What follows belongs to an exercise in optimizing a design on an open flow for small area; a production flow would make more cautious choices.
Function was checked by simulation only, so behaviour that the tests miss may differ from the original.
Some runs may be left out. An edit can pass the tests and still lose a function that they never use.
The clock cells of runs 8 to 11 come from the design's own scripts or RTL, not from TritonCTS.
The clock input has no modelled driver; a real chip could not lean on it and would need a root buffer or a full tree.
Power and IR drop assume default switching activity.

**flow/run.sh**
```bash
#!/bin/bash
# synth_recipe.tcl (not shown) runs the flow's synth.tcl, then flattens the netlist and writes it again
# the make line also repeats each setting of config.mk as NAME=value (left out here)
make -C /OpenROAD-flow-scripts/flow DESIGN_CONFIG=/design/flow/config.mk WORK_HOME=/design/flow/orfs CLKGATE_MAP_FILE= SYNTH_SCRIPT=/design/flow/synth_recipe.tcl finish
```
**flow/config.mk**
```make
export PLATFORM = sky130hd
export DESIGN_NAME = step_tracker
export DESIGN_NICKNAME = step_tracker
export VERILOG_FILES = /design/flow/design.v
export SDC_FILE = /design/flow/constraint.sdc
export NUM_CORES = 4
export LEC_CHECK = 0
export CAP_MARGIN = 20
export CORE_MARGIN = 2
export CORE_UTILIZATION = 40
export PLACE_DENSITY = 0.6
export SLEW_MARGIN = 20
```
**flow/constraint.sdc**
```tcl
create_clock -name core_clock -period 20.0 [get_ports {clk}]
set_input_delay 4.0000 -clock core_clock [delete_from_list [all_inputs] [get_ports {clk}]]
set_output_delay 4.0000 -clock core_clock [all_outputs]
set_load 0.01 [all_outputs]
```
**flow/design.v**
```verilog
module tracker(clk, reset, step, one_Hz_clk, si, step_counter_bcd3, step_counter_bcd2, step_counter_bcd1, step_counter_bcd0,
               distance_covered_bcd3, distance_covered_bcd2, distance_covered_bcd1, distance_covered_bcd0, active_secs);
input clk, reset, step, one_Hz_clk;
output si;
output [4:0] step_counter_bcd3, step_counter_bcd2, step_counter_bcd1, step_counter_bcd0;
output [4:0] distance_covered_bcd3, distance_covered_bcd2, distance_covered_bcd1, distance_covered_bcd0;
output [3:0] active_secs;
reg [15:0] step_counter; 
reg [5:0] shift_register;
reg [15:0] steps_in_one_sec_counter;
reg [3:0] up_to_nine_sec_counter;
reg [3:0] steps_over_32_per_sec_counter;
wire one_Hz_clk_SP, adder_sel, adder_in, clk_sel, first_nine_sec_pulse; 
always @(posedge clk or posedge reset) 
begin
	if(reset == 1'b1) step_counter <= 16'b0;
	else if(step) step_counter <= step_counter + 1;
end
assign si = (step_counter > 9999) ?	1'b1 : 1'b0;
assign step_counter_bcd0 = (step_counter > 9999) ? 5'd9 : (step_counter % 10); 
assign step_counter_bcd1 = (step_counter > 9999) ? 5'd9 : ((step_counter/10) % 10);
assign step_counter_bcd2 = (step_counter > 9999) ? 5'd9 : ((step_counter/100) % 10);
assign step_counter_bcd3 = (step_counter > 9999) ? 5'd9 : ((step_counter/1000) % 10);
always @(posedge clk or posedge reset)
begin
	if(reset == 1'b1) shift_register <= 6'b0;
	else if(step) shift_register <= step_counter[15:10];  
end													 
assign distance_covered_bcd3 = 5'd0;
assign distance_covered_bcd2 = shift_register[5:1];  
assign distance_covered_bcd1 = 5'h1F;
assign distance_covered_bcd0 = (shift_register[0] == 1'b1) ? 5'd5 : 5'd0;
single_pulse single_pulser(clk, reset, one_Hz_clk, one_Hz_clk_SP);
always @(posedge clk or posedge reset)   
begin
	if(reset == 1'b1) steps_in_one_sec_counter <= 16'b0;
	else if(one_Hz_clk_SP) steps_in_one_sec_counter <= 16'b0;
	else if(step) steps_in_one_sec_counter <= steps_in_one_sec_counter + 1;
end
always @(posedge clk or posedge reset)  
begin
	if(reset == 1'b1) up_to_nine_sec_counter <= 4'b0;
	else if(first_nine_sec_pulse) up_to_nine_sec_counter <= up_to_nine_sec_counter + 1;
end
always @(posedge clk or posedge reset)  
begin
	if(reset == 1'b1) steps_over_32_per_sec_counter <= 4'b0;
	else if(first_nine_sec_pulse) steps_over_32_per_sec_counter <= steps_over_32_per_sec_counter + adder_in;
end
assign adder_sel = (steps_in_one_sec_counter > 32) ? 1'b1 : 1'b0;
assign clk_sel = (up_to_nine_sec_counter < 9) ? 1'b1 : 1'b0;
assign adder_in = adder_sel ? 1'b1 : 1'b0;
assign first_nine_sec_pulse = clk_sel ? one_Hz_clk_SP : 1'b0;
assign active_secs = steps_over_32_per_sec_counter;
endmodule 
module AND(a, b, out);
input a, b;
output out;
assign out = a & b;
endmodule
module DFF(clk, reset, d, q, q_bar);
input clk, reset, d;
output q, q_bar;
reg q, q_bar;
always @(posedge clk or posedge reset)
begin
  if (reset) begin
    q <= 1'b0;
    q_bar <= 1'b1;
  end else begin
    q <= d;
    q_bar <= ~d;
  end
end
endmodule
module debounce(clk, reset, D, SYNCPRESS);
input clk, reset, D;
output SYNCPRESS;
wire flop1_Q, unused1, unused2;
DFF flop1(clk, reset, D, flop1_Q, unused1);
DFF flop2(clk, reset, flop1_Q, SYNCPRESS, unused2);
endmodule
module single_pulse(clk, reset, press, SP);
input clk, reset, press;
output SP;
wire sync_press, unused, q_bar;
debounce debouncer(clk, reset, press, sync_press);
DFF flip_flop(clk, reset, sync_press, unused, q_bar);
AND and_gate(sync_press, q_bar, SP);
endmodule
module seven_seg_display( input clk, input reset,
 input [4:0] bcd0, bcd1, bcd2, bcd3,   
 output a, b, c, d, e, f, g, dp,  
 output [3:0] an    
 );
localparam N = 17;  
reg [N-1:0]count;  
reg [4:0]sseg;  
reg [3:0]an_temp;  
reg [7:1] sseg_temp;  
always @ (posedge clk or posedge reset)
begin
   if (reset) count <= 0;
   else count <= count + 1;
end
always @ (*)
 begin
  case(count[N-1:N-2])  
   2'b00 :   
    begin
     sseg = bcd0;
     an_temp = 4'b1110;
    end
   2'b01:   
    begin
     sseg = bcd1;
     an_temp = 4'b1101;
    end
   2'b10:   
    begin
     sseg = bcd2;
     an_temp = 4'b1011;
    end
   2'b11:   
    begin
     sseg = bcd3;
     an_temp = 4'b0111;
    end
  endcase
 end
assign an = an_temp;
always @ (*)
 begin
  case(sseg)
   5'd0 : sseg_temp = 7'b1000000;  
   5'd1 : sseg_temp = 7'b1111001;  
   5'd2 : sseg_temp = 7'b0100100;  
   5'd3 : sseg_temp = 7'b0110000;  
   5'd4 : sseg_temp = 7'b0011001;  
   5'd5 : sseg_temp = 7'b0010010;  
   5'd6 : sseg_temp = 7'b0000010;  
   5'd7 : sseg_temp = 7'b1111000;  
   5'd8 : sseg_temp = 7'b0000000;  
   5'd9 : sseg_temp = 7'b0010000;  
   5'h0A : sseg_temp = 7'b0001000;  
   5'h0B : sseg_temp = 7'b0000011;  
   5'h0C : sseg_temp = 7'b1000110;  
   5'h0D : sseg_temp = 7'b0100001;  
   5'h0E : sseg_temp = 7'b0000110;  
   5'h0F : sseg_temp = 7'b0001110;  
   5'h1F : sseg_temp = 7'b1111111;  
   default : sseg_temp = 7'b1111111;  
  endcase
 end
assign {g, f, e, d, c, b, a} = sseg_temp;  
assign dp = 1'b1;  
endmodule
module step_tracker(clk, rst, step, one_hz, disp_sel, si, steps_bcd, miles, half_mile, active_secs, seg, an);
input clk, rst, step, one_hz;
input [1:0] disp_sel;
output si;
output [15:0] steps_bcd;    
output [4:0] miles;         
output half_mile;           
output [3:0] active_secs;   
output [6:0] seg;           
output [3:0] an;            
wire [4:0] bcd0, bcd1, bcd2, bcd3;   
wire [4:0] s3, s2, s1, s0, d3, d2, d1, d0;
wire a, b, c, d, e, f, g, dp;
tracker tracker_inst(clk, rst, step, one_hz, si, s3, s2, s1, s0, d3, d2, d1, d0, active_secs);
assign steps_bcd = {s3[3:0], s2[3:0], s1[3:0], s0[3:0]};
assign miles = d2;
assign half_mile = (d0 == 5'd5);
assign bcd0 = (disp_sel == 2'b00) ? s0 : (disp_sel == 2'b01) ? d0 : {1'b0, active_secs};
assign bcd1 = (disp_sel == 2'b00) ? s1 : (disp_sel == 2'b01) ? d1 : 5'd0;
assign bcd2 = (disp_sel == 2'b00) ? s2 : (disp_sel == 2'b01) ? d2 : 5'd0;
assign bcd3 = (disp_sel == 2'b00) ? s3 : (disp_sel == 2'b01) ? d3 : 5'd0;
seven_seg_display seven_seg_display_inst(clk, rst, bcd0, bcd1, bcd2, bcd3, a, b, c, d, e, f, g, dp, an);
assign seg = {g, f, e, d, c, b, a};
endmodule
```
### Clock wires, drivers and flops, run 1

Scale: 2 px per um.
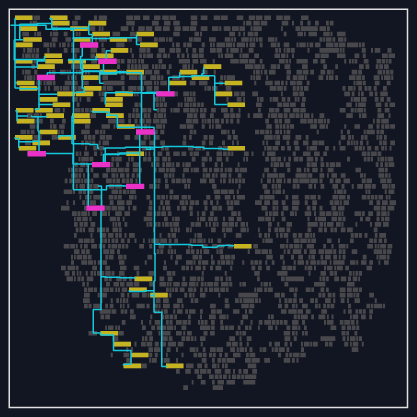
[clock wires] cyan | length: 1360 um
[clock-net drivers] magenta | count: 9
[flip-flops] yellow | count: 66
routed clock nets: 10
Setup Skew: 0.0230 ns
clk pwr: 0.170 mW
Clock Power Share: 12.3%

### Metal 4, run 1

Scale: 3 px per um.
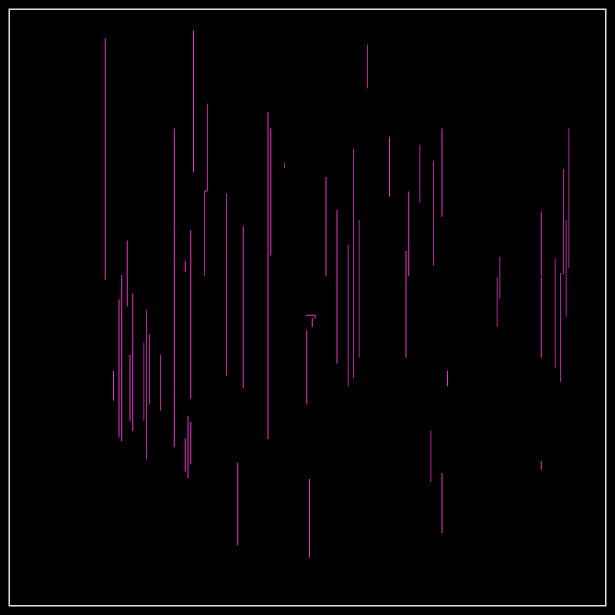
share of all routed wire: 3.4%
longest straight run: 109 um
nets with wire on the layer: 50
Post-Route WL: 52500 um
routed via count: 17588

### Port wiring, run 1

Scale: 3 px per um.
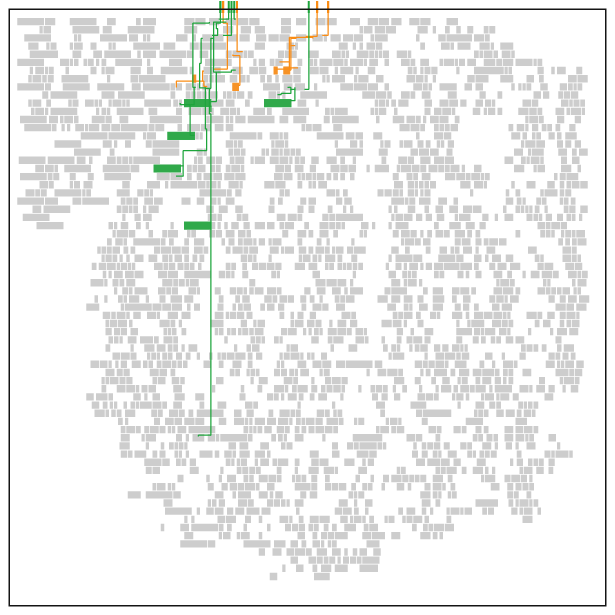
| port | colour | bits | direction | end cells | wire |
|---|---|---|---|---|---|
| an | orange | 4 | output | 4 | 137 um |
| miles | green | 5 | output | 5 | 368 um |
Top Ports: 44
IO buf count: 43

==> impl_metrics.toml, run 1 <==
[logic_synthesis]
synth_flop_cell = "dfrtp_1"
synth_area_sq_um = 15100
yosys_warnings = 3
synth_area_leaders = "dfrtp_1 (11%), xnor2_1 (6.0%), nor2_1 (5.6%)"
synth_edf_count = 0
synth_area_leader_cell = "dfrtp_1"
synth_cells = 2190
async_flop_share_pct = 100
synth_area_per_cell_sq_um = 6.90
synth_top_area_share_pct = 10.8
ys_seq_area_share_pct = 10.9
ys_ff_latch = 66
yosysUniqueCellTypes = 127
syn_nets = 2230

[sta]
fin_crit_sh_pct = 92.0
finalSetupViolations = 0
fin_crit_ns = 18.41
finalHoldViolations = 0
drv_slew = 0
rsz0062_at_grt = "no"
fin_tns_setup_ns = 0
worst_slew_pin_slew_ns = 1.00
max_freq_mhz = 54.3
slew_headroom_pct = 32.8

[cts]
path_clk_slew_ns = 0.07
cts_setup_buffers = 0
clock-sinks = 66
cts-root-buf = "clkbuf_16"
cts_buffers = 9
postCtsHoldBufs = 0
clkLatencyLatePin_ns = 0.36
cts_tree = "yes"
cts_buffer_depth = 2
htree_levels = 3
ctsResizeCount = 0

[power_and_ir_drop]
cellLeakagePower_nw = 6.11
ir_worst_vdd_mv = 0.102
powerDensity_nw_per_um2 = 86.0

[global_routing]
grt_pass1_vias = 16325
antenna_found_initial = 0
grt_max_degree = 67
overflow = 0
grt_first_pass_wirelength_um = 85400
track_usage_pct = 26.4

[die]
core_area_sq_um = 37400
die_y_um = 198
die_x_um = 198
start_util_pct = 40.4
row_count = 71
die-area_sq_um = 39300

[job]
max_cap_violations = 0

[routing]
dr.pass1.iters = 6
post_drt_wl_per_cell_um = 19.8
detail_route.vias_per_cell = 6.63
drtIter0Drc = 1919
drc = 0
ant_nets = 0

[setup_path]
cpMaxStageDelayCell = "a211oi_2"
worstPathRequired_ns = 16.00
worstSetupEndpointType = "output port"
cp_data_arrival_time_ns = 14.41
worst-path-max-fanout = 39
worst_setup_path_start_kind = "flip-flop"
cpPeakStageDelay_ns = 0.76
path_class = "flip-flop to output port"

[finish]
layout-drive-gt1-share_pct = 8.08
layout.nets = 2176
finish.utilization_pct = 43.0
insertedDiodeCount = 0
syn_to_final_growth_pct = 6.44

[placed_design]
gp_congestion = 0.924
dpl.hpwl_um = 39200

[run_status]
status = "timing/DRC/antenna clean"

[hold_path]
hold_path_class = "flip-flop to flip-flop"
-- run 1: metrics by stage --
stage               hold slack [ns]  setup slack [ns]  std cells  cell area, sq um  power (mW)
floorplan                     0.331              5.58       2190             15100       0.971
detailed placement            0.346              2.23       2636             15800        1.19
global placement              0.335              2.42       2636             15800        1.17
CTS                           0.356              1.77       2652             16100        1.37
global route                  0.369             0.536       2652             16100        1.50
finish                        0.348              1.59       2652             16100        1.38
-- run 1: cell usage after synthesis (16+ instances only) --
library cell    n
and2_1         30
maj3_1         19
a21oi_1       132
nand2_1       202
o21ai_0       123
nor2_1        227
a21o_1         19
dfrtp_1        65
nor3_1         82
o21a_1         20
clkbuf_1       77
o21ai_1        17
o211ai_1       38
inv_1          57
nand3_1       103
or2_2          23
or3_1          18
xor2_1         24
a211o_1        18
o31ai_1        21
buf_2          29
a31oi_1        37
o2111ai_1      21
a211oi_1       28
a311oi_1       20
nand2b_1       27
and3_1         41
buf_4          16
nand4_1        42
xnor2_1       103
mux2i_1        38
nor4_1         35
o22ai_1        17
ha_1           34
nor2b_1        20
-- run 1: final timing paths --
check,startpoint,end,slack (ns),depth (start not counted)
min in group asynchronous,rst,tracker_inst.single_pulser.debouncer.flop2.q,4.24,3
setup reg to reg,tracker_inst.step_counter[5],tracker_inst.step_counter[14],16.84,7
max in group asynchronous,rst,seven_seg_display_inst.count[1],15.17,3
hold reg to reg,tracker_inst.single_pulser.debouncer.flop1.q,tracker_inst.single_pulser.debouncer.flop2.q,0.35,0
setup / recovery,tracker_inst.step_counter[14],seg[4],1.59,41
hold / removal,tracker_inst.single_pulser.debouncer.flop1.q,tracker_inst.single_pulser.debouncer.flop2.q,0.35,0
-- run 1: logic make-up (layout without fill, tap and decap cells) --
logic type      count (synthesis)  count (layout)  synth area share, %
xor+xnor                      127             127                 7.36
buf+inv                       209             160                 5.99
mux                            55              55                 3.81
fa+ha+maj                      54              54                 4.15
flops                          66              66                 10.9
compound gates                750             750                 36.3
simple gates                  929             929                 31.4
-- run 1: sequential cells by signal, summed over array words and instances (netlist names) --
name and count:
seven_seg_display_inst.count 17, tracker_inst.step_counter 16, tracker_inst.steps_in_one_sec_counter 16, tracker_inst.shift_register 6
tracker_inst.steps_over_32_per_sec_counter 4, tracker_inst.up_to_nine_sec_counter 4, tracker_inst.single_pulser.debouncer.flop1.q 1, tracker_inst.single_pulser.debouncer.flop2.q 1
tracker_inst.single_pulser.flip_flop.q_bar 1
-- run 1: layer usage --
layer  GRT usage [%]  part of all wire (%)  vias up
met4            9.89                   3.4        0
met5               0                     0        -
met3            2.33                   6.3      117
met2            43.8                    46      781
met1            35.6                    44     8401
li1                -                     -     8289
-- run 1: critical path: cells and delay by family, from the launching register on --
| family | cells | cell delay [ns] |
|---|---|---|
| AOI/OAI and AO/OA | 16 | 5.39 |
| buffers and inverters | 6 | 1.56 |
| and+or+nand+nor | 11 | 4.06 |
| DFF | 1 | 0.32 |
| adders and majority gates | 2 | 0.63 |
| muxes | 5 | 1.77 |
| xor gates and xnor gates | 1 | 0.27 |
-- run 1: report_power, final --
group | internal, mW | total [mW] | switching (mW) | leakage, nW
registers | 0.149 | 0.176 | 0.0263 | 0.834
logic | 0.393 | 1.04 | 0.645 | 5.12
clock network | 0.0976 | 0.170 | 0.0723 | 0.150
-- run 1: cell type report --
cell class	instances	area, sq um
fillers	3869	21300
clock inverters	7	75.1
inverters	70	264
multi-input cells	1915	12600
clock buffers	9	225
repair buffers	74	663
well taps	511	639
flip-flops and latches	66	1650
-- run 1: layout by cell type, fill, tap and decap left out, drive strengths merged, types with 19 or more instances in the layout --
cell type	netlist	layout
a211oi	32	32
a21o	19	19
a21oi	136	136
a311oi	20	20
a31oi	37	37
and2	30	30
and3	41	41
buf	62	31
clkdlybuf4s50	0	43
dfrtp	65	65
ha	34	34
inv	65	67
maj3	20	20
mux2i	38	38
nand2	204	204
nand2b	27	27
nand3	104	104
nand4	42	42
nor2	229	229
nor2b	20	20
nor3	87	87
nor4	41	41
o2111ai	21	21
o211ai	39	39
o21a	20	20
o21ai	144	144
o31ai	23	23
or2	31	31
xnor2	103	103
xor2	24	24
==> run 1 -> run 2 <==
==> flow/design.v (replaced) <==
module tracker(clk, rst, step, one_hz, count, miles_reg, active);
input clk, rst, step, one_hz;
output reg [15:0] count;    
output [5:0] miles_reg;     
output reg [3:0] active;    
reg no_step;
reg s1, s2, s3;
reg [15:0] sec;
reg [3:0] nsec;
wire tick = s2 & ~s3;
wire nine = nsec[3] & nsec[0];
assign miles_reg = count[15:10] - {5'd0, ~no_step & (count[9:0] == 10'd0)};
always @(posedge clk or posedge rst) begin
  if (rst) begin
    count <= 16'd0;
    no_step <= 1'b1;
    s1 <= 1'b0; s2 <= 1'b0; s3 <= 1'b0;
    sec <= 16'd0;
    nsec <= 4'd0;
    active <= 4'd0;
  end else begin
    if (step) begin
      count <= count + 16'd1;
      no_step <= 1'b0;
    end
    s1 <= one_hz; s2 <= s1; s3 <= s2;
    if (tick) sec <= 16'd0;
    else if (step) sec <= sec + 16'd1;
    if (tick & ~nine) begin
      nsec <= nsec + 4'd1;
      if (sec > 16'd32) active <= active + 4'd1;
    end
  end
end
endmodule
module bcd(clk, rst, step, wrap, dec);
input clk, rst, step, wrap;
output reg [15:0] dec;
wire [3:0] nine;
genvar i;
generate for (i = 0; i < 4; i = i + 1) begin : g
  assign nine[i] = dec[4*i+3] & dec[4*i];
end endgenerate
wire full = &nine;
wire [3:0] inc;
assign inc[0] = step & (~full | wrap);
assign inc[1] = inc[0] & nine[0];
assign inc[2] = inc[1] & nine[1];
assign inc[3] = inc[2] & nine[2];
integer j;
always @(posedge clk or posedge rst) begin
  if (rst) dec <= 16'd0;
  else
    for (j = 0; j < 4; j = j + 1)
      if (inc[j]) dec[4*j +: 4] <= nine[j] ? 4'd0 : dec[4*j +: 4] + 4'd1;
end
endmodule
module step_tracker(clk, rst, step, one_hz, disp_sel, si, steps_bcd, miles, half_mile, active_secs, seg, an);
input clk, rst, step, one_hz;
input [1:0] disp_sel;
output si;
output [15:0] steps_bcd;    
output [4:0] miles;         
output half_mile;           
output [3:0] active_secs;   
output reg [6:0] seg;       
output reg [3:0] an;        
wire [15:0] count;
wire [5:0] miles_reg;
tracker tracker_inst(clk, rst, step, one_hz, count, miles_reg, active_secs);
bcd bcd_inst(clk, rst, step, step & (&count), steps_bcd);
assign si = (count > 16'd9999);
assign miles = miles_reg[5:1];
assign half_mile = miles_reg[0];
reg [14:0] lfsr;
reg [1:0] k;
wire lz = (lfsr[13:0] == 14'd0);
always @(posedge clk or posedge rst)
  if (rst) begin
    lfsr <= 15'd0;
    k <= 2'd0;
  end else begin
    lfsr <= {lfsr[13:0], lfsr[14] ^ lfsr[13] ^ lz};
    if (lfsr[14] & lz) k <= k + 2'd1;
  end
reg [4:0] code;
always @(*) begin
  case (disp_sel)
    2'd0: case (k)
            2'd0: code = {1'b0, steps_bcd[3:0]};
            2'd1: code = {1'b0, steps_bcd[7:4]};
            2'd2: code = {1'b0, steps_bcd[11:8]};
            default: code = {1'b0, steps_bcd[15:12]};
          endcase
    2'd1: case (k)
            2'd0: code = half_mile ? 5'd5 : 5'd0;
            2'd1: code = 5'd31;
            2'd2: code = miles;
            default: code = 5'd0;
          endcase
    default: code = (k == 2'd0) ? {1'b0, active_secs} : 5'd0;
  endcase
  case (k)
    2'd0: an = 4'b1110;
    2'd1: an = 4'b1101;
    2'd2: an = 4'b1011;
    default: an = 4'b0111;
  endcase
  case (code)
    5'd0: seg = 7'b1000000;
    5'd1: seg = 7'b1111001;
    5'd2: seg = 7'b0100100;
    5'd3: seg = 7'b0110000;
    5'd4: seg = 7'b0011001;
    5'd5: seg = 7'b0010010;
    5'd6: seg = 7'b0000010;
    5'd7: seg = 7'b1111000;
    5'd8: seg = 7'b0000000;
    5'd9: seg = 7'b0010000;
    5'd10: seg = 7'b0001000;
    5'd11: seg = 7'b0000011;
    5'd12: seg = 7'b1000110;
    5'd13: seg = 7'b0100001;
    5'd14: seg = 7'b0000110;
    5'd15: seg = 7'b0001110;
    default: seg = 7'b1111111;
  endcase
end
endmodule
--- a/flow/config.mk
+++ b/flow/config.mk
@@ -9,4 +9,7 @@
 export CORE_MARGIN = 2
 export CORE_UTILIZATION = 40
+export CTS_BUF_LIST = sky130_fd_sc_hd__clkbuf_8
+export CTS_CLUSTER_DIAMETER = 100
+export CTS_CLUSTER_SIZE = 40
 export PLACE_DENSITY = 0.6
 export SLEW_MARGIN = 20
### Clock wires, drivers and flops, run 2

Scale: 4 px per um.
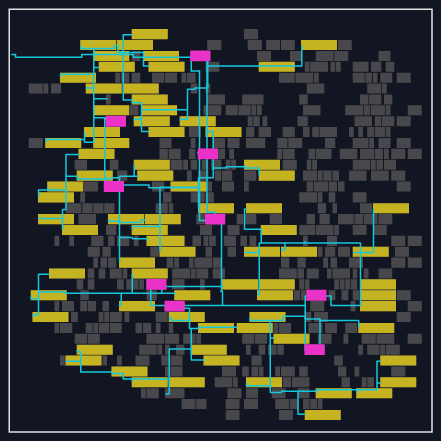
[clock-net drivers] magenta | count: 9
[flip-flops] yellow | count: 77
[clock wires] cyan | length: 1000 um
flops lie: all over the die
Clock Power Share: 24.8%
Worst-Skew Late Latency: 0.34 ns
clk pwr: 0.103 mW
Setup Skew: 0.0109 ns

### Port wiring, run 2

Scale: 6 px per um.
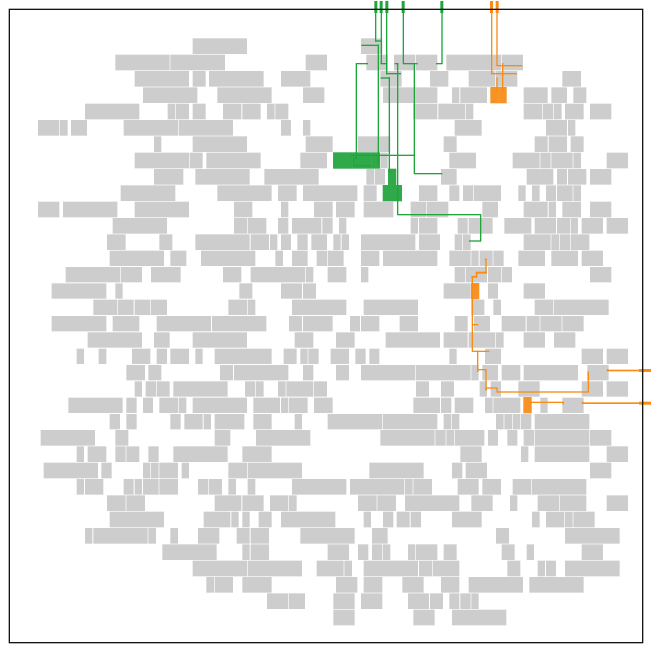
| port | colour | bits | direction | end cells | wire |
|---|---|---|---|---|---|
| miles | green | 5 | output | 5 | 190 um |
| an | orange | 4 | output | 4 | 108 um |

==> run 2 against run 1 <==
  * Critical path depth fell by 31
  * Flip-flop and latch count increased by 11
  * Clock skew shrank 0.012 ns
  * Wire length down 84%
  * First-iteration DRC count shrank 93%
  * Count of clock-buffer cells in the layout rose by 1
  * Power decreased by 70%
  * Sequential power up 16%
  * Largest cell class unchanged
  * Highest routed layer unchanged
==> impl_metrics.toml, run 2 <==
[power_and_ir_drop]
powerDensity_nw_per_um2 = 85.5
cellLeakagePower_nw = 2.13
ir_worst_vdd_mv = 0.0427

[cts]
clock-sinks = 77
cts-root-buf = "clkbuf_8"
ctsResizeCount = 0
postCtsHoldBufs = 0
cts_buffers = 9
cts_tree = "yes"
cts_setup_buffers = 0
cts_buffer_depth = 2
path_clk_slew_ns = 0.08
htree_levels = 3

[die]
die_y_um = 105
die-area_sq_um = 11100
start_util_pct = 41.6
die_x_um = 105
boundaryPins = 44
row_count = 36
core_area_sq_um = 9860

[setup_path]
crit_family = "buffers and inverters"
worstPathRequired_ns = 16.00
cpPeakStageDelay_ns = 0.55
path_buf_inv = 3
worst_setup_path_start_kind = "primary input"
r2r_setup_slack_ns = 17.64
worst-path-max-fanout = 8
cpMaxStageDelayCell = "clkdlybuf4s50_1"
path_cells = "clkdlybuf4s50_1, nand2b_1, nand2b_1, o211ai_1, inv_1, ha_1, o21ai_0, o21ai_0, a32oi_1, clkdlybuf4s50_1"
cp_data_arrival_time_ns = 6.72
path_class = "primary input to output port"
worstSetupEndpointType = "output port"

[logic_synthesis]
async_flop_share_pct = 100
synth_area_sq_um = 4110
ys_ff_latch = 77
synthMuxAreaShare_pct = 2.56
synth_commonest_cells = "dfrtp_1 (76), nor2_1 (31), nand2_1 (30), inv_1 (26), ha_1 (24)"
ys_seq_area_share_pct = 47.0
synth.most_common_cell = "dfrtp_1"
synth_area_per_cell_sq_um = 10.3
yosysUniqueCellTypes = 66
synth_edf_count = 0
synthXorXnorAreaFrac_pct = 8.32
synth_flop_cell = "dfrtp_1"
synth_top_family_by_area = "simple AND/OR/NAND/NOR gates"
synth_fa_ha_area_share_pct = 7.31
synth_area_leader_cell = "dfrtp_1"
synth_top_area_share_pct = 46.3
synth_area_leaders = "dfrtp_1 (46%), ha_1 (7.3%), xnor2_1 (4.9%)"
synth-compound-area-share_pct = 11.4
syn_nets = 428
synth_cells = 398
yosys_warnings = 3
synth_simple_gate_area_share_pct = 19.7

[global_routing]
grt_first_pass_wirelength_um = 14400
busiest_layer = "met2"
grt_pass1_vias = 3035
overflow = 0
grt_max_degree = 78
antenna_found_initial = 0
gr-usage-met3_pct = 4.51
track_usage_pct = 16.1
met1_usage_pct = 20.7
grtUsageMet2_pct = 25.8

[sta]
slew_headroom_pct = 36.0
rsz0062_at_grt = "no"
fin_tns_setup_ns = 0
fin_crit_sh_pct = 53.6
finalHoldViolations = 0
max_freq_mhz = 93.3
fin_crit_ns = 10.72
finalSetupViolations = 0
drv_slew = 0
worst_slew_pin_slew_ns = 0.960

[placed_design]
gp_congestion = 0.862
port_buffers = 43
dpl.hpwl_um = 5960

[finish]
layout-drive-gt1-share_pct = 7.33
reg.largest.list = "bcd_inst.dec x16, tracker_inst.count x16, tracker_inst.sec x16"
finish.utilization_pct = 49.1
syn_to_final_growth_pct = 17.9
layout.nets = 475
insertedDiodeCount = 0
layout_common_cells = "dfrtp_1 (76), clkdlybuf4s50_1 (43), nor2_1 (31)"
layout_commonest_cell = "dfrtp_1"

[routing]
dr.pass1.iters = 4
drtIter0Drc = 140
drc = 0
detail_route.vias_per_cell = 5.22
ant_nets = 0

[job]
max_cap_violations = 0

[hold_path]
hold_path_class = "flip-flop to flip-flop"

[run_status]
status = "timing/DRC/antenna clean"
### Routed metal per tile, run 2

Scale: 4 px per um. The die is cut into 21 by 21 equal tiles; black is low, pale yellow is high, scaled to the fullest tile. Values are wire area over tile area, all layers added.
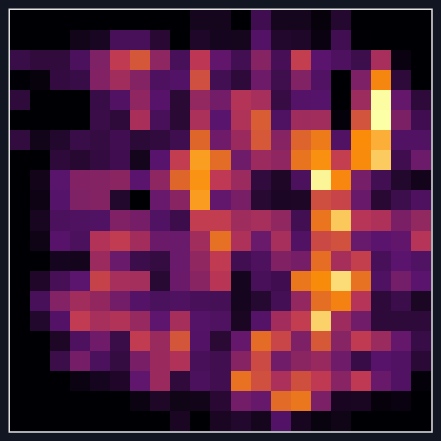
fullest tile: 0.45
densest ninth of the die: right middle
mean over tiles: 0.12
tiles over half the peak: 15%
nearly empty tiles: 18%
Post-Route WL: 8270 um
routed via count: 3044
WL per Instance: 14.2 um

run 2: layer usage:
| metal | vias to the layer above | wire [um] | share of wire, % |
|---|---|---|---|
| li1 | 1517 | - | - |
| met1 | 1464 | 3960 | 48 |
| met2 | 53 | 3920 | 47 |
| met3 | 10 | 275 | 3.3 |
| met4 | 0 | 114 | 1.4 |
| met5 | - | 0 | 0 |
run 2: power breakdown:
group | switching [mW] | leakage (nW) | total, mW | internal [mW]
Combinational | 0.0491 | 1.07 | 0.107 | 0.0578
Sequential | 0.0284 | 0.975 | 0.204 | 0.176
Clock | 0.0555 | 0.0907 | 0.103 | 0.0471
run 2: worst paths after layout:
check / cells after the start / from / to
max: 10 / disp_sel[1] / seg[3]
min in group asynchronous: 3 / rst / lfsr[7]
min reg2reg: 0 / tracker_inst.s1 / tracker_inst.s2
max in group asynchronous: 3 / rst / tracker_inst.sec[15]
max reg2reg: 6 / tracker_inst.sec[0] / tracker_inst.active[1]
min: 0 / tracker_inst.s1 / tracker_inst.s2
run 2: cells by family after synthesis:
group,Yosys count
xor+xnor,39
flops,77
simple gates,150
mux,10
compound gates,61
fa+ha+maj,24
buf+inv,37
run 2: cell type report:
type	count	area, sq um
fillers	940	5020
multi-input cells	284	2020
flip-flops and latches	77	1930
repair buffers	46	453
well taps	133	166
clock buffers	10	138
inverters	27	101
clock inverters	6	32.5
run 2: per-stage QoR:
stage / instance area [sq um] / total power, mW / instances / hold WS, ns / worst slack (ns)
floorplan: 4110 / 0.269 / 398 / 0.331 / 10.50
global placement: 4670 / 0.313 / 567 / 0.331 / 9.34
detailed placement: 4670 / 0.316 / 567 / 0.340 / 9.28
CTS: 4840 / 0.421 / 583 / 0.358 / 9.27
global route: 4840 / 0.444 / 583 / 0.361 / 8.96
finish: 4840 / 0.414 / 583 / 0.354 / 9.28
==> run 2 -> run 3 <==
--- a/flow/config.mk
+++ b/flow/config.mk
@@ -9,7 +9,5 @@
 export CORE_MARGIN = 2
 export CORE_UTILIZATION = 40
-export CTS_BUF_LIST = sky130_fd_sc_hd__clkbuf_8
-export CTS_CLUSTER_DIAMETER = 100
-export CTS_CLUSTER_SIZE = 40
+export CTS_BUF_LIST = sky130_fd_sc_hd__clkbuf_4
 export PLACE_DENSITY = 0.6
 export SLEW_MARGIN = 20
### Routed metal per tile, run 3

Scale: 4 px per um. The die is cut into 21 by 21 equal tiles; black is low, pale yellow is high, scaled to the fullest tile. Values are wire area over tile area, all layers added.
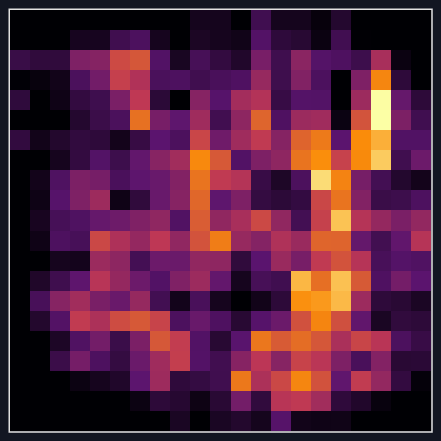
nearly empty tiles: 17%
densest ninth of the die: right middle
mean over tiles: 0.12
fullest tile: 0.45

### Port wiring, run 3

Scale: 6 px per um.
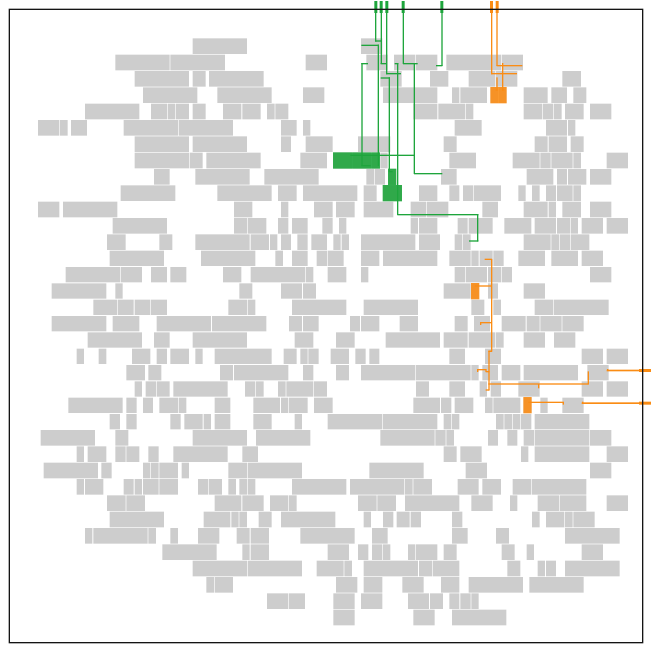
| port | colour | bits | direction | end cells | wire |
|---|---|---|---|---|---|
| miles | green | 5 | output | 5 | 187 um |
| an | orange | 4 | output | 4 | 107 um |

==> run 3 against run 2 <==
  * Sequential share of layout area up 0.49 points
  * Hold slack better by 0.011 ns
  * Count of clock-buffer cells in the layout up 1
  * Critical path type unchanged
==> impl_metrics.toml, run 3 <==
[run_status]
status = "timing/DRC/antenna clean"

[routing]
drc = 0
ant_nets = 0
detail_route.vias_per_cell = 5.25
dr.pass1.iters = 4
post_drt_wl_per_cell_um = 14.1

[sta]
rsz0062_at_grt = "no"
fin_crit_sh_pct = 53.6
worst_slew_pin_slew_ns = 0.966
finalHoldViolations = 0

[setup_path]
cpMaxStageDelayCell = "clkdlybuf4s50_1"
rr_worst_depth = 6
cpPeakStageDelay_ns = 0.55
reg2reg_to = "tracker_inst.active[1]"
worst-path-max-fanout = 8
path_buf_inv = 3
path_cells = "clkdlybuf4s50_1, nand2b_1, nand2b_1, o211ai_1, inv_1, ha_1, o21ai_0, o21ai_0, a32oi_1, clkdlybuf4s50_1"
path_class = "primary input to output port"
reg2reg_from = "tracker_inst.sec[0]"

[die]
row_count = 36
die-area_sq_um = 11100
core_area_sq_um = 9860
die_x_um = 105
boundaryPins = 44

[logic_synthesis]
synth-compound-area-share_pct = 11.4
synth_edf_count = 0
synth_top_area_share_pct = 46.3
synth_top_family_by_area = "simple AND/OR/NAND/NOR gates"
synth.most_common_cell = "dfrtp_1"
async_flop_share_pct = 100
yosys_warnings = 3
yosysUniqueCellTypes = 66
synth_area_leaders = "dfrtp_1 (46%), ha_1 (7.3%), xnor2_1 (4.9%)"
synth_area_sq_um = 4110
synth_commonest_cells = "dfrtp_1 (76), nor2_1 (31), nand2_1 (30), inv_1 (26), ha_1 (24)"
synth_flop_cell = "dfrtp_1"
ys_seq_area_share_pct = 47.0
synth_area_leader_cell = "dfrtp_1"
synth_simple_gate_area_share_pct = 19.7

[global_routing]
grt_first_pass_wirelength_um = 14300
grt_pass1_vias = 3034
antenna_found_initial = 0
grt_max_degree = 78
overflow = 0

[finish]
finish.utilization_pct = 48.5
layout_common_cells = "dfrtp_1 (76), clkdlybuf4s50_1 (43), nor2_1 (31)"
insertedDiodeCount = 0
layout-drive-gt1-share_pct = 7.56
layout_commonest_cell = "dfrtp_1"
reg.largest.list = "bcd_inst.dec x16, tracker_inst.count x16, tracker_inst.sec x16"

[hold_path]
min_to = "tracker_inst.s2"
hold_depth = 0

[power_and_ir_drop]
powerDensity_nw_per_um2 = 81.9
ir_worst_vdd_mv = 0.0437

[cts]
htree_levels = 3
path_clk_slew_ns = 0.12
postCtsHoldBufs = 0
clock-sinks = 77
cts_buffer_depth = 2
cts_setup_buffers = 0
ctsResizeCount = 0
clkLatencyLatePin_ns = 0.42
cts-root-buf = "clkbuf_4"
cts_tree = "yes"
### Metal 4, run 3

Scale: 6 px per um.
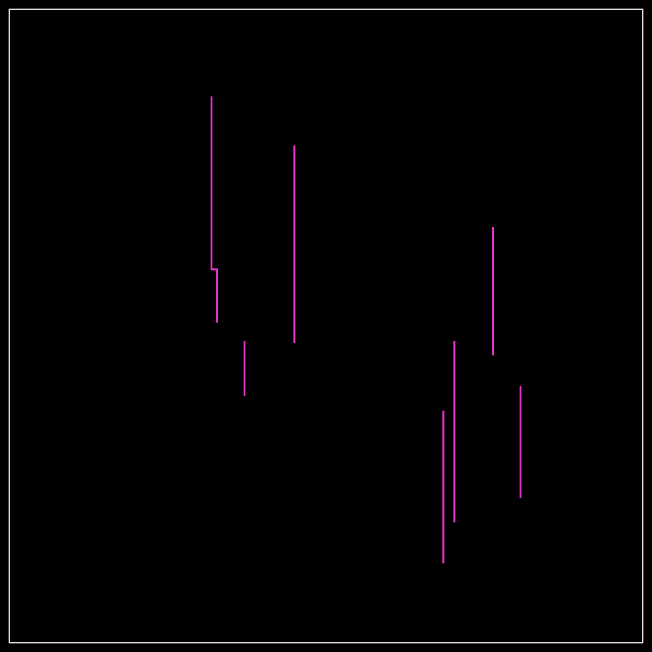
wire length on this layer: 174 um
share of all routed wire: 2.1%
longest straight run: 32.6 um
main direction: vertical
nets with wire on the layer: 5
routed via count: 3058
Post-Route WL: 8240 um

[run 3: cell counts after synthesis]
Identical to the previous run, type by type.
[run 3: layout make-up]
class	count	area, sq um	area share [%]
timing repair buffer	46	453	9.47
tap	133	166	3.48
inverter	27	101	2.12
multi-input combinational	284	2020	42.3
sequential	77	1930	40.3
clock buffer	11	82.6	1.73
clock inverter	5	28.8	0.602
[run 3: worst max path at each step]
stage | end | slack [ns] | depth (start not counted) | from
6_report | seg[3] | 9.27 | 10 | disp_sel[1]
5_1_grt | seg[0] | 8.96 | 8 | disp_sel[1]
4_1_cts | seg[3] | 9.27 | 10 | disp_sel[1]
3_5_place_dp | seg[3] | 9.28 | 10 | disp_sel[1]
3_3_place_gp | seg[3] | 9.34 | 10 | disp_sel[1]
2_1_floorplan | seg[3] | 10.50 | 8 | disp_sel[1]
[run 3: through the flow]
step                      cell area [sq um]  setup slack [ns]  instances  power [mW]  hold WS (ns)
after floorplan                        4110             10.50        398       0.269         0.331
after global placement                 4670              9.34        567       0.313         0.331
after detailed placement               4670              9.28        567       0.316         0.340
after CTS                              4780              9.27        583       0.398         0.368
after global routing                   4780              8.96        583       0.421         0.371
final                                  4780              9.27        583       0.392         0.365
[run 3: cells by family after synthesis]
logic type,count (synthesis)
fa+ha+maj,24
mux,10
simple gates,150
xor+xnor,39
buf+inv,37
flops,77
compound gates,61
[run 3: report_power, final]
group	total (mW)	internal [mW]	leakage [nW]	switching, mW
clock network	0.0808	0.0276	0.0603	0.0532
logic	0.107	0.0578	1.07	0.0493
registers	0.204	0.176	0.975	0.0284
[run 3: worst reg2reg max path, delay by kind of cell, from the launching register on]
family | cells | cell delay [ns]
and+or+nand+nor | 1 | 0.44
adders and majority gates | 1 | 0.13
muxes | 1 | 0.33
AOI/OAI and AO/OA | 2 | 0.85
buffers and inverters | 1 | 0.08
DFF | 1 | 0.46
[run 3: per-layer routing]
| layer | share of wire [%] | GRT usage [%] | vias up |
|---|---|---|---|
| li1 | - | - | 1518 |
| met1 | 47 | 20.5 | 1468 |
| met2 | 47 | 25.6 | 55 |
| met3 | 3.6 | 3.77 | 17 |
| met4 | 2.1 | 6.86 | 0 |
| met5 | 0 | 0 | - |
==> run 3 -> run 4 <==
--- a/flow/design.v
+++ b/flow/design.v
@@ -43,12 +43,12 @@
 end endgenerate
 wire full = &nine;
-wire [3:0] inc;
-assign inc[0] = step & (~full | wrap);
-assign inc[1] = inc[0] & nine[0];
-assign inc[2] = inc[1] & nine[1];
-assign inc[3] = inc[2] & nine[2];
+wire [3:0] inc = {step & ~full & nine[2] & nine[1] & nine[0],
+                  step & ~full & nine[1] & nine[0],
+                  step & ~full & nine[0],
+                  step & ~full};
 integer j;
 always @(posedge clk or posedge rst) begin
   if (rst) dec <= 16'd0;
+  else if (wrap) dec <= 16'd0;
   else
     for (j = 0; j < 4; j = j + 1)
@@ -87,10 +87,5 @@
 always @(*) begin
   case (disp_sel)
-    2'd0: case (k)
-            2'd0: code = {1'b0, steps_bcd[3:0]};
-            2'd1: code = {1'b0, steps_bcd[7:4]};
-            2'd2: code = {1'b0, steps_bcd[11:8]};
-            default: code = {1'b0, steps_bcd[15:12]};
-          endcase
+    2'd0: code = {1'b0, steps_bcd[4*k +: 4]};
     2'd1: case (k)
             2'd0: code = half_mile ? 5'd5 : 5'd0;
--- a/flow/config.mk
+++ b/flow/config.mk
@@ -9,5 +9,4 @@
 export CORE_MARGIN = 2
 export CORE_UTILIZATION = 40
-export CTS_BUF_LIST = sky130_fd_sc_hd__clkbuf_4
 export PLACE_DENSITY = 0.6
 export SLEW_MARGIN = 20
### Routed metal per tile, run 4

Scale: 4 px per um. The die is cut into 21 by 21 equal tiles; black is low, pale yellow is high, scaled to the fullest tile. Values are wire area over tile area, all layers added.
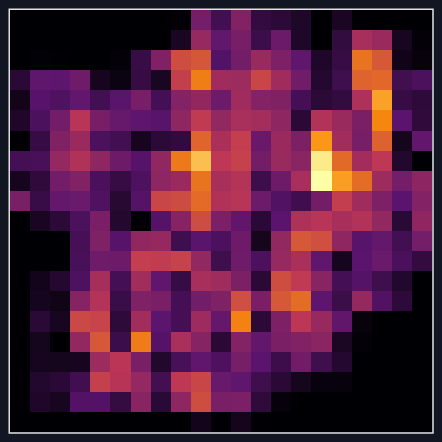
nearly empty tiles: 21%
tiles over half the peak: 11%
mean over tiles: 0.12
emptiest ninth of the die: bottom right
GRT Util Overall: 16.3%
WL per Instance: 14.5 um
Post-Route WL: 8380 um

### Signal wires by layer, run 4

Scale: 4 px per um.
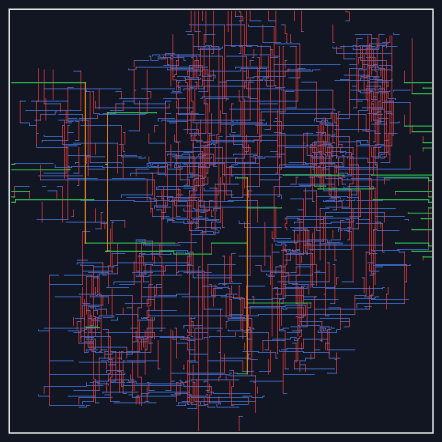
| layer | colour | wire length |
|---|---|---|
| M4 | orange | 124 um |
| M2 | red | 3950 um |
| M3 | green | 307 um |
| M1 | blue | 3990 um |

==> run 4 against run 3 <==
  * Global-route usage up 0.39 points
  * Largest power group unchanged
  * Combinational power about the same
  * Flip-flop and latch count did not move
  * Still clean on timing, DRC and antenna
==> impl_metrics.toml, run 4 <==
[logic_synthesis]
syn_nets = 423
synth_cells = 393
ys_ff_latch = 77
synth_area_leaders = "dfrtp_1 (46%), ha_1 (7.3%), xnor2_1 (5.1%)"
yosysUniqueCellTypes = 64
synthMuxAreaShare_pct = 4.67
synth_commonest_cells = "dfrtp_1 (76), nor2_1 (37), nand2_1 (29), ha_1 (24), xnor2_1 (24)"
synth_area_leader_cell = "dfrtp_1"
synth_edf_count = 0
synth_fa_ha_area_share_pct = 7.28
synth_area_sq_um = 4130
synth_flop_cell = "dfrtp_1"
yosys_warnings = 3
synth_area_per_cell_sq_um = 10.5
synth_top_family_by_area = "simple AND/OR/NAND/NOR gates"

[placed_design]
port_buffers = 43
place_area_sq_um = 4670
dpl.hpwl_um = 5970
gp_congestion = 0.797

[cts]
cts_tree = "yes"
cts_buffers = 9
postCtsHoldBufs = 0
ctsResizeCount = 0
htree_levels = 3

[power_and_ir_drop]
p_clk_share_pct = 26.1
seq_power_share_pct = 47.7
p_sw_mw = 0.140
cellLeakagePower_nw = 2.11
combinationalPowerShare_pct = 26.2
powerDensity_nw_per_um2 = 86.2
ir_worst_vdd_mv = 0.0598
intPower_mw = 0.279

[die]
boundaryPins = 44
start_util_pct = 40.5

[finish]
finish.utilization_pct = 47.8
syn_to_final_growth_pct = 18.0
nFillCells = 965
layout.nets = 467
insertedDiodeCount = 0
layout_common_cells = "dfrtp_1 (76), clkdlybuf4s50_1 (43), nor2_1 (37)"
layout-drive-gt1-share_pct = 9.73
reg.largest.list = "bcd_inst.dec x16, tracker_inst.count x16, tracker_inst.sec x16"

[routing]
ant_nets = 0
detail_route.vias_per_cell = 5.18
drtIter0Drc = 171
drc = 0

[global_routing]
grt_first_pass_wirelength_um = 14600
antenna_found_initial = 0
grt_max_degree = 78

[sta]
max_freq_mhz = 91.3
slew_headroom_pct = 46.6
fin_tns_setup_ns = 0
finalSetupViolations = 0
worst_slew_pin_slew_ns = 0.798
rsz0062_at_grt = "no"
skew_ns = 0.0123
finalHoldViolations = 0
fin_ws_ns = 9.04

[setup_path]
worstSetupEndpointType = "output port"
rr_worst_depth = 6
worst_setup_path_start_kind = "primary input"
worstPathRequired_ns = 16.00
path_class = "primary input to output port"

[hold_path]
min_to = "tracker_inst.s2"
hold_depth = 0
worstHoldStart = "tracker_inst.s1"

[job]
max_cap_violations = 0

[run_status]
status = "timing/DRC/antenna clean"
### Top view of the die, run 4

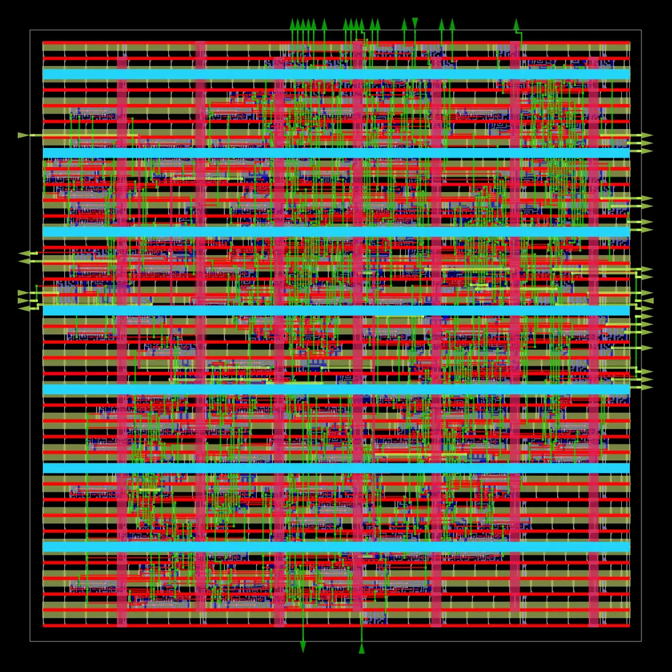
die area: 11100 sq um
Post-Layout Cell Count: 578
std cell rows: 37
Design Area, Final: 4870 sq um
Die Width: 106 um

run 4: changes by cell type after synthesis, sizes merged, moves of 4 or more:
cell,delta
a21oi,+9
a222oi,-4
inv,-4
nand3,-6
nor2,+6
nor3,-5
o311ai,+4
run 4: layout make-up:
cell class                      instances  area, sq um  share of cell area (%)
Clock buffer                            9          124                    2.54
Clock inverter                          7         57.6                    1.18
Inverter                               22         82.6                    1.70
Multi-Input combinational cell        281         2040                    41.9
Sequential cell                        77         1930                    39.6
Tap cell                              136          170                    3.50
Timing Repair Buffer                   46          465                    9.56
run 4: critical path, cell delays in order:
cell and delay (ns):
clkdlybuf4s50_1 0.55, nand2b_1 0.26, o21ai_0 0.55, inv_1 0.20, ha_1 0.32, or2_2 0.32, o211ai_1 0.09, o311ai_0 0.14
clkdlybuf4s50_1 0.52
run 4: logic make-up after synthesis:
logic type | Yosys count
buf+inv | 35
xor+xnor | 44
fa+ha+maj | 24
simple gates | 141
mux | 16
flops | 77
compound gates | 56
run 4: power groups by stage:
stage	clock network [mW]	registers (mW)	logic, mW
after detailed placement	0	0.203	0.111
after global placement	0	0.203	0.106
final	0.110	0.200	0.110
after floorplan	0	0.198	0.0691
after global routing	0.121	0.204	0.124
after CTS	0.115	0.200	0.111
run 4: per-layer routing:
layer / vias to the layer above / routed length [um] / global-route usage, %
li1: 1472 / - / -
met1: 1467 / 3990 / 22.1
met2: 43 / 3950 / 26.1
met3: 10 / 306 / 3.65
met4: 0 / 123 / 5.26
met5: - / 0 / 0
run 4: through the flow:
step | cells | power, mW | hold slack (ns)
2_1_floorplan | 393 | 0.268 | 0.331
3_3_place_gp | 561 | 0.309 | 0.334
3_5_place_dp | 561 | 0.314 | 0.336
4_1_cts | 577 | 0.426 | 0.357
5_1_grt | 578 | 0.449 | 0.376
6_report | 578 | 0.419 | 0.353
run 4: worst max path at each step:
stage                        end  slack [ns]  cells after the start
after floorplan           seg[4]        9.92                      6
after global placement    seg[3]        8.92                      9
after detailed placement  seg[3]        8.77                      9
after CTS                 seg[3]        8.73                      9
after global routing      seg[4]        8.77                      9
final                     seg[4]        9.04                      9
==> run 4 -> run 5 <==
--- a/flow/design.v
+++ b/flow/design.v
@@ -43,12 +43,12 @@
 end endgenerate
 wire full = &nine;
-wire [3:0] inc = {step & ~full & nine[2] & nine[1] & nine[0],
-                  step & ~full & nine[1] & nine[0],
-                  step & ~full & nine[0],
-                  step & ~full};
+wire [3:0] inc;
+assign inc[0] = step & (~full | wrap);
+assign inc[1] = inc[0] & nine[0];
+assign inc[2] = inc[1] & nine[1];
+assign inc[3] = inc[2] & nine[2];
 integer j;
 always @(posedge clk or posedge rst) begin
   if (rst) dec <= 16'd0;
-  else if (wrap) dec <= 16'd0;
   else
     for (j = 0; j < 4; j = j + 1)
@@ -87,5 +87,10 @@
 always @(*) begin
   case (disp_sel)
-    2'd0: code = {1'b0, steps_bcd[4*k +: 4]};
+    2'd0: case (k)
+            2'd0: code = {1'b0, steps_bcd[3:0]};
+            2'd1: code = {1'b0, steps_bcd[7:4]};
+            2'd2: code = {1'b0, steps_bcd[11:8]};
+            default: code = {1'b0, steps_bcd[15:12]};
+          endcase
     2'd1: case (k)
             2'd0: code = half_mile ? 5'd5 : 5'd0;
==> flow/flow/run.sh (new file) <==
#!/bin/bash
# Layout flow: the standard flow, with three changes to how it maps the
# design to cells:
#  - synthesis maps the logic with an area-oriented ABC script
#    (flow/abc_area.script) and without Yosys's full-adder extraction;
#  - ports are buffered with the smallest buffer, buf_1;
#  - CTS builds the clock tree from small clock buffers, without dummy loads.
# Registers, their names and cell types are those of the standard synthesis.
set -euo pipefail
work=$(pwd)
rm -rf "$work/scripts"
cp -r "$FLOW_HOME/scripts" "$work/scripts"
cp "$work/flow/abc_area.script" "$work/scripts/abc_area.script"

bash standard.sh SCRIPTS_DIR="$work/scripts" ABC_AREA=1 ADDER_MAP_FILE= synth > "$work/synth.log" 2>&1

export BUFFER_PORTS_ARGS="-buffer_cell sky130_fd_sc_hd__buf_1"
export CTS_ARGS="-sink_clustering_enable -repair_clock_nets -dont_use_dummy_load -buf_list sky130_fd_sc_hd__clkbuf_4 sky130_fd_sc_hd__clkbuf_8"
bash standard.sh > "$work/layout.log" 2>&1
==> flow/flow/abc_area.script (new file) <==
strash
&get -n
&deepsyn -T 20
&put
dch -f
amap
topo
stime -c
==> flow/standard.sh (new file) <==
#!/bin/bash
# synth_recipe.tcl (not shown) runs the flow's synth.tcl, then flattens the netlist and writes it again
# the make line also repeats each setting of config.mk as NAME=value (left out here)
make -C /OpenROAD-flow-scripts/flow DESIGN_CONFIG=/design/flow/config.mk WORK_HOME=/design/flow/orfs CLKGATE_MAP_FILE= SYNTH_SCRIPT=/design/flow/synth_recipe.tcl "${@:-finish}"
removed: flow/run.sh
==> run 5 against run 4 <==
  * The flow now stops in 4_1_cts
  * Synthesized area shrank 20%
  * Synthesized cell count is 7.1% lower
==> impl_metrics.toml, run 5 <==
[die]
start_util_pct = 40.7
die_y_um = 95.0
die_x_um = 95.0
boundaryPins = 44
row_count = 33

[logic_synthesis]
yosysUniqueCellTypes = 32
syn_nets = 371
synth.most_common_cell = "nor2_1"
synth_edf_count = 0
synth_area_sq_um = 3310
synth_area_leaders = "dfrtp_1 (57%), nor2_1 (11%), clkinv_1 (5.0%)"
synth_area_leader_cell = "dfrtp_1"
yosys_warnings = 3
synth_top_area_share_pct = 57.5
synth_area_per_cell_sq_um = 9.07
synth_commonest_cells = "nor2_1 (94), dfrtp_1 (76), clkinv_1 (44), nand2_1 (24), o21ai_0 (19)"
ys_ff_latch = 77
synth_cells = 365
synth_flop_cell = "dfrtp_1"
ys_seq_area_share_pct = 58.3
async_flop_share_pct = 100

[run_status]
status = "did not finish"
toolErrorMsg = "[ERROR STA-0564] clock_tree_synthesis positional arguments not supported."
haltStage = "4_1_cts"

[placed_design]
dp_slack_ns = 9.17
gp_congestion = 0.789
dpl.hpwl_um = 4830
port_buffers = 43
-- run 5: cell count changes after synthesis, moves of 11 or more --
cell      before  now
nand4_1       12    1
xnor2_1       24    0
inv_1         22    0
nor2_1        37   94
ha_1          24    0
clkinv_1       0   44
xor2_1        19    0
-- run 5: per-stage QoR --
step	power, mW	utilization (%)	cells	cell area, sq um
3_3_place_gp	0.294	44.5	515	3620
2_1_floorplan	0.263	-	365	3310
3_5_place_dp	0.296	44.5	515	3620
-- run 5: kinds of logic after synthesis --
logic type / share of synthesized area, %
buffers and inverters: 4.99
AOI/OAI and AO/OA: 12.3
DFF: 58.3
and+or+nand+nor: 24.4
-- run 5: how the worst max path moves through the flow --
| stage | from | slack [ns] | endpoint | cells past startpoint |
|---|---|---|---|---|
| after floorplan | disp_sel[1] | 9.70 | seg[0] | 10 |
| after global placement | disp_sel[1] | 9.30 | seg[6] | 13 |
| after detailed placement | disp_sel[1] | 9.17 | seg[6] | 13 |
-- run 5: power groups by stage --
stage          Sequential, mW  Clock, mW  Combinational, mW
2_1_floorplan           0.208          0             0.0553
3_3_place_gp            0.207          0             0.0864
3_5_place_dp            0.208          0             0.0885
==> run 5 -> run 6 <==
--- a/flow/flow/run.sh
+++ b/flow/flow/run.sh
@@ -16,4 +16,4 @@
 
 export BUFFER_PORTS_ARGS="-buffer_cell sky130_fd_sc_hd__buf_1"
-export CTS_ARGS="-sink_clustering_enable -repair_clock_nets -dont_use_dummy_load -buf_list sky130_fd_sc_hd__clkbuf_4 sky130_fd_sc_hd__clkbuf_8"
+export CTS_ARGS="-sink_clustering_enable -repair_clock_nets -dont_use_dummy_load -sink_clustering_size 80 -sink_clustering_max_diameter 500 -buf_list {sky130_fd_sc_hd__clkbuf_8 sky130_fd_sc_hd__clkbuf_16}"
 bash standard.sh > "$work/layout.log" 2>&1
### Top view of the die, run 6

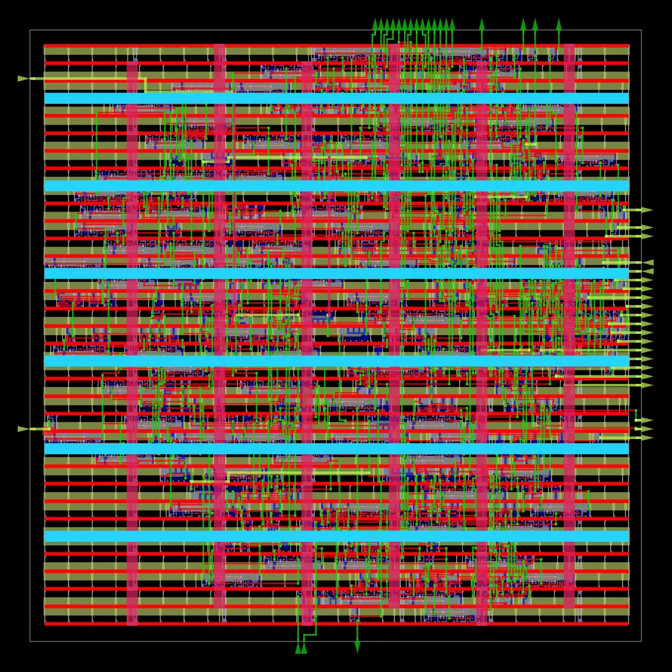
Die Width: 94.9 um
post-layout util: 46.0%
std cell rows: 33
Die Height: 94.9 um

### Routed metal per tile, run 6

Scale: 4 px per um. The die is cut into 19 by 19 equal tiles; black is low, pale yellow is high, scaled to the fullest tile. Values are wire area over tile area, all layers added.
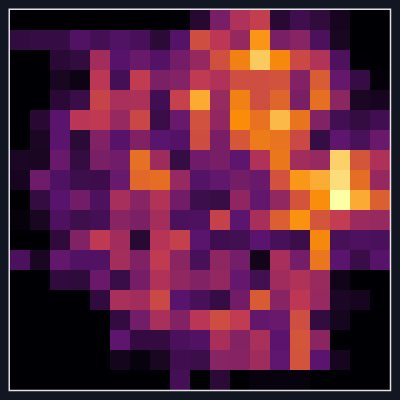
fullest tile: 0.41
tiles over half the peak: 18%
densest ninth of the die: right middle
mean over tiles: 0.11

==> run 6 against run 5 <==
  * The run now finishes clean
  * Synthesized cell count down 1.4%
  * Synthesized area about the same
==> impl_metrics.toml, run 6 <==
[job]
max_cap_violations = 0

[routing]
vias = 2549
drc = 0
wl_um = 6560
dr.pass1.iters = 4
drtIter0Drc = 99
detail_route.vias_per_cell = 4.91
ant_nets = 0
post_drt_wl_per_cell_um = 12.6

[power_and_ir_drop]
powerDensity_nw_per_um2 = 98.2
ir_worst_vdd_mv = 0.0380
p_sw_share_pct = 32.0
cellLeakagePower_nw = 1.60
total_power_mw = 0.367
intPower_mw = 0.250
combinationalPowerShare_pct = 21.4
p_sw_mw = 0.117
seq_power_share_pct = 54.8

[logic_synthesis]
synth_area_per_cell_sq_um = 9.19
ys_ff_latch = 77
yosysUniqueCellTypes = 34
async_flop_share_pct = 100
syn_nets = 366
synth_top_area_share_pct = 57.5
synth_area_leaders = "dfrtp_1 (58%), nor2_1 (10%), clkinv_1 (4.7%)"
yosys_warnings = 3
synth_cells = 360
synth_commonest_cells = "nor2_1 (90), dfrtp_1 (76), clkinv_1 (41), nand2_1 (24), nor3_1 (19)"
synth_area_sq_um = 3310
synth_flop_cell = "dfrtp_1"
synth_edf_count = 0
synth.most_common_cell = "nor2_1"
ys_seq_area_share_pct = 58.3
synth_area_leader_cell = "dfrtp_1"

[finish]
multi_input_area_sq_um = 1220
insertedDiodeCount = 0
layout.nets = 422
nFillCells = 807
layout-drive-gt1-share_pct = 3.14
seq_area_sq_um = 1930
reg.largest.list = "bcd_inst.dec x16, tracker_inst.count x16, tracker_inst.sec x16"
stdcell_count = 519
syn_to_final_growth_pct = 13.1
layout_common_cells = "nor2_1 (90), dfrtp_1 (76), buf_1 (43)"
layout_commonest_cell = "nor2_1"

[setup_path]
worstSetupEndpointType = "output port"
worst-path-max-fanout = 5
path_class = "primary input to output port"
crit_top_cell = "buf_1"
worst_setup_path_start_kind = "primary input"
crit_family = "compound AO/OA/AOI/OAI gates"
path_buf_inv = 3
worstPathRequired_ns = 16.00
cp_data_arrival_time_ns = 6.46
cpMaxStageDelayCell = "a2111oi_0"
cpPeakStageDelay_ns = 0.80
path_cells = "buf_1, nand2b_1, nor2_1, a2111oi_0, clkinv_1, o21ai_0, or2_0, or3_1, a31o_1, buf_1"

[global_routing]
track_usage_pct = 16.0
grt_first_pass_wirelength_um = 11300
grt_max_degree = 78
grt_pass1_vias = 2484
antenna_found_initial = 0
overflow = 0

[sta]
max_freq_mhz = 95.6
finalSetupViolations = 0
slew_headroom_pct = 36.2
fin_crit_sh_pct = 52.3
worst_slew_pin_slew_ns = 0.957
finalHoldViolations = 0
fin_crit_ns = 10.46
rsz0062_at_grt = "no"
fin_tns_setup_ns = 0
drv_slew = 0

[cts]
path_clk_slew_ns = 0.06
clock-sinks = 77
ctsResizeCount = 0
cts_setup_buffers = 0
htree_levels = 3
cts_buffers = 9
cts_tree = "yes"
cts_buffer_depth = 2
postCtsHoldBufs = 0
cts-root-buf = "clkbuf_8"
clkLatencyLatePin_ns = 0.34

[die]
boundaryPins = 44
start_util_pct = 40.7
core_area_sq_um = 8130
die-area_sq_um = 9010

[hold_path]
hold_path_class = "flip-flop to flip-flop"

[placed_design]
gp_congestion = 0.745
placed_cells = 510
port_buffers = 43
dpl.hpwl_um = 4800

[run_status]
status = "timing/DRC/antenna clean"
### Clock wires, drivers and flops, run 6

Scale: 4 px per um.
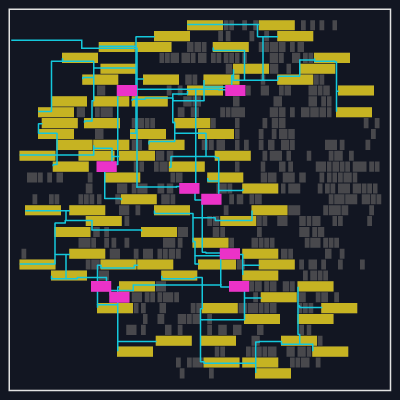
[clock-net drivers] magenta | count: 9
[clock wires] cyan | length: 919 um
[flip-flops] yellow | count: 77
routed clock nets: 10
clk pwr: 0.0873 mW
Clock Power Share: 23.8%
Setup Skew: 0.0286 ns

run 6: cell types whose count changed after synthesis, moves of 3 or more:
cell,change
and3_1,+6
clkinv_1,-3
o21a_1,-3
nor2_1,-4
o21ai_0,-8
nor3_1,+5
run 6: final cells by class:
cell class | count | area share (%)
Sequential cell | 77 | 51.6
Multi-Input combinational cell | 242 | 32.8
Timing Repair Buffer | 45 | 4.72
Inverter | 41 | 4.12
Tap cell | 105 | 3.51
Clock buffer | 9 | 3.31
run 6: worst paths after layout:
check / depth (start not counted) / slack [ns] / endpoint / from
worst max-delay path: 10 / 9.54 / seg[3] / disp_sel[1]
worst min-delay path: 0 / 0.35 / tracker_inst.s2 / tracker_inst.s1
worst max register to register: 26 / 15.39 / bcd_inst.dec[15] / tracker_inst.count[0]
worst min register to register: 0 / 0.35 / tracker_inst.s2 / tracker_inst.s1
max in group asynchronous: 3 / 15.43 / tracker_inst.active[1] / rst
min in group asynchronous: 3 / 3.92 / tracker_inst.count[4] / rst
run 6: power groups by stage:
stage	Sequential (mW)	Combinational, mW	Clock (mW)
floorplan	0.203	0.0511	0
global placement	0.203	0.0774	0
detailed placement	0.204	0.0792	0
CTS	0.201	0.0795	0.0920
global route	0.205	0.0916	0.0970
finish	0.201	0.0785	0.0873
run 6: cell families after synthesis:
| family | count (synthesis) | synth area share, % |
|---|---|---|
| AOI/OAI and AO/OA | 56 | 11.1 |
| buffers and inverters | 41 | 4.65 |
| DFF | 77 | 58.3 |
| and+or+nand+nor | 186 | 26.0 |
run 6: metrics by stage:
| stage | utilization [%] | cell area (sq um) | setup WS (ns) | hold WS [ns] |
|---|---|---|---|---|
| 6_report | 46.0 | 3740 | 9.54 | 0.348 |
| 5_1_grt | 46.0 | 3740 | 9.17 | 0.355 |
| 4_1_cts | 46.0 | 3740 | 9.59 | 0.351 |
| 3_5_place_dp | 44.4 | 3610 | 9.62 | 0.336 |
| 3_3_place_gp | 44.4 | 3610 | 9.74 | 0.335 |
| 2_1_floorplan | - | 3310 | 10.19 | 0.331 |
run 6: per-layer routing:
metal  GRT usage [%]  wire length (um)  vias up
met5               0                 0        -
met4            5.07                59        0
met3            3.99               225        4
met2            25.3              3000       36
met1            21.8              3280     1177
li1                -                 -     1332
run 6: worst register-to-register path, stage by stage (launching register included):
cell and delay [ns]:
dfrtp_1 0.39, nor2b_1 0.22, and3_1 0.23, and3_1 0.22, and3_1 0.21, nand2_1 0.09
nor2_1 0.17, clkinv_1 0.10, nor2_1 0.14, clkinv_1 0.09, nor2_1 0.13, clkinv_1 0.10
nor2_1 0.15, clkinv_1 0.10, nor2_1 0.14, clkinv_1 0.10, nor2_1 0.17, o311a_1 0.24
and2_0 0.28, and2_0 0.25, nand2_1 0.11, clkinv_1 0.11, and3_1 0.28, and2_0 0.21
and3_1 0.18, nor2_1 0.04, nor2_1 0.10
==> run 6 -> run 7 <==
--- a/flow/flow/run.sh
+++ b/flow/flow/run.sh
@@ -16,4 +16,4 @@
 
 export BUFFER_PORTS_ARGS="-buffer_cell sky130_fd_sc_hd__buf_1"
-export CTS_ARGS="-sink_clustering_enable -repair_clock_nets -dont_use_dummy_load -sink_clustering_size 80 -sink_clustering_max_diameter 500 -buf_list {sky130_fd_sc_hd__clkbuf_8 sky130_fd_sc_hd__clkbuf_16}"
+export CTS_ARGS="-sink_clustering_enable -repair_clock_nets -dont_use_dummy_load -buf_list {sky130_fd_sc_hd__clkbuf_4 sky130_fd_sc_hd__clkbuf_8}"
 bash standard.sh > "$work/layout.log" 2>&1
### Routed metal per tile, run 7

Scale: 4 px per um. The die is cut into 19 by 19 equal tiles; black is low, pale yellow is high, scaled to the fullest tile. Values are wire area over tile area, all layers added.
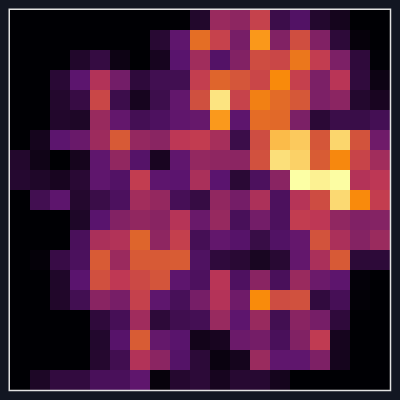
densest ninth of the die: right middle
mean over tiles: 0.12
emptiest ninth of the die: top left
fullest tile: 0.43

### Metal 4, run 7

Scale: 6 px per um.
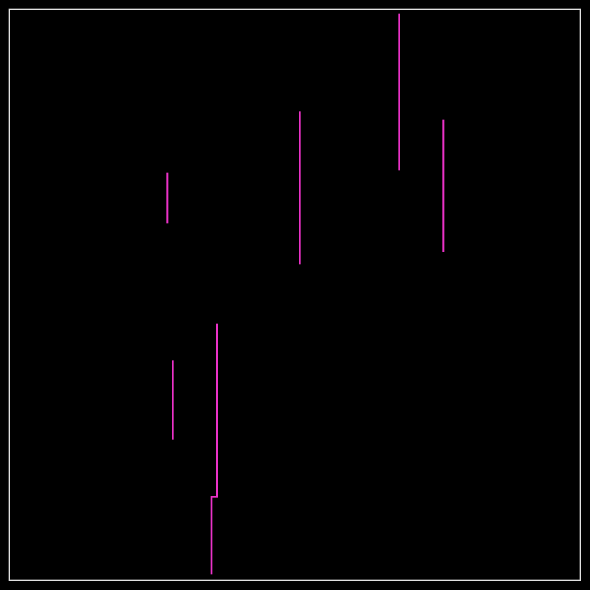
wire length on this layer: 136 um
main direction: vertical
nets with wire on the layer: 4
routed via count: 2600
Post-Route WL: 6530 um

==> run 7 against run 6 <==
  * Combinational power increased by 13%
  * Largest cell class unchanged
  * Hold slack improved by 0.013 ns
  * Still clean
  * Via count increased by 2.0%
  * Critical path depth increased by 1
  * Highest routed layer unchanged
  * Critical endpoint is now seg[1]
  * Maximum frequency decreased by 1.3%
  * First-iteration DRC count increased by 37%
==> impl_metrics.toml, run 7 <==
[cts]
clkLatencyLatePin_ns = 0.34
ctsResizeCount = 0
clock-sinks = 77
cts_buffer_depth = 2
cts_setup_buffers = 0
htree_levels = 3
cts-root-buf = "clkbuf_8"
cts_tree = "yes"
path_clk_slew_ns = 0.07
postCtsHoldBufs = 0
cts_buffers = 9

[finish]
layout_common_cells = "nor2_1 (87), dfrtp_1 (76), clkinv_1 (44)"
final_area_sq_um = 3740
syn_to_final_growth_pct = 13.1
layout_commonest_cell = "nor2_1"
layout-drive-gt1-share_pct = 3.12
insertedDiodeCount = 0
layout.nets = 425
stdcell_count = 522
reg.largest.list = "bcd_inst.dec x16, tracker_inst.count x16, tracker_inst.sec x16"

[routing]
post_drt_wl_per_cell_um = 12.5
ant_nets = 0
wl_met3_um = 330
wl_met2_um = 2830
drtIter0Drc = 136
detail_route.vias_per_cell = 4.98
dr.pass1.iters = 5
wl_met1_um = 3240
routed.top_layer = "met4"
drc = 0

[sta]
fin_crit_sh_pct = 53.0
worst_slew_pin_slew_ns = 0.951
max_freq_mhz = 94.3
rsz0062_at_grt = "no"
skew_ns = 0.0229
drv_slew = 0
finalSetupViolations = 0
timing.hold.ws_ns = 0.361
fin_crit_ns = 10.60
fin_ws_ns = 9.40
fin_tns_setup_ns = 0
slew_headroom_pct = 36.6
finalHoldViolations = 0

[die]
boundaryPins = 44
row_count = 33
die-area_sq_um = 9010
core_area_sq_um = 8130
die_y_um = 94.9
die_x_um = 94.9
start_util_pct = 40.7

[logic_synthesis]
syn_nets = 369
synth_area_leaders = "dfrtp_1 (58%), nor2_1 (9.9%), clkinv_1 (5.1%)"
synth_flop_cell = "dfrtp_1"
synth_edf_count = 0
synth_cells = 363
yosysUniqueCellTypes = 32
synth_area_sq_um = 3310
async_flop_share_pct = 100
ys_seq_area_share_pct = 58.3
ys_ff_latch = 77
synth_area_per_cell_sq_um = 9.11
synth_area_leader_cell = "dfrtp_1"
synth_commonest_cells = "nor2_1 (87), dfrtp_1 (76), clkinv_1 (45), nand2_1 (29), o21ai_0 (17)"
yosys_warnings = 3
synth_top_area_share_pct = 57.5
synth.most_common_cell = "nor2_1"

[global_routing]
grt_max_degree = 78
grt_first_pass_wirelength_um = 11300
antenna_found_initial = 0
grt_pass1_vias = 2423
overflow = 0
track_usage_pct = 16.1

[run_status]
status = "timing/DRC/antenna clean"

[job]
max_cap_violations = 0

[placed_design]
placed_cells = 513
dpl.hpwl_um = 4800
dp_slack_ns = 9.47
place_area_sq_um = 3610
gp_congestion = 0.811
port_buffers = 43

[setup_path]
worst-path-max-fanout = 5
worstSetupEndpointType = "output port"
worstPathRequired_ns = 16.00
worst_setup_path_start_kind = "primary input"
path_class = "primary input to output port"
cp_data_arrival_time_ns = 6.60

[power_and_ir_drop]
powerDensity_nw_per_um2 = 103
cellLeakagePower_nw = 1.56
ir_worst_vdd_mv = 0.0362

[hold_path]
hold_path_class = "flip-flop to flip-flop"
### Clock wires, drivers and flops, run 7

Scale: 4 px per um.
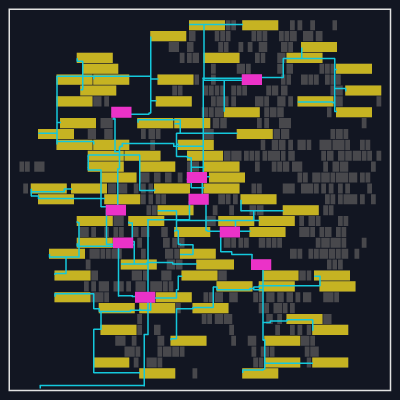
[clock wires] cyan | length: 906 um
[flip-flops] yellow | count: 77
[clock-net drivers] magenta | count: 9
flops lie: all over the die

==> run 7: cell count changes in the layout (fill, tap and decap cells not counted), sizes merged, moves of 3 or more <==
cell / before / now
and3: 15 / 9
nor3: 19 / 13
o21ai: 11 / 17
nand2: 24 / 29
clkinv: 40 / 44
nand3: 5 / 8
nor2: 90 / 87
o21a: 2 / 5
o311ai: 0 / 3
==> run 7: kinds of logic after synthesis <==
| logic type | count (synthesis) | synth area share, % |
|---|---|---|
| buffers and inverters | 45 | 5.11 |
| and+or+nand+nor | 174 | 23.6 |
| DFF | 77 | 58.3 |
| AOI/OAI and AO/OA | 67 | 12.9 |
==> run 7: worst max-delay path, cell delays in order <==
cell,delay [ns]
buf_1,0.11
nor2_1,0.21
o21ai_0,0.11
o311ai_0,0.77
clkinv_1,0.27
nor2_1,0.21
clkinv_1,0.10
nor2_1,0.18
o21ai_0,0.17
a311o_1,0.35
buf_1,0.13
==> run 7: power by group <==
part           leakage (nW)  switching, mW  total (mW)  internal (mW)
combinational         0.551         0.0549      0.0890         0.0340
sequential            0.946         0.0258       0.208          0.182
clock                0.0647         0.0472      0.0874         0.0402
==> run 7: area by class of cell <==
cell class,count,area (sq um)
Clock buffer,9,124
Timing Repair Buffer,45,176
Tap cell,105,131
Fill cell,803,4400
Multi-Input combinational cell,241,1210
Inverter,45,169
Sequential cell,77,1930
==> run 7: final timing paths <==
| path | from | endpoint | slack, ns | cells after the start |
|---|---|---|---|---|
| min in group asynchronous | rst | lfsr[12] | 3.93 | 3 |
| setup / recovery | disp_sel[1] | seg[1] | 9.40 | 11 |
| setup reg to reg | tracker_inst.count[0] | bcd_inst.dec[15] | 15.75 | 25 |
| hold reg to reg | tracker_inst.s1 | tracker_inst.s2 | 0.36 | 0 |
| hold / removal | tracker_inst.s1 | tracker_inst.s2 | 0.36 | 0 |
| max in group asynchronous | rst | tracker_inst.count[14] | 15.45 | 3 |
==> run 7: per-layer routing <==
layer	track usage, %	up-vias
met5	0	-
met4	7.73	0
met3	3.51	13
met2	23.2	65
met1	23.0	1180
li1	-	1342
==> run 7: per-stage QoR <==
step,util [%],total power [mW]
floorplan,-,0.267
global placement,44.4,0.298
detailed placement,44.4,0.301
CTS,46.0,0.389
global route,46.0,0.414
finish,46.0,0.384
==> run 7 -> run 8 <==
--- a/flow/design.v
+++ b/flow/design.v
@@ -4,5 +4,5 @@
 output [5:0] miles_reg;     
 output reg [3:0] active;    
-reg no_step;
+reg stepped;
 reg s1, s2, s3;
 reg [15:0] sec;
@@ -10,9 +10,9 @@
 wire tick = s2 & ~s3;
 wire nine = nsec[3] & nsec[0];
-assign miles_reg = count[15:10] - {5'd0, ~no_step & (count[9:0] == 10'd0)};
+assign miles_reg = count[15:10] - {5'd0, stepped & (count[9:0] == 10'd0)};
 always @(posedge clk or posedge rst) begin
   if (rst) begin
     count <= 16'd0;
-    no_step <= 1'b1;
+    stepped <= 1'b0;
     s1 <= 1'b0; s2 <= 1'b0; s3 <= 1'b0;
     sec <= 16'd0;
@@ -22,5 +22,5 @@
     if (step) begin
       count <= count + 16'd1;
-      no_step <= 1'b0;
+      stepped <= 1'b1;
     end
     s1 <= one_hz; s2 <= s1; s3 <= s2;
==> flow/flow/run.sh (replaced) <==
#!/bin/bash
# Layout flow: the standard flow (ORFS), with these changes to how it maps
# the design to cells:
#  - synthesis maps the logic with an area-oriented ABC script
#    (flow/abc_area.script) and without Yosys's full-adder extraction;
#  - ports are buffered with the smallest buffer, buf_1;
#  - in place of clock_tree_synthesis, the registers are split into
#    CLOCK_GROUPS groups by position, each with one clock buffer driven by the
#    clock port (flow/clock.tcl).
# Registers, their names and cell types are those of the standard synthesis.
set -euo pipefail
work=$(pwd)
rm -rf "$work/scripts"
cp -r "$FLOW_HOME/scripts" "$work/scripts"
cp "$work/flow/abc_area.script" "$work/scripts/abc_area.script"
sed -i 's|^log_cmd clock_tree_synthesis {\*}\$cts_args$|source $::env(OWN_CTS_TCL)|' "$work/scripts/cts.tcl"
grep -q OWN_CTS_TCL "$work/scripts/cts.tcl"
export SCRIPTS_DIR="$work/scripts"
export OWN_CTS_TCL="$work/flow/clock.tcl"
export CLOCK_BUFFER_CELL=sky130_fd_sc_hd__clkbuf_16
export CLOCK_GROUPS=3
export BUFFER_PORTS_ARGS="-buffer_cell sky130_fd_sc_hd__buf_1"

bash standard.sh SCRIPTS_DIR="$work/scripts" ABC_AREA=1 ADDER_MAP_FILE= synth > "$work/synth.log" 2>&1
bash standard.sh SCRIPTS_DIR="$work/scripts" > "$work/layout.log" 2>&1
==> flow/flow/clock.tcl (new file) <==
# Clock distribution in place of clock_tree_synthesis: the registers are split
# into CLOCK_GROUPS groups by position (k-means), and one clock buffer at the
# centre of each group, driven by the clock port, drives the group's clock pins.
set block [ord::get_db_block]
set dbu [$block getDbUnitsPerMicron]
set k $::env(CLOCK_GROUPS)
set pins {}
set xs {}
set ys {}
foreach inst [$block getInsts] {
  if { [[$inst getMaster] isSequential] } {
    set box [$inst getBBox]
    lappend xs [expr { ([$box xMin] + [$box xMax]) / 2.0 / $dbu }]
    lappend ys [expr { ([$box yMin] + [$box yMax]) / 2.0 / $dbu }]
    set clkpin ""
    foreach it [$inst getITerms] {
      if { [[$it getMTerm] getSigType] == "CLOCK" || [[$it getMTerm] getName] == "CLK" } {
        set clkpin "[$inst getName]/[[$it getMTerm] getName]"
      }
    }
    lappend pins $clkpin
  }
}
set n [llength $pins]
# initial centres: registers spread over the list sorted by x
set order [lsort -real -indices $xs]
set cx {}
set cy {}
for { set c 0 } { $c < $k } { incr c } {
  set i [lindex $order [expr { int(($c + 0.5) * $n / $k) }]]
  lappend cx [lindex $xs $i]
  lappend cy [lindex $ys $i]
}
for { set iter 0 } { $iter < 50 } { incr iter } {
  set assign {}
  for { set i 0 } { $i < $n } { incr i } {
    set best 0
    set bd 1e30
    for { set c 0 } { $c < $k } { incr c } {
      set d [expr { abs([lindex $xs $i] - [lindex $cx $c]) + abs([lindex $ys $i] - [lindex $cy $c]) }]
      if { $d < $bd } { set bd $d; set best $c }
    }
    lappend assign $best
  }
  for { set c 0 } { $c < $k } { incr c } {
    set sx 0.0; set sy 0.0; set m 0
    for { set i 0 } { $i < $n } { incr i } {
      if { [lindex $assign $i] == $c } {
        set sx [expr { $sx + [lindex $xs $i] }]
        set sy [expr { $sy + [lindex $ys $i] }]
        incr m
      }
    }
    if { $m > 0 } {
      lset cx $c [expr { $sx / $m }]
      lset cy $c [expr { $sy / $m }]
    }
  }
}
for { set c 0 } { $c < $k } { incr c } {
  set loads {}
  for { set i 0 } { $i < $n } { incr i } {
    if { [lindex $assign $i] == $c } { lappend loads [get_pins [lindex $pins $i]] }
  }
  if { [llength $loads] == 0 } { continue }
  puts "clock buffer $c: [llength $loads] registers at ([lindex $cx $c], [lindex $cy $c])"
  insert_buffer -buffer_cell $::env(CLOCK_BUFFER_CELL) -load_pins $loads \
    -location [list [lindex $cx $c] [lindex $cy $c]] \
    -buffer_name clkbuf_$c -net_name clk_$c
}
set_propagated_clock [all_clocks]
### Top view of the die, run 8

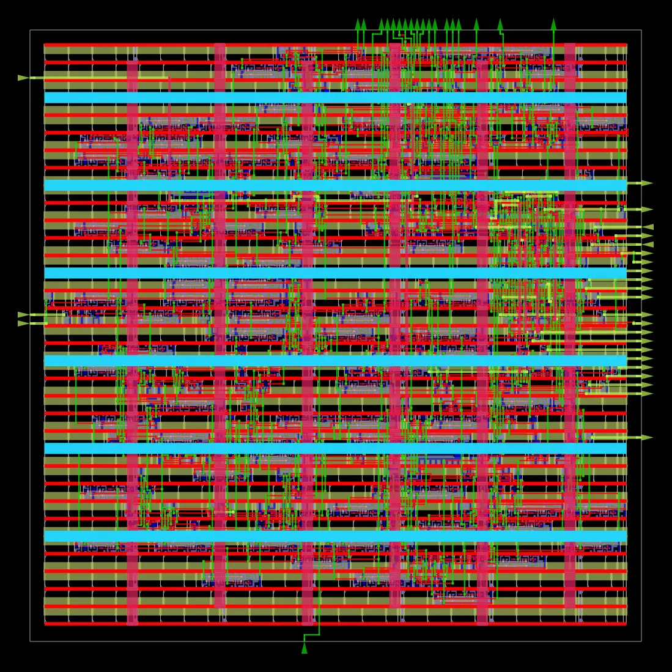
Die Height: 94.8 um
Die Width: 94.8 um
Post-Layout Cell Count: 512

### Signal wires by layer, run 8

Scale: 4 px per um.
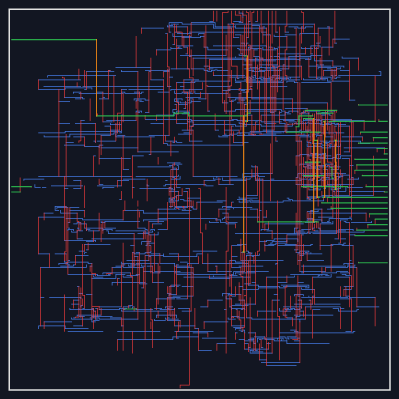
| layer | colour | wire length |
|---|---|---|
| M2 | red | 2880 um |
| M3 | green | 299 um |
| M1 | blue | 3170 um |
| M4 | orange | 141 um |
GRT Util Overall: 14.2%
routed via count: 2598
Post-Route WL: 6500 um
WL per Instance: 12.7 um

==> run 8 against run 7 <==
  * Sequential share of layout area increased by 0.77 points
  * Sequential power about the same
  * Wire length decreased by 0.52%
  * Setup slack got worse by 0.14 ns
  * Power decreased by 6.1%
  * Cell count is 1.9% lower
  * Largest power group unchanged
==> impl_metrics.toml, run 8 <==
[sta]
drv_slew = 0
skew_ns = 0.0227
finalSetupViolations = 0
max_freq_mhz = 93.1
worst_slew_pin_slew_ns = 0.938
rsz0062_at_grt = "no"
fin_crit_ns = 10.74
fin_crit_sh_pct = 53.7
slew_headroom_pct = 37.5
fin_tns_setup_ns = 0
finalHoldViolations = 0

[finish]
multi_input_area_sq_um = 1220
reg.largest.list = "bcd_inst.dec x16, tracker_inst.count x16, tracker_inst.sec x16"
layout-drive-gt1-share_pct = 1.47
finish.utilization_pct = 45.5
seq_area_sq_um = 1930
insertedDiodeCount = 0
layout_commonest_cell = "nor2_1"
layout.nets = 415
nFillCells = 819
layout_common_cells = "nor2_1 (85), dfrtp_1 (77), buf_1 (43)"
syn_to_final_growth_pct = 11.6

[logic_synthesis]
synth.most_common_cell = "nor2_1"
synth_flop_cell = "dfrtp_1"
synth_commonest_cells = "nor2_1 (85), dfrtp_1 (77), clkinv_1 (40), nand2_1 (26), o21ai_0 (22)"
synth_area_leader_cell = "dfrtp_1"
synth-compound-area-share_pct = 13.4
synth_area_sq_um = 3300
synth_area_per_cell_sq_um = 9.19
syn_nets = 365
synth_area_leaders = "dfrtp_1 (58%), nor2_1 (9.7%), clkinv_1 (4.6%)"
yosysUniqueCellTypes = 33
async_flop_share_pct = 100
synth_top_family_by_area = "simple AND/OR/NAND/NOR gates"
synth_edf_count = 0
synth_simple_gate_area_share_pct = 23.6
synthXorXnorAreaFrac_pct = 0
ys_ff_latch = 77
ys_seq_area_share_pct = 58.4
synth_cells = 359
yosys_warnings = 3
synthMuxAreaShare_pct = 0
synth_top_area_share_pct = 58.4

[power_and_ir_drop]
intPower_mw = 0.242
p_clk_share_pct = 18.0
combinationalPowerShare_pct = 23.9
p_sw_mw = 0.119
cellLeakagePower_nw = 1.52

[global_routing]
antenna_found_initial = 0
grt_max_degree = 78
busiest_layer = "met2"
met1_usage_pct = 21.4
grt_pass1_vias = 2251
gr-usage-met3_pct = 1.04
grt_first_pass_wirelength_um = 10600

[run_status]
status = "timing/DRC/antenna clean"

[setup_path]
path_cells = "buf_1, nor2_1, o21ai_0, o2111ai_1, clkinv_1, nor2_1, o21ai_0, nor2_1, nor2b_1, a21oi_1, o21ai_0, o221ai_1, clkinv_1, o22ai_1, buf_1"
path_buf_inv = 4
worstPathRequired_ns = 16.00
cpPeakStageDelay_ns = 0.43
worst-path-max-fanout = 5
crit_family = "compound AO/OA/AOI/OAI gates"
worst_setup_path_start_kind = "primary input"
worstSetupEndpointType = "output port"

[die]
die-area_sq_um = 8990
core_area_sq_um = 8090
row_count = 33
boundaryPins = 44
start_util_pct = 40.8

[placed_design]
port_buffers = 43
gp_congestion = 0.849
dpl.hpwl_um = 4850

[routing]
dr.pass1.iters = 5
detail_route.vias_per_cell = 5.07
ant_nets = 0
drtIter0Drc = 144

[cts]
cts_setup_buffers = 0
ctsResizeCount = 0
postCtsHoldBufs = 0
clkLatencyLatePin_ns = 0.17

[hold_path]
hold_path_class = "flip-flop to flip-flop"
### Port wiring, run 8

Scale: 6 px per um.
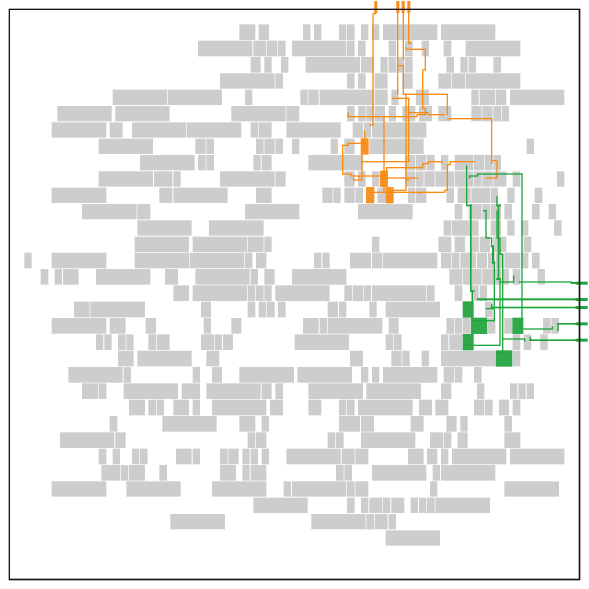
| port | colour | bits | direction | end cells | wire |
|---|---|---|---|---|---|
| miles | green | 5 | output | 5 | 206 um |
| an | orange | 4 | output | 4 | 240 um |

[run 8: cell count changes in the layout (fill, tap and decap cells not counted), sizes merged, moves of 3 or more]
cell    change
nand2       -3
o21ai       +5
and2        +3
a21oi       +3
nand3       -3
clkbuf      -6
clkinv      -5
[run 8: through the flow]
stage	hold slack [ns]	area (sq um)	instances	total power [mW]	setup WS (ns)
6_report	0.361	3680	512	0.361	9.26
4_1_cts	0.360	3680	512	0.365	9.35
3_3_place_gp	0.332	3610	509	0.296	9.60
3_5_place_dp	0.336	3610	509	0.300	9.36
5_1_grt	0.366	3680	512	0.387	8.96
2_1_floorplan	0.331	3300	359	0.265	9.72
[run 8: area by class of cell, without the clock buffers]
class / count / area share (%)
flip-flops and latches: 77 / 52.3
repair buffers: 45 / 4.79
well taps: 105 / 3.57
multi-input cells: 242 / 33.2
inverters: 40 / 4.08
[run 8: worst register-to-register path, stage by stage (launching register included)]
cell,delay (ns)
dfrtp_1,0.41
and2_0,0.21
and3_1,0.22
and3_1,0.21
and3_1,0.21
nand2_1,0.10
nor2_1,0.19
nand2_1,0.12
nor2_1,0.15
clkinv_1,0.10
nor2_1,0.14
clkinv_1,0.10
nor2_1,0.14
clkinv_1,0.09
nor2_1,0.14
o211a_1,0.25
and3_1,0.24
nand2_1,0.11
nor2_1,0.32
and3_1,0.29
o21ai_0,0.14
or2_0,0.25
o22ai_1,0.12
[run 8: cells by family after synthesis]
| logic type | after synthesis |
|---|---|
| buffers and inverters | 40 |
| flip-flops | 77 |
| AO/OA/AOI/OAI | 72 |
| AND/OR/NAND/NOR | 170 |
[run 8: path summary, 6_finish.rpt]
path,startpoint,to,slack (ns),cells past startpoint
min in group asynchronous,rst,tracker_inst.sec[7],4.10,3
setup / recovery,disp_sel[0],seg[6],9.26,15
max in group asynchronous,rst,k[1],15.30,3
setup reg to reg,tracker_inst.count[0],bcd_inst.dec[14],15.66,22
hold / removal,tracker_inst.s1,tracker_inst.s2,0.36,0
hold reg to reg,tracker_inst.s1,tracker_inst.s2,0.36,0
[run 8: power groups by stage]
| stage | logic (mW) | registers, mW | clock network [mW] |
|---|---|---|---|
| finish | 0.0862 | 0.210 | 0.0651 |
| global route | 0.0991 | 0.214 | 0.0740 |
| CTS | 0.0874 | 0.210 | 0.0678 |
| detailed placement | 0.0872 | 0.213 | 0 |
| global placement | 0.0847 | 0.212 | 0 |
| floorplan | 0.0536 | 0.212 | 0 |
[run 8: layer usage]
layer  vias to the layer above  wire length [um]
met2                        59              2880
li1                       1319                 -
met1                      1206              3170
met5                         -                 0
met3                        14               299
met4                         0               140
==> run 8 -> run 9 <==
--- a/flow/config.mk
+++ b/flow/config.mk
@@ -8,5 +8,5 @@
 export CAP_MARGIN = 20
 export CORE_MARGIN = 2
-export CORE_UTILIZATION = 40
-export PLACE_DENSITY = 0.6
+export CORE_UTILIZATION = 65
+export PLACE_DENSITY = 0.8
 export SLEW_MARGIN = 20
### Clock wires, drivers and flops, run 9

Scale: 6 px per um.
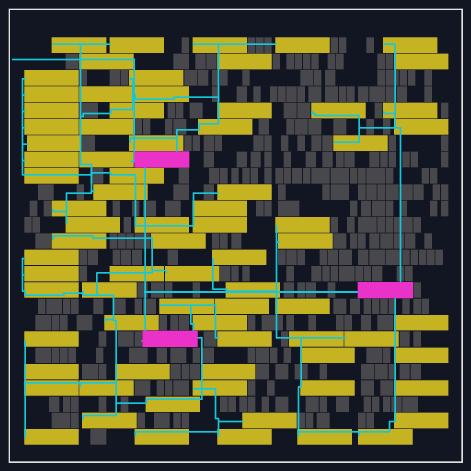
[flip-flops] yellow | count: 77
[clock wires] cyan | length: 674 um
[clock-net drivers] magenta | count: 3
routed clock nets: 4
flops lie: all over the die

### Top view of the die, run 9

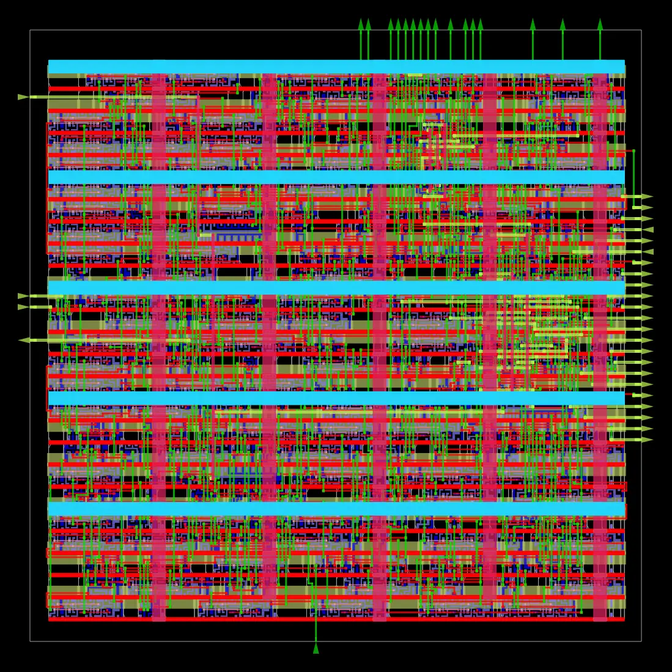
post-layout util: 75.4%
Die Width: 75.2 um
Design Area, Final: 3630 sq um

==> run 9 against run 8 <==
  * Critical path depth unchanged
  * Power shrank 0.19%
  * Synthesized cell count unchanged
  * Wire length decreased by 2.5%
  * Clock skew decreased by 0.0050 ns
  * Cell count decreased by 7.4%
  * Largest power group unchanged
==> impl_metrics.toml, run 9 <==
[routing]
drc = 0
detail_route.vias_per_cell = 5.52
ant_nets = 0
drtIter0Drc = 147

[sta]
worst_slew_pin_slew_ns = 0.910
skew_ns = 0.0178
finalSetupViolations = 0
max_freq_mhz = 93.6
fin_tns_setup_ns = 0
fin_crit_ns = 10.69
drv_slew = 0
slew_headroom_pct = 39.4
rsz0062_at_grt = "no"

[setup_path]
cp_data_arrival_time_ns = 6.69
cpPeakStageDelay_ns = 0.43
worstPathRequired_ns = 16.00
worst-path-max-fanout = 5
worst_setup_path_start_kind = "primary input"
cp-endpoint = "seg[6]"
path_depth = 15
worstSetupEndpointType = "output port"
path_cells = "buf_1, nor2_1, o21ai_0, o2111ai_1, clkinv_1, nor2_1, o21ai_0, nor2_1, nor2b_1, a21oi_1, o21ai_0, o221ai_1, clkinv_1, o22ai_1, buf_1"
reg2reg_from = "tracker_inst.count[0]"
path_class = "primary input to output port"
cpMaxStageDelayCell = "o2111ai_1"

[global_routing]
antenna_found_initial = 0
grt_pass1_vias = 2350
overflow = 0
track_usage_pct = 22.8
busiest_layer = "met2"
gr-usage-met3_pct = 1.34

[logic_synthesis]
synth_area_sq_um = 3300
yosys_warnings = 3
async_flop_share_pct = 100
ys_seq_area_share_pct = 58.4
synth_top_area_share_pct = 58.4
yosysUniqueCellTypes = 33
ys_ff_latch = 77
synth_cells = 359
synth_flop_cell = "dfrtp_1"
syn_nets = 365
synth.most_common_cell = "nor2_1"
synth_area_leaders = "dfrtp_1 (58%), nor2_1 (9.7%), clkinv_1 (4.6%)"
synth_commonest_cells = "nor2_1 (85), dfrtp_1 (77), clkinv_1 (40), nand2_1 (26), o21ai_0 (22)"
synth_edf_count = 0

[cts]
ctsResizeCount = 0
cts_setup_buffers = 0
path_clk_slew_ns = 0.10

[finish]
reg.largest.list = "bcd_inst.dec x16, tracker_inst.count x16, tracker_inst.sec x16"
insertedDiodeCount = 0
layout.nets = 415
layout-drive-gt1-share_pct = 1.47
layout_common_cells = "nor2_1 (85), dfrtp_1 (77), buf_1 (43)"

[placed_design]
dpl.hpwl_um = 4680
port_buffers = 43

[die]
boundaryPins = 44
die-area_sq_um = 5660
start_util_pct = 68.5

[power_and_ir_drop]
cellLeakagePower_nw = 1.52
ir_worst_vdd_mv = 0.0590

[job]
max_cap_violations = 0

[run_status]
status = "timing/DRC/antenna clean"
### Metal 4, run 9

Scale: 8 px per um.
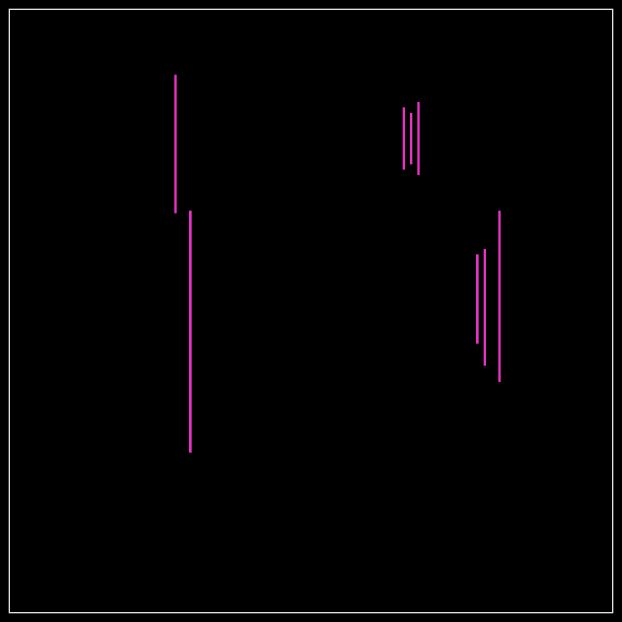
wire length on this layer: 116 um
longest straight run: 29.9 um
main direction: vertical
Post-Route WL: 6340 um
routed via count: 2618

run 9: cell counts in the layout (fill, tap and decap cells not counted):
Identical to the previous run, type by type.
run 9: worst min-delay path by stage:
| stage | depth (start not counted) | start | slack (ns) | endpoint |
|---|---|---|---|---|
| 2_1_floorplan | 0 | tracker_inst.s1 | 0.33 | tracker_inst.s2 |
| 3_3_place_gp | 0 | tracker_inst.s1 | 0.33 | tracker_inst.s2 |
| 3_5_place_dp | 0 | tracker_inst.s1 | 0.35 | tracker_inst.s2 |
| 4_1_cts | 0 | tracker_inst.s1 | 0.37 | tracker_inst.s2 |
| 5_1_grt | 0 | tracker_inst.s1 | 0.38 | tracker_inst.s2 |
| 6_report | 0 | tracker_inst.s1 | 0.38 | tracker_inst.s2 |
run 9: power breakdown:
group	internal, mW	switching (mW)	leakage [nW]
sequential	0.182	0.0271	0.938
clock	0.0276	0.0364	0.0370
combinational	0.0325	0.0546	0.550
total	0.242	0.118	1.52
run 9: metrics by stage:
stage          utilization [%]  power, mW  setup slack (ns)  std cells  instance area (sq um)
2_1_floorplan                -      0.265              9.72        359                   3300
3_3_place_gp              73.9      0.295              9.60        471                   3560
3_5_place_dp              73.9      0.299              9.40        471                   3560
4_1_cts                   75.4      0.362              9.38        474                   3630
5_1_grt                   75.4      0.385              9.01        474                   3630
6_report                  75.4      0.360              9.31        474                   3630
run 9: per-layer routing:
| layer | vias up | share of wire [%] |
|---|---|---|
| met2 | 80 | 46 |
| met4 | 0 | 1.8 |
| li1 | 1313 | - |
| met5 | - | 0 |
| met1 | 1208 | 47 |
| met3 | 17 | 5.5 |
run 9: cells by family after synthesis:
logic type	Yosys count	share of synthesized area [%]
compound gates	72	13.4
buf+inv	40	4.55
flops	77	58.4
simple gates	170	23.6
run 9: area by class of cell, without the clock buffers:
| cell class | instances | area [sq um] |
|---|---|---|
| Timing Repair Buffer | 45 | 176 |
| Inverter | 40 | 150 |
| Sequential cell | 77 | 1930 |
| Fill cell | 361 | 1180 |
| Tap cell | 67 | 83.8 |
| Multi-Input combinational cell | 242 | 1220 |
==> run 9 -> run 10 <==
--- a/flow/flow/run.sh
+++ b/flow/flow/run.sh
@@ -6,6 +6,6 @@
 #  - ports are buffered with the smallest buffer, buf_1;
 #  - in place of clock_tree_synthesis, the registers are split into
-#    CLOCK_GROUPS groups by position, each with one clock buffer driven by the
-#    clock port (flow/clock.tcl).
+#    CLOCK_GROUPS groups of nearly equal size by position, each with one clock
+#    buffer, which the clock port drives (flow/clock.tcl).
 # Registers, their names and cell types are those of the standard synthesis.
 set -euo pipefail
@@ -18,6 +18,6 @@
 export SCRIPTS_DIR="$work/scripts"
 export OWN_CTS_TCL="$work/flow/clock.tcl"
-export CLOCK_BUFFER_CELL=sky130_fd_sc_hd__clkbuf_16
-export CLOCK_GROUPS=3
+export CLOCK_BUFFER_CELL=sky130_fd_sc_hd__clkbuf_8
+export CLOCK_GROUPS=4
 export BUFFER_PORTS_ARGS="-buffer_cell sky130_fd_sc_hd__buf_1"
 
==> flow/flow/clock.tcl (replaced) <==
set block [ord::get_db_block]
set dbu [$block getDbUnitsPerMicron]
set regs {}
foreach inst [$block getInsts] {
  if { [[$inst getMaster] isSequential] } {
    set box [$inst getBBox]
    set x [expr { ([$box xMin] + [$box xMax]) / 2.0 / $dbu }]
    set y [expr { ([$box yMin] + [$box yMax]) / 2.0 / $dbu }]
    set clkpin ""
    foreach it [$inst getITerms] {
      if { [$it isClocked] } { set clkpin "[$inst getName]/[[$it getMTerm] getName]" }
    }
    if { $clkpin == "" } { error "no clock pin on [$inst getName]" }
    lappend regs [list $x $y $clkpin]
  }
}

# split regs into k groups of nearly equal size, cutting across the longer side
proc bisect { regs k } {
  if { $k <= 1 } { return [list $regs] }
  set xs {}
  set ys {}
  foreach r $regs { lappend xs [lindex $r 0]; lappend ys [lindex $r 1] }
  set xs [lsort -real $xs]
  set ys [lsort -real $ys]
  set w [expr { [lindex $xs end] - [lindex $xs 0] }]
  set h [expr { [lindex $ys end] - [lindex $ys 0] }]
  set axis [expr { $w >= $h ? 0 : 1 }]
  set sorted [lsort -real -index $axis $regs]
  set k1 [expr { $k / 2 }]
  set n1 [expr { int(round([llength $regs] * double($k1) / $k)) }]
  return [concat [bisect [lrange $sorted 0 [expr { $n1 - 1 }]] $k1] \
                 [bisect [lrange $sorted $n1 end] [expr { $k - $k1 }]]]
}

set groups [bisect $regs $::env(CLOCK_GROUPS)]
set c 0
set rx 0.0
set ry 0.0
foreach g $groups {
  set sx 0.0
  set sy 0.0
  set loads {}
  foreach r $g {
    set sx [expr { $sx + [lindex $r 0] }]
    set sy [expr { $sy + [lindex $r 1] }]
    lappend loads [get_pins [lindex $r 2]]
  }
  set x [expr { $sx / [llength $g] }]
  set y [expr { $sy / [llength $g] }]
  set rx [expr { $rx + $x / [llength $groups] }]
  set ry [expr { $ry + $y / [llength $groups] }]
  puts "clock buffer $c: [llength $g] registers at ($x, $y)"
  insert_buffer -buffer_cell $::env(CLOCK_BUFFER_CELL) -load_pins $loads \
    -location [list $x $y] -buffer_name clkbuf_$c -net_name clk_$c
  incr c
}
if { [info exists ::env(CLOCK_ROOT_CELL)] && $::env(CLOCK_ROOT_CELL) != "" } {
  puts "clock root buffer at ($rx, $ry)"
  insert_buffer -buffer_cell $::env(CLOCK_ROOT_CELL) -net clk -location [list $rx $ry] \
    -buffer_name clkbuf_root -net_name clk_root
}
set_propagated_clock [all_clocks]
### Port wiring, run 10

Scale: 8 px per um.
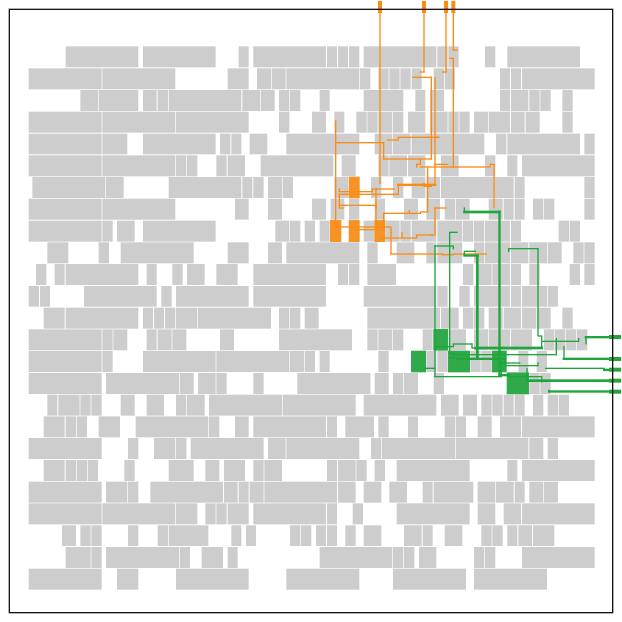
| port | colour | bits | direction | end cells | wire |
|---|---|---|---|---|---|
| an | orange | 4 | output | 4 | 222 um |
| miles | green | 5 | output | 5 | 200 um |

### Top view of the die, run 10

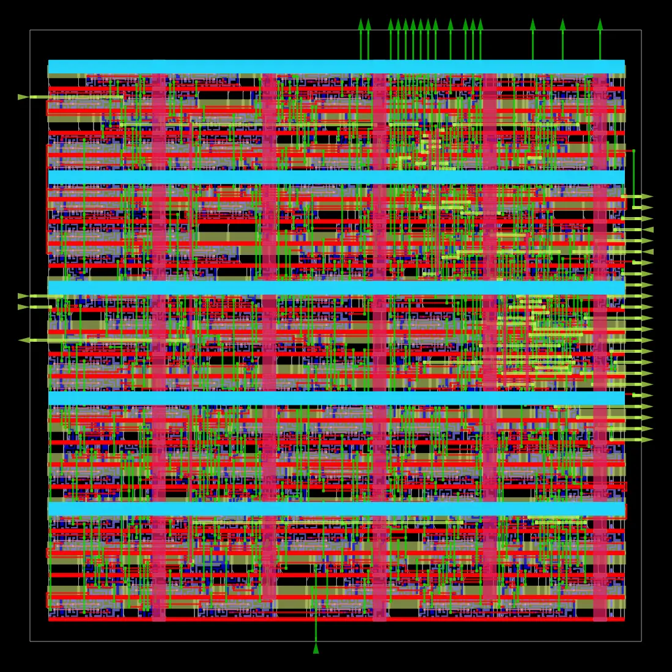
Design Area, Final: 3610 sq um
Post-Route WL: 6280 um

==> run 10 against run 9 <==
  * Maximum frequency grew 0.18%
  * Setup slack gained 0.020 ns
  * Power shrank 2.4%
  * Register-to-register slack lost 0.08 ns
  * Still clean on timing, DRC and antenna
  * Utilization shrank 0.42 points
  * Critical path depth is the same
  * Synthesized cell count is the same
  * Sequential power is essentially flat
  * Die area is the same
  * Cell count grew 0.21%
==> impl_metrics.toml, run 10 <==
[sta]
slew_headroom_pct = 39.3
timing.hold.ws_ns = 0.368
fin_crit_sh_pct = 53.3
drv_slew = 0
fin_crit_ns = 10.67
worst_slew_pin_slew_ns = 0.910
rsz0062_at_grt = "no"
skew_ns = 0.0159
finalSetupViolations = 0
fin_tns_setup_ns = 0

[logic_synthesis]
yosys_warnings = 3
synth_commonest_cells = "nor2_1 (85), dfrtp_1 (77), clkinv_1 (40), nand2_1 (26), o21ai_0 (22)"
synth_area_leader_cell = "dfrtp_1"
synth_cells = 359
async_flop_share_pct = 100
yosysUniqueCellTypes = 33
synth_area_leaders = "dfrtp_1 (58%), nor2_1 (9.7%), clkinv_1 (4.6%)"
synth_flop_cell = "dfrtp_1"
synth_edf_count = 0
ys_seq_area_share_pct = 58.4
synth_top_area_share_pct = 58.4
synth.most_common_cell = "nor2_1"
synth_area_per_cell_sq_um = 9.19

[run_status]
status = "timing/DRC/antenna clean"

[finish]
reg.largest.list = "bcd_inst.dec x16, tracker_inst.count x16, tracker_inst.sec x16"
nFillCells = 364
layout.nets = 416
seq_area_sq_um = 1930
layout_commonest_cell = "nor2_1"
syn_to_final_growth_pct = 9.56
insertedDiodeCount = 0
layout_common_cells = "nor2_1 (85), dfrtp_1 (77), buf_1 (43)"
multi_input_area_sq_um = 1220

[setup_path]
path_class = "primary input to output port"
startpoint = "disp_sel[0]"
worstSetupEndpointType = "output port"
path_cells = "buf_1, nor2_1, o21ai_0, o2111ai_1, clkinv_1, nor2_1, o21ai_0, nor2_1, nor2b_1, a21oi_1, o21ai_0, o221ai_1, clkinv_1, o22ai_1, buf_1"
reg2reg_from = "tracker_inst.count[0]"
path_buf_inv = 4
cpMaxStageDelayCell = "o2111ai_1"
worst_setup_path_start_kind = "primary input"
worstPathRequired_ns = 16.00
worst-path-max-fanout = 5
path_depth = 15
cpPeakStageDelay_ns = 0.43
cp_data_arrival_time_ns = 6.67

[cts]
postCtsHoldBufs = 0
path_clk_slew_ns = 0.10
cts_setup_buffers = 0
clkLatencyLatePin_ns = 0.17

[global_routing]
grt_pass1_vias = 2325
grt_first_pass_wirelength_um = 10200
overflow = 0
met1_usage_pct = 33.8
antenna_found_initial = 0
busiest_layer = "met2"
gr-usage-met3_pct = 2.01
grtUsageMet2_pct = 37.9

[die]
row_count = 25
die_y_um = 75.2
die_x_um = 75.2
core_area_sq_um = 4820
start_util_pct = 68.5
die-area_sq_um = 5660
boundaryPins = 44

[power_and_ir_drop]
intPower_mw = 0.233
p_sw_mw = 0.118
seq_power_share_pct = 59.5
cellLeakagePower_nw = 1.52
p_clk_share_pct = 15.8

[routing]
drc = 0
drtIter0Drc = 221
detail_route.vias_per_cell = 5.56
ant_nets = 0
dr.pass1.iters = 6

[hold_path]
hold_path_class = "flip-flop to flip-flop"
worstHoldStart = "tracker_inst.s1"

[placed_design]
gp_congestion = 0.933
port_buffers = 43

[job]
max_cap_violations = 0
### Routed metal per tile, run 10

Scale: 4 px per um. The die is cut into 15 by 15 equal tiles; black is low, pale yellow is high, scaled to the fullest tile. Values are wire area over tile area, all layers added.
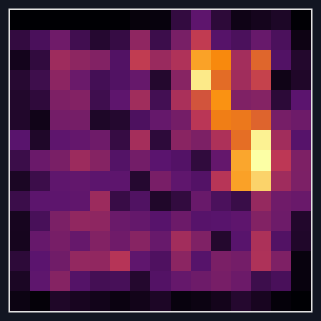
mean over tiles: 0.18
nearly empty tiles: 4.9%
emptiest ninth of the die: top left
WL per Instance: 13.2 um
routed via count: 2641
GRT Util Overall: 22.7%

-- run 10: cell counts after synthesis --
No cell type changed its count.
-- run 10: area by class of cell, without the clock buffers --
cell class / count / share of cell area [%]
inverter: 40 / 4.16
multi-input combinational: 242 / 33.8
sequential: 77 / 53.3
tap: 67 / 2.32
timing repair buffer: 45 / 4.88
-- run 10: final timing paths --
check / slack, ns / to
min reg2reg: 0.37 / tracker_inst.s2
max in group asynchronous: 15.35 / tracker_inst.count[3]
max reg2reg: 15.62 / bcd_inst.dec[14]
max: 9.33 / seg[6]
min in group asynchronous: 4.08 / bcd_inst.dec[3]
min: 0.37 / tracker_inst.s2
-- run 10: through the flow --
step / worst slack, ns / instance area [sq um] / instances / util [%] / power (mW)
detailed placement: 9.40 / 3560 / 471 / 73.9 / 0.299
global placement: 9.60 / 3560 / 471 / 73.9 / 0.295
CTS: 9.38 / 3610 / 475 / 75.0 / 0.353
global route: 9.01 / 3610 / 475 / 75.0 / 0.376
floorplan: 9.72 / 3300 / 359 / - / 0.265
finish: 9.33 / 3610 / 475 / 75.0 / 0.352
-- run 10: metal layers --
layer  vias up  part of all wire, %
met5         -                    0
met4         0                  1.8
met3        11                  6.0
met2       100                   45
met1      1217                   47
li1       1313                    -
-- run 10: power groups by stage --
stage / Sequential [mW] / Combinational [mW] / Clock [mW]
3_5_place_dp: 0.212 / 0.0873 / 0
4_1_cts: 0.209 / 0.0877 / 0.0567
5_1_grt: 0.213 / 0.100 / 0.0626
3_3_place_gp: 0.210 / 0.0840 / 0
2_1_floorplan: 0.212 / 0.0536 / 0
6_report: 0.209 / 0.0871 / 0.0555
-- run 10: cells by family (layout without fill, tap and decap cells) --
group | count (synthesis) | after routing | synth area share [%]
simple gates | 170 | 170 | 23.6
flops | 77 | 77 | 58.4
compound gates | 72 | 72 | 13.4
buf+inv | 40 | 89 | 4.55
==> run 10 -> run 11 <==
==> flow/flow/abc_area.script (replaced) <==
strash
&get -n
&deepsyn -T 30
&put
&get -n
&dch
&nf -R 1000
&put
topo
stime -c
### Signal wires by layer, run 11

Scale: 6 px per um.
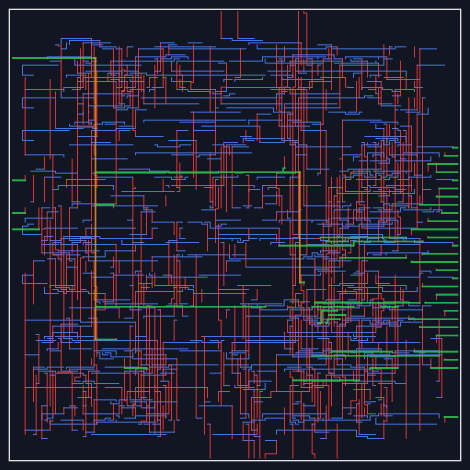
| layer | colour | wire length |
|---|---|---|
| M1 | blue | 2970 um |
| M4 | orange | 65.3 um |
| M3 | green | 349 um |
| M2 | red | 2830 um |
routed via count: 2492
Post-Route WL: 6210 um

### Port wiring, run 11

Scale: 8 px per um.
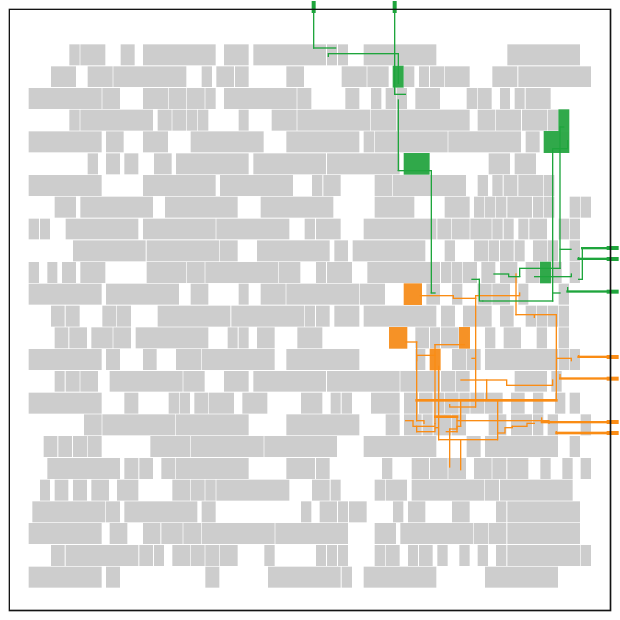
| port | colour | bits | direction | end cells | wire |
|---|---|---|---|---|---|
| miles | green | 5 | output | 5 | 147 um |
| an | orange | 4 | output | 4 | 208 um |

==> run 11 against run 10 <==
  * Via count fell by 5.6%
  * First-iteration DRC count fell by 18%
  * Global-route usage rose by 0.21 points
  * Die area fell by 0.68%
  * Utilization fell by 0.16 points
  * Sequential share of layout area rose by 0.47 points
  * Sequential power fell by 5%
  * Clock power barely moved
  * Setup slack improved by 0.17 ns
  * Synthesized area fell by 0.72%
  * Synthesized cell count fell by 11%
  * Combinational power fell by about 30%
  * Critical path type unchanged
  * Largest power group unchanged
==> impl_metrics.toml, run 11 <==
[run_status]
status = "timing/DRC/antenna clean"

[setup_path]
worstSetupEndpointType = "output port"
worst_setup_path_start_kind = "primary input"
cpMaxStageDelayCell = "a311o_1"
worstPathRequired_ns = 16.00
path_class = "primary input to output port"
path_cells = "buf_1, nand2b_1, or2_0, a21oi_1, a311o_1, nor4_1, nor2_1, and2_0, a21oi_1, nand2_1, o211ai_1, clkinv_1, o2bb2ai_1, buf_1"
path_buf_inv = 3
cpPeakStageDelay_ns = 0.40
worst-path-max-fanout = 6
crit_family = "simple AND/OR/NAND/NOR gates"
cp_data_arrival_time_ns = 6.50

[power_and_ir_drop]
powerDensity_nw_per_um2 = 87.9
p_sw_mw = 0.0954
cellLeakagePower_nw = 1.65
intPower_mw = 0.219
seq_power_share_pct = 62.8
ir_worst_vdd_mv = 0.0576
p_clk_share_pct = 17.7
combinationalPowerShare_pct = 19.4
p_sw_share_pct = 30.3
total_power_mw = 0.315

[sta]
fin_ws_ns = 9.50
fin_crit_ns = 10.50
fin_tns_setup_ns = 0
finalSetupViolations = 0
worst_slew_pin_slew_ns = 0.929
finalHoldViolations = 0
max_freq_mhz = 95.2
fin_crit_sh_pct = 52.5
timing.hold.ws_ns = 0.370
skew_ns = 0.00690
rsz0062_at_grt = "no"
slew_headroom_pct = 38.1
drv_slew = 0

[finish]
nFillCells = 369
multi_input_area_sq_um = 1310
seq_area_sq_um = 1930
reg.largest.list = "bcd_inst.dec x16, tracker_inst.count x16, tracker_inst.sec x16"
syn_to_final_growth_pct = 9.40
layout.nets = 374
layout_commonest_cell = "dfrtp_1"
insertedDiodeCount = 0
layout-drive-gt1-share_pct = 1.64
layout_common_cells = "dfrtp_1 (77), buf_1 (43), nor2_1 (41)"

[routing]
ant_nets = 0
drc = 0
drtIter0Drc = 181
detail_route.vias_per_cell = 5.76
post_drt_wl_per_cell_um = 14.4
dr.pass1.iters = 4

[logic_synthesis]
syn_nets = 324
synth_area_sq_um = 3270
synth_cells = 318
yosys_warnings = 3
synth_edf_count = 0
synth_area_leaders = "dfrtp_1 (59%), nor2_1 (4.7%), a21oi_1 (4.3%)"
synth.most_common_cell = "dfrtp_1"
ys_seq_area_share_pct = 58.8
synth_commonest_cells = "dfrtp_1 (77), nor2_1 (41), a21oi_1 (28), nand2_1 (21), o21ai_0 (21)"
synth_top_area_share_pct = 58.8
synth_area_leader_cell = "dfrtp_1"
async_flop_share_pct = 100
ys_ff_latch = 77
synth_flop_cell = "dfrtp_1"
synth_area_per_cell_sq_um = 10.3
yosysUniqueCellTypes = 35

[cts]
clkLatencyLatePin_ns = 0.17
cts_setup_buffers = 0
postCtsHoldBufs = 0
path_clk_slew_ns = 0.10
ctsResizeCount = 0

[global_routing]
grt_max_degree = 78
track_usage_pct = 22.9
overflow = 0
antenna_found_initial = 0
grt_pass1_vias = 2312
grt_first_pass_wirelength_um = 10300

[hold_path]
hold_path_class = "flip-flop to flip-flop"

[placed_design]
gp_congestion = 0.898
port_buffers = 43
dp_slack_ns = 9.56
dpl.hpwl_um = 4480

[job]
max_cap_violations = 0

[die]
boundaryPins = 44
core_area_sq_um = 4790
start_util_pct = 68.4
### Top view of the die, run 11

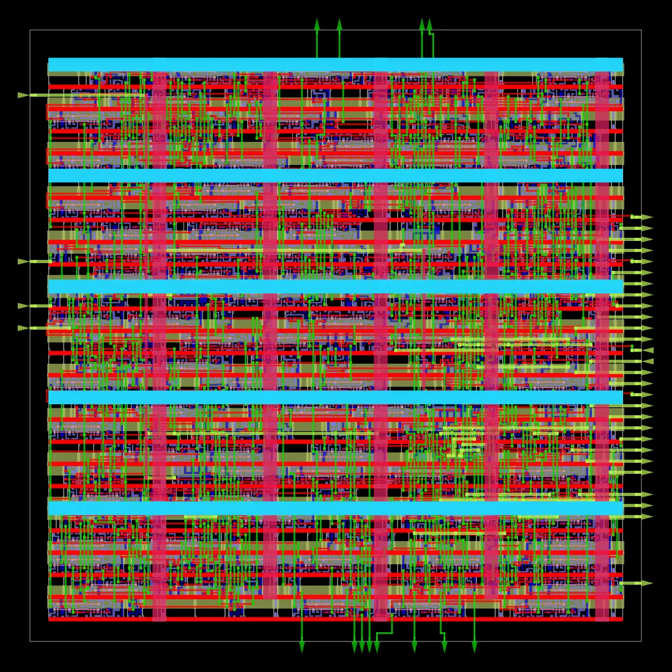
std cell rows: 25
post-layout util: 74.8%
Die Height: 75.0 um
die area: 5620 sq um
Die Width: 75.0 um

## run 11: cell count changes after synthesis, moves of 4 or more
cell      change
a21oi_1       +9
xor2_1       +11
and3_1        +4
a211oi_1      -5
nand3_1       +7
nand2_1       -5
clkinv_1     -30
xnor2_1      +14
a31oi_1       +4
nor2_1       -44
nand2b_1      +4
## run 11: final cells by class, without the clock buffers
class	count	area share, %
Sequential cell	77	53.8
Multi-Input combinational cell	231	36.6
Tap cell	67	2.34
Inverter	10	1.05
Timing Repair Buffer	44	4.72
## run 11: cells by family after synthesis
group | after synthesis | share of synthesized area [%]
flip-flops | 77 | 58.8
multiplexers | 1 | 0.344
AO/OA/AOI/OAI | 75 | 13.5
buffers and inverters | 10 | 1.15
XOR/XNOR | 25 | 6.69
AND/OR/NAND/NOR | 130 | 19.5
## run 11: per-layer routing
metal / part of all wire [%] / global-route usage [%] / vias up
met5: 0 / 0 / -
met4: 1.0 / 2.58 / 0
met1: 48 / 35.3 / 1184
met3: 5.6 / 1.20 / 6
met2: 46 / 38.1 / 74
li1: - / - / 1228
## run 11: through the flow
stage / cell area (sq um) / cells / util, %
2_1_floorplan: 3270 / 318 / -
3_3_place_gp: 3530 / 429 / 73.7
3_5_place_dp: 3530 / 429 / 73.7
4_1_cts: 3580 / 433 / 74.8
5_1_grt: 3580 / 433 / 74.8
6_report: 3580 / 433 / 74.8
## run 11: worst reg2reg max path: cells and delay by family (launching register included)
kind | cells | cell delay [ns]
flops | 1 | 0.43
compound gates | 3 | 0.59
simple gates | 14 | 3.21
## run 11: worst paths after layout
kind | start | end | slack (ns) | depth (start not counted)
worst min-delay path | tracker_inst.s1 | tracker_inst.s2 | 0.37 | 0
max in group asynchronous | rst | lfsr[13] | 15.33 | 3
worst max-delay path | disp_sel[1] | seg[6] | 9.50 | 14
worst min register to register | tracker_inst.s1 | tracker_inst.s2 | 0.37 | 0
min in group asynchronous | rst | tracker_inst.count[5] | 4.09 | 3
worst max register to register | tracker_inst.count[0] | bcd_inst.dec[14] | 15.72 | 17
## run 11: power groups by stage
| stage | clock network [mW] | registers, mW | logic [mW] |
|---|---|---|---|
| finish | 0.0558 | 0.198 | 0.0612 |
| global route | 0.0616 | 0.201 | 0.0701 |
| CTS | 0.0568 | 0.197 | 0.0618 |
| detailed placement | 0 | 0.200 | 0.0618 |
| global placement | 0 | 0.199 | 0.0598 |
| floorplan | 0 | 0.198 | 0.0416 |

==> notes/layouts.md <==
Pictures saved along the way, in no particular order.

Clock wires, drivers and flops.
panel A
Scale: 4 px per um.
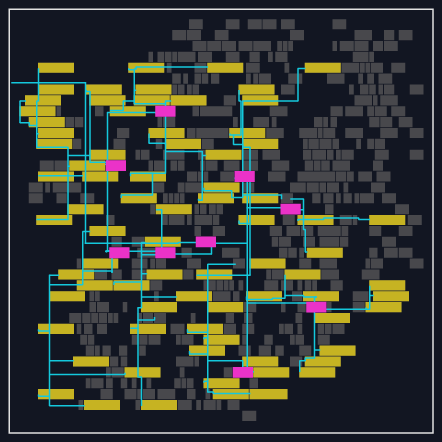
panel B
Scale: 4 px per um.
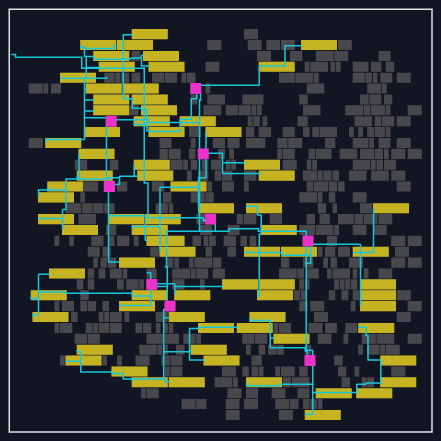
panel C
Scale: 6 px per um.
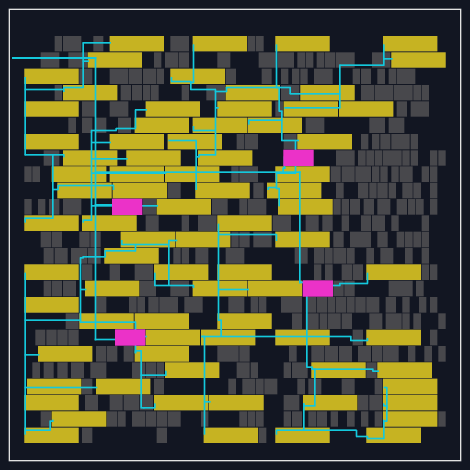
panel D
Scale: 4 px per um.
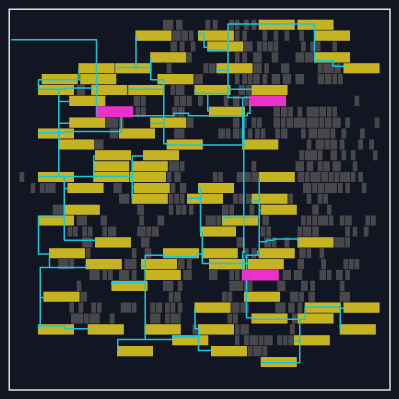
panel E
Scale: 6 px per um.
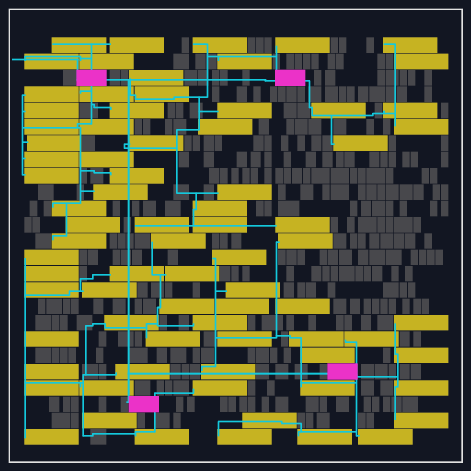
| from | picture |
|---|---|
| run 4 | panel A |
| run 11 | panel C |
| run 10 | panel E |
| run 3 | panel B |
| run 8 | panel D |


==> notes/layouts.md <==
Pictures saved along the way, in no particular order.

Port wiring.
picture 1
Scale: 8 px per um.
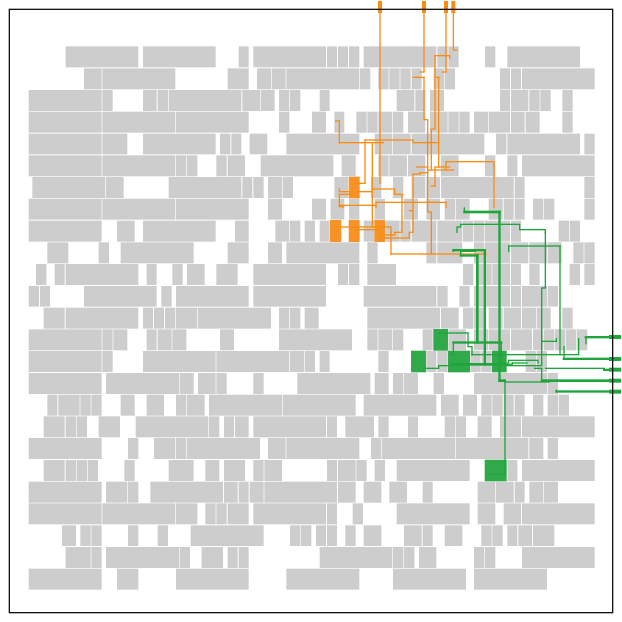
picture 2
Scale: 6 px per um.
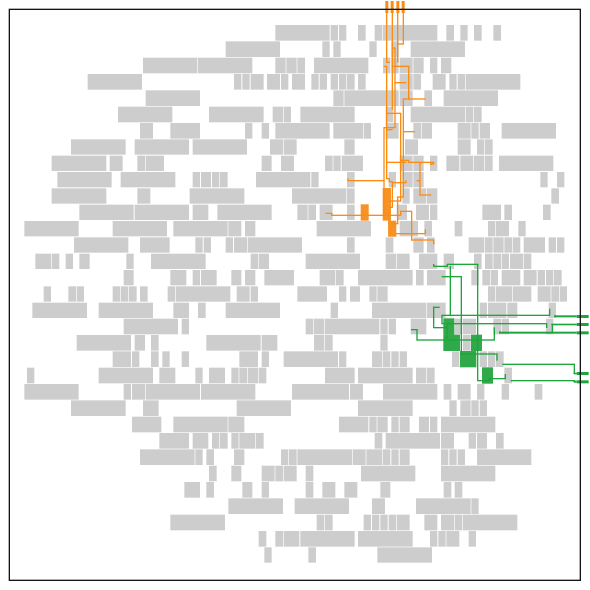
picture 3
Scale: 6 px per um.
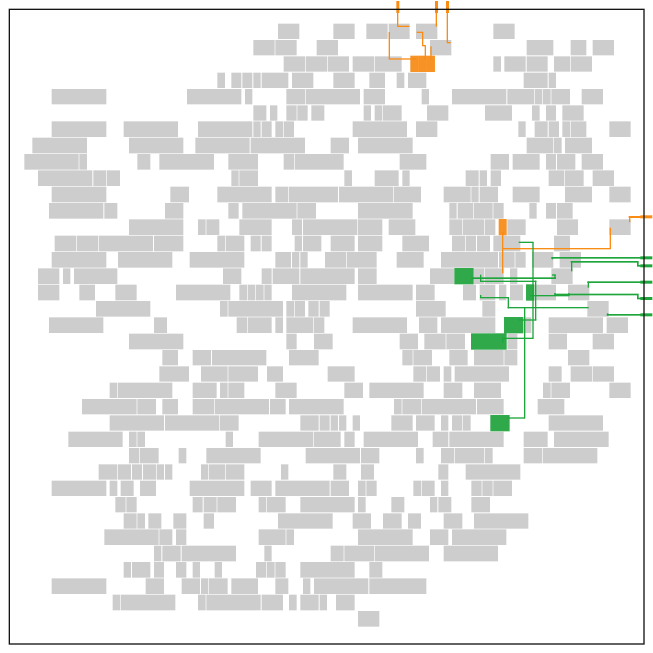
run 9: picture 1
run 6: picture 2
run 4: picture 3
Of these, largest die: picture 3
Of these, smallest die: picture 1

Key to picture 3:
| port | colour | bits | direction | end cells | wire |
|---|---|---|---|---|---|
| miles | green | 5 | output | 5 | 166 um |
| an | orange | 4 | output | 4 | 60.8 um |

==> port drivers added, routing unchanged <==
The results above use ideal ports. As a check the final layouts listed here were re-extracted and re-timed, cells and wires unchanged. Step 1: set_driving_cell puts a clkbuf_16 on clk and a buf_2 on each other input, an assumption about the parent block. Step 2 adds t to the input delays and takes it off the output delays; t is the mean of the earliest and latest rising clock arrival at the registers after step 1. Input paths then give back, and output paths get back, about the clock's delay inside the block. Slacks: no drivers / after step 1 / after step 2; pairs: no drivers / after step 1.
run	t, ns	setup WS [ns]	hold slack, ns	latest minus earliest clock arrival (ns)
run 1	0.398	1.592 / 1.542 / 1.940	0.348 / 0.348 / 0.348	0.024 / 0.024
run 2	0.371	9.277 / 9.250 / 9.250	0.354 / 0.354 / 0.354	0.011 / 0.010
run 3	0.441	9.275 / 9.248 / 9.248	0.365 / 0.365 / 0.365	0.009 / 0.010
run 4	0.379	9.042 / 9.014 / 9.014	0.353 / 0.353 / 0.353	0.013 / 0.012
run 6	0.355	9.542 / 9.506 / 9.506	0.348 / 0.348 / 0.348	0.031 / 0.031
run 7	0.358	9.400 / 9.379 / 9.379	0.361 / 0.361 / 0.361	0.023 / 0.023
run 8	0.217	9.262 / 9.241 / 9.241	0.361 / 0.361 / 0.361	0.023 / 0.022
run 9	0.213	9.314 / 9.294 / 9.294	0.380 / 0.380 / 0.380	0.018 / 0.018
run 10	0.220	9.334 / 9.314 / 9.314	0.368 / 0.368 / 0.368	0.016 / 0.016
run 11	0.218	9.500 / 9.476 / 9.476	0.370 / 0.370 / 0.370	0.008 / 0.008
After both steps setup and hold are still met in every run listed. The setup slack of run 6, which loses most, moves by -0.036 ns with the drivers and by -0.036 ns with both steps.
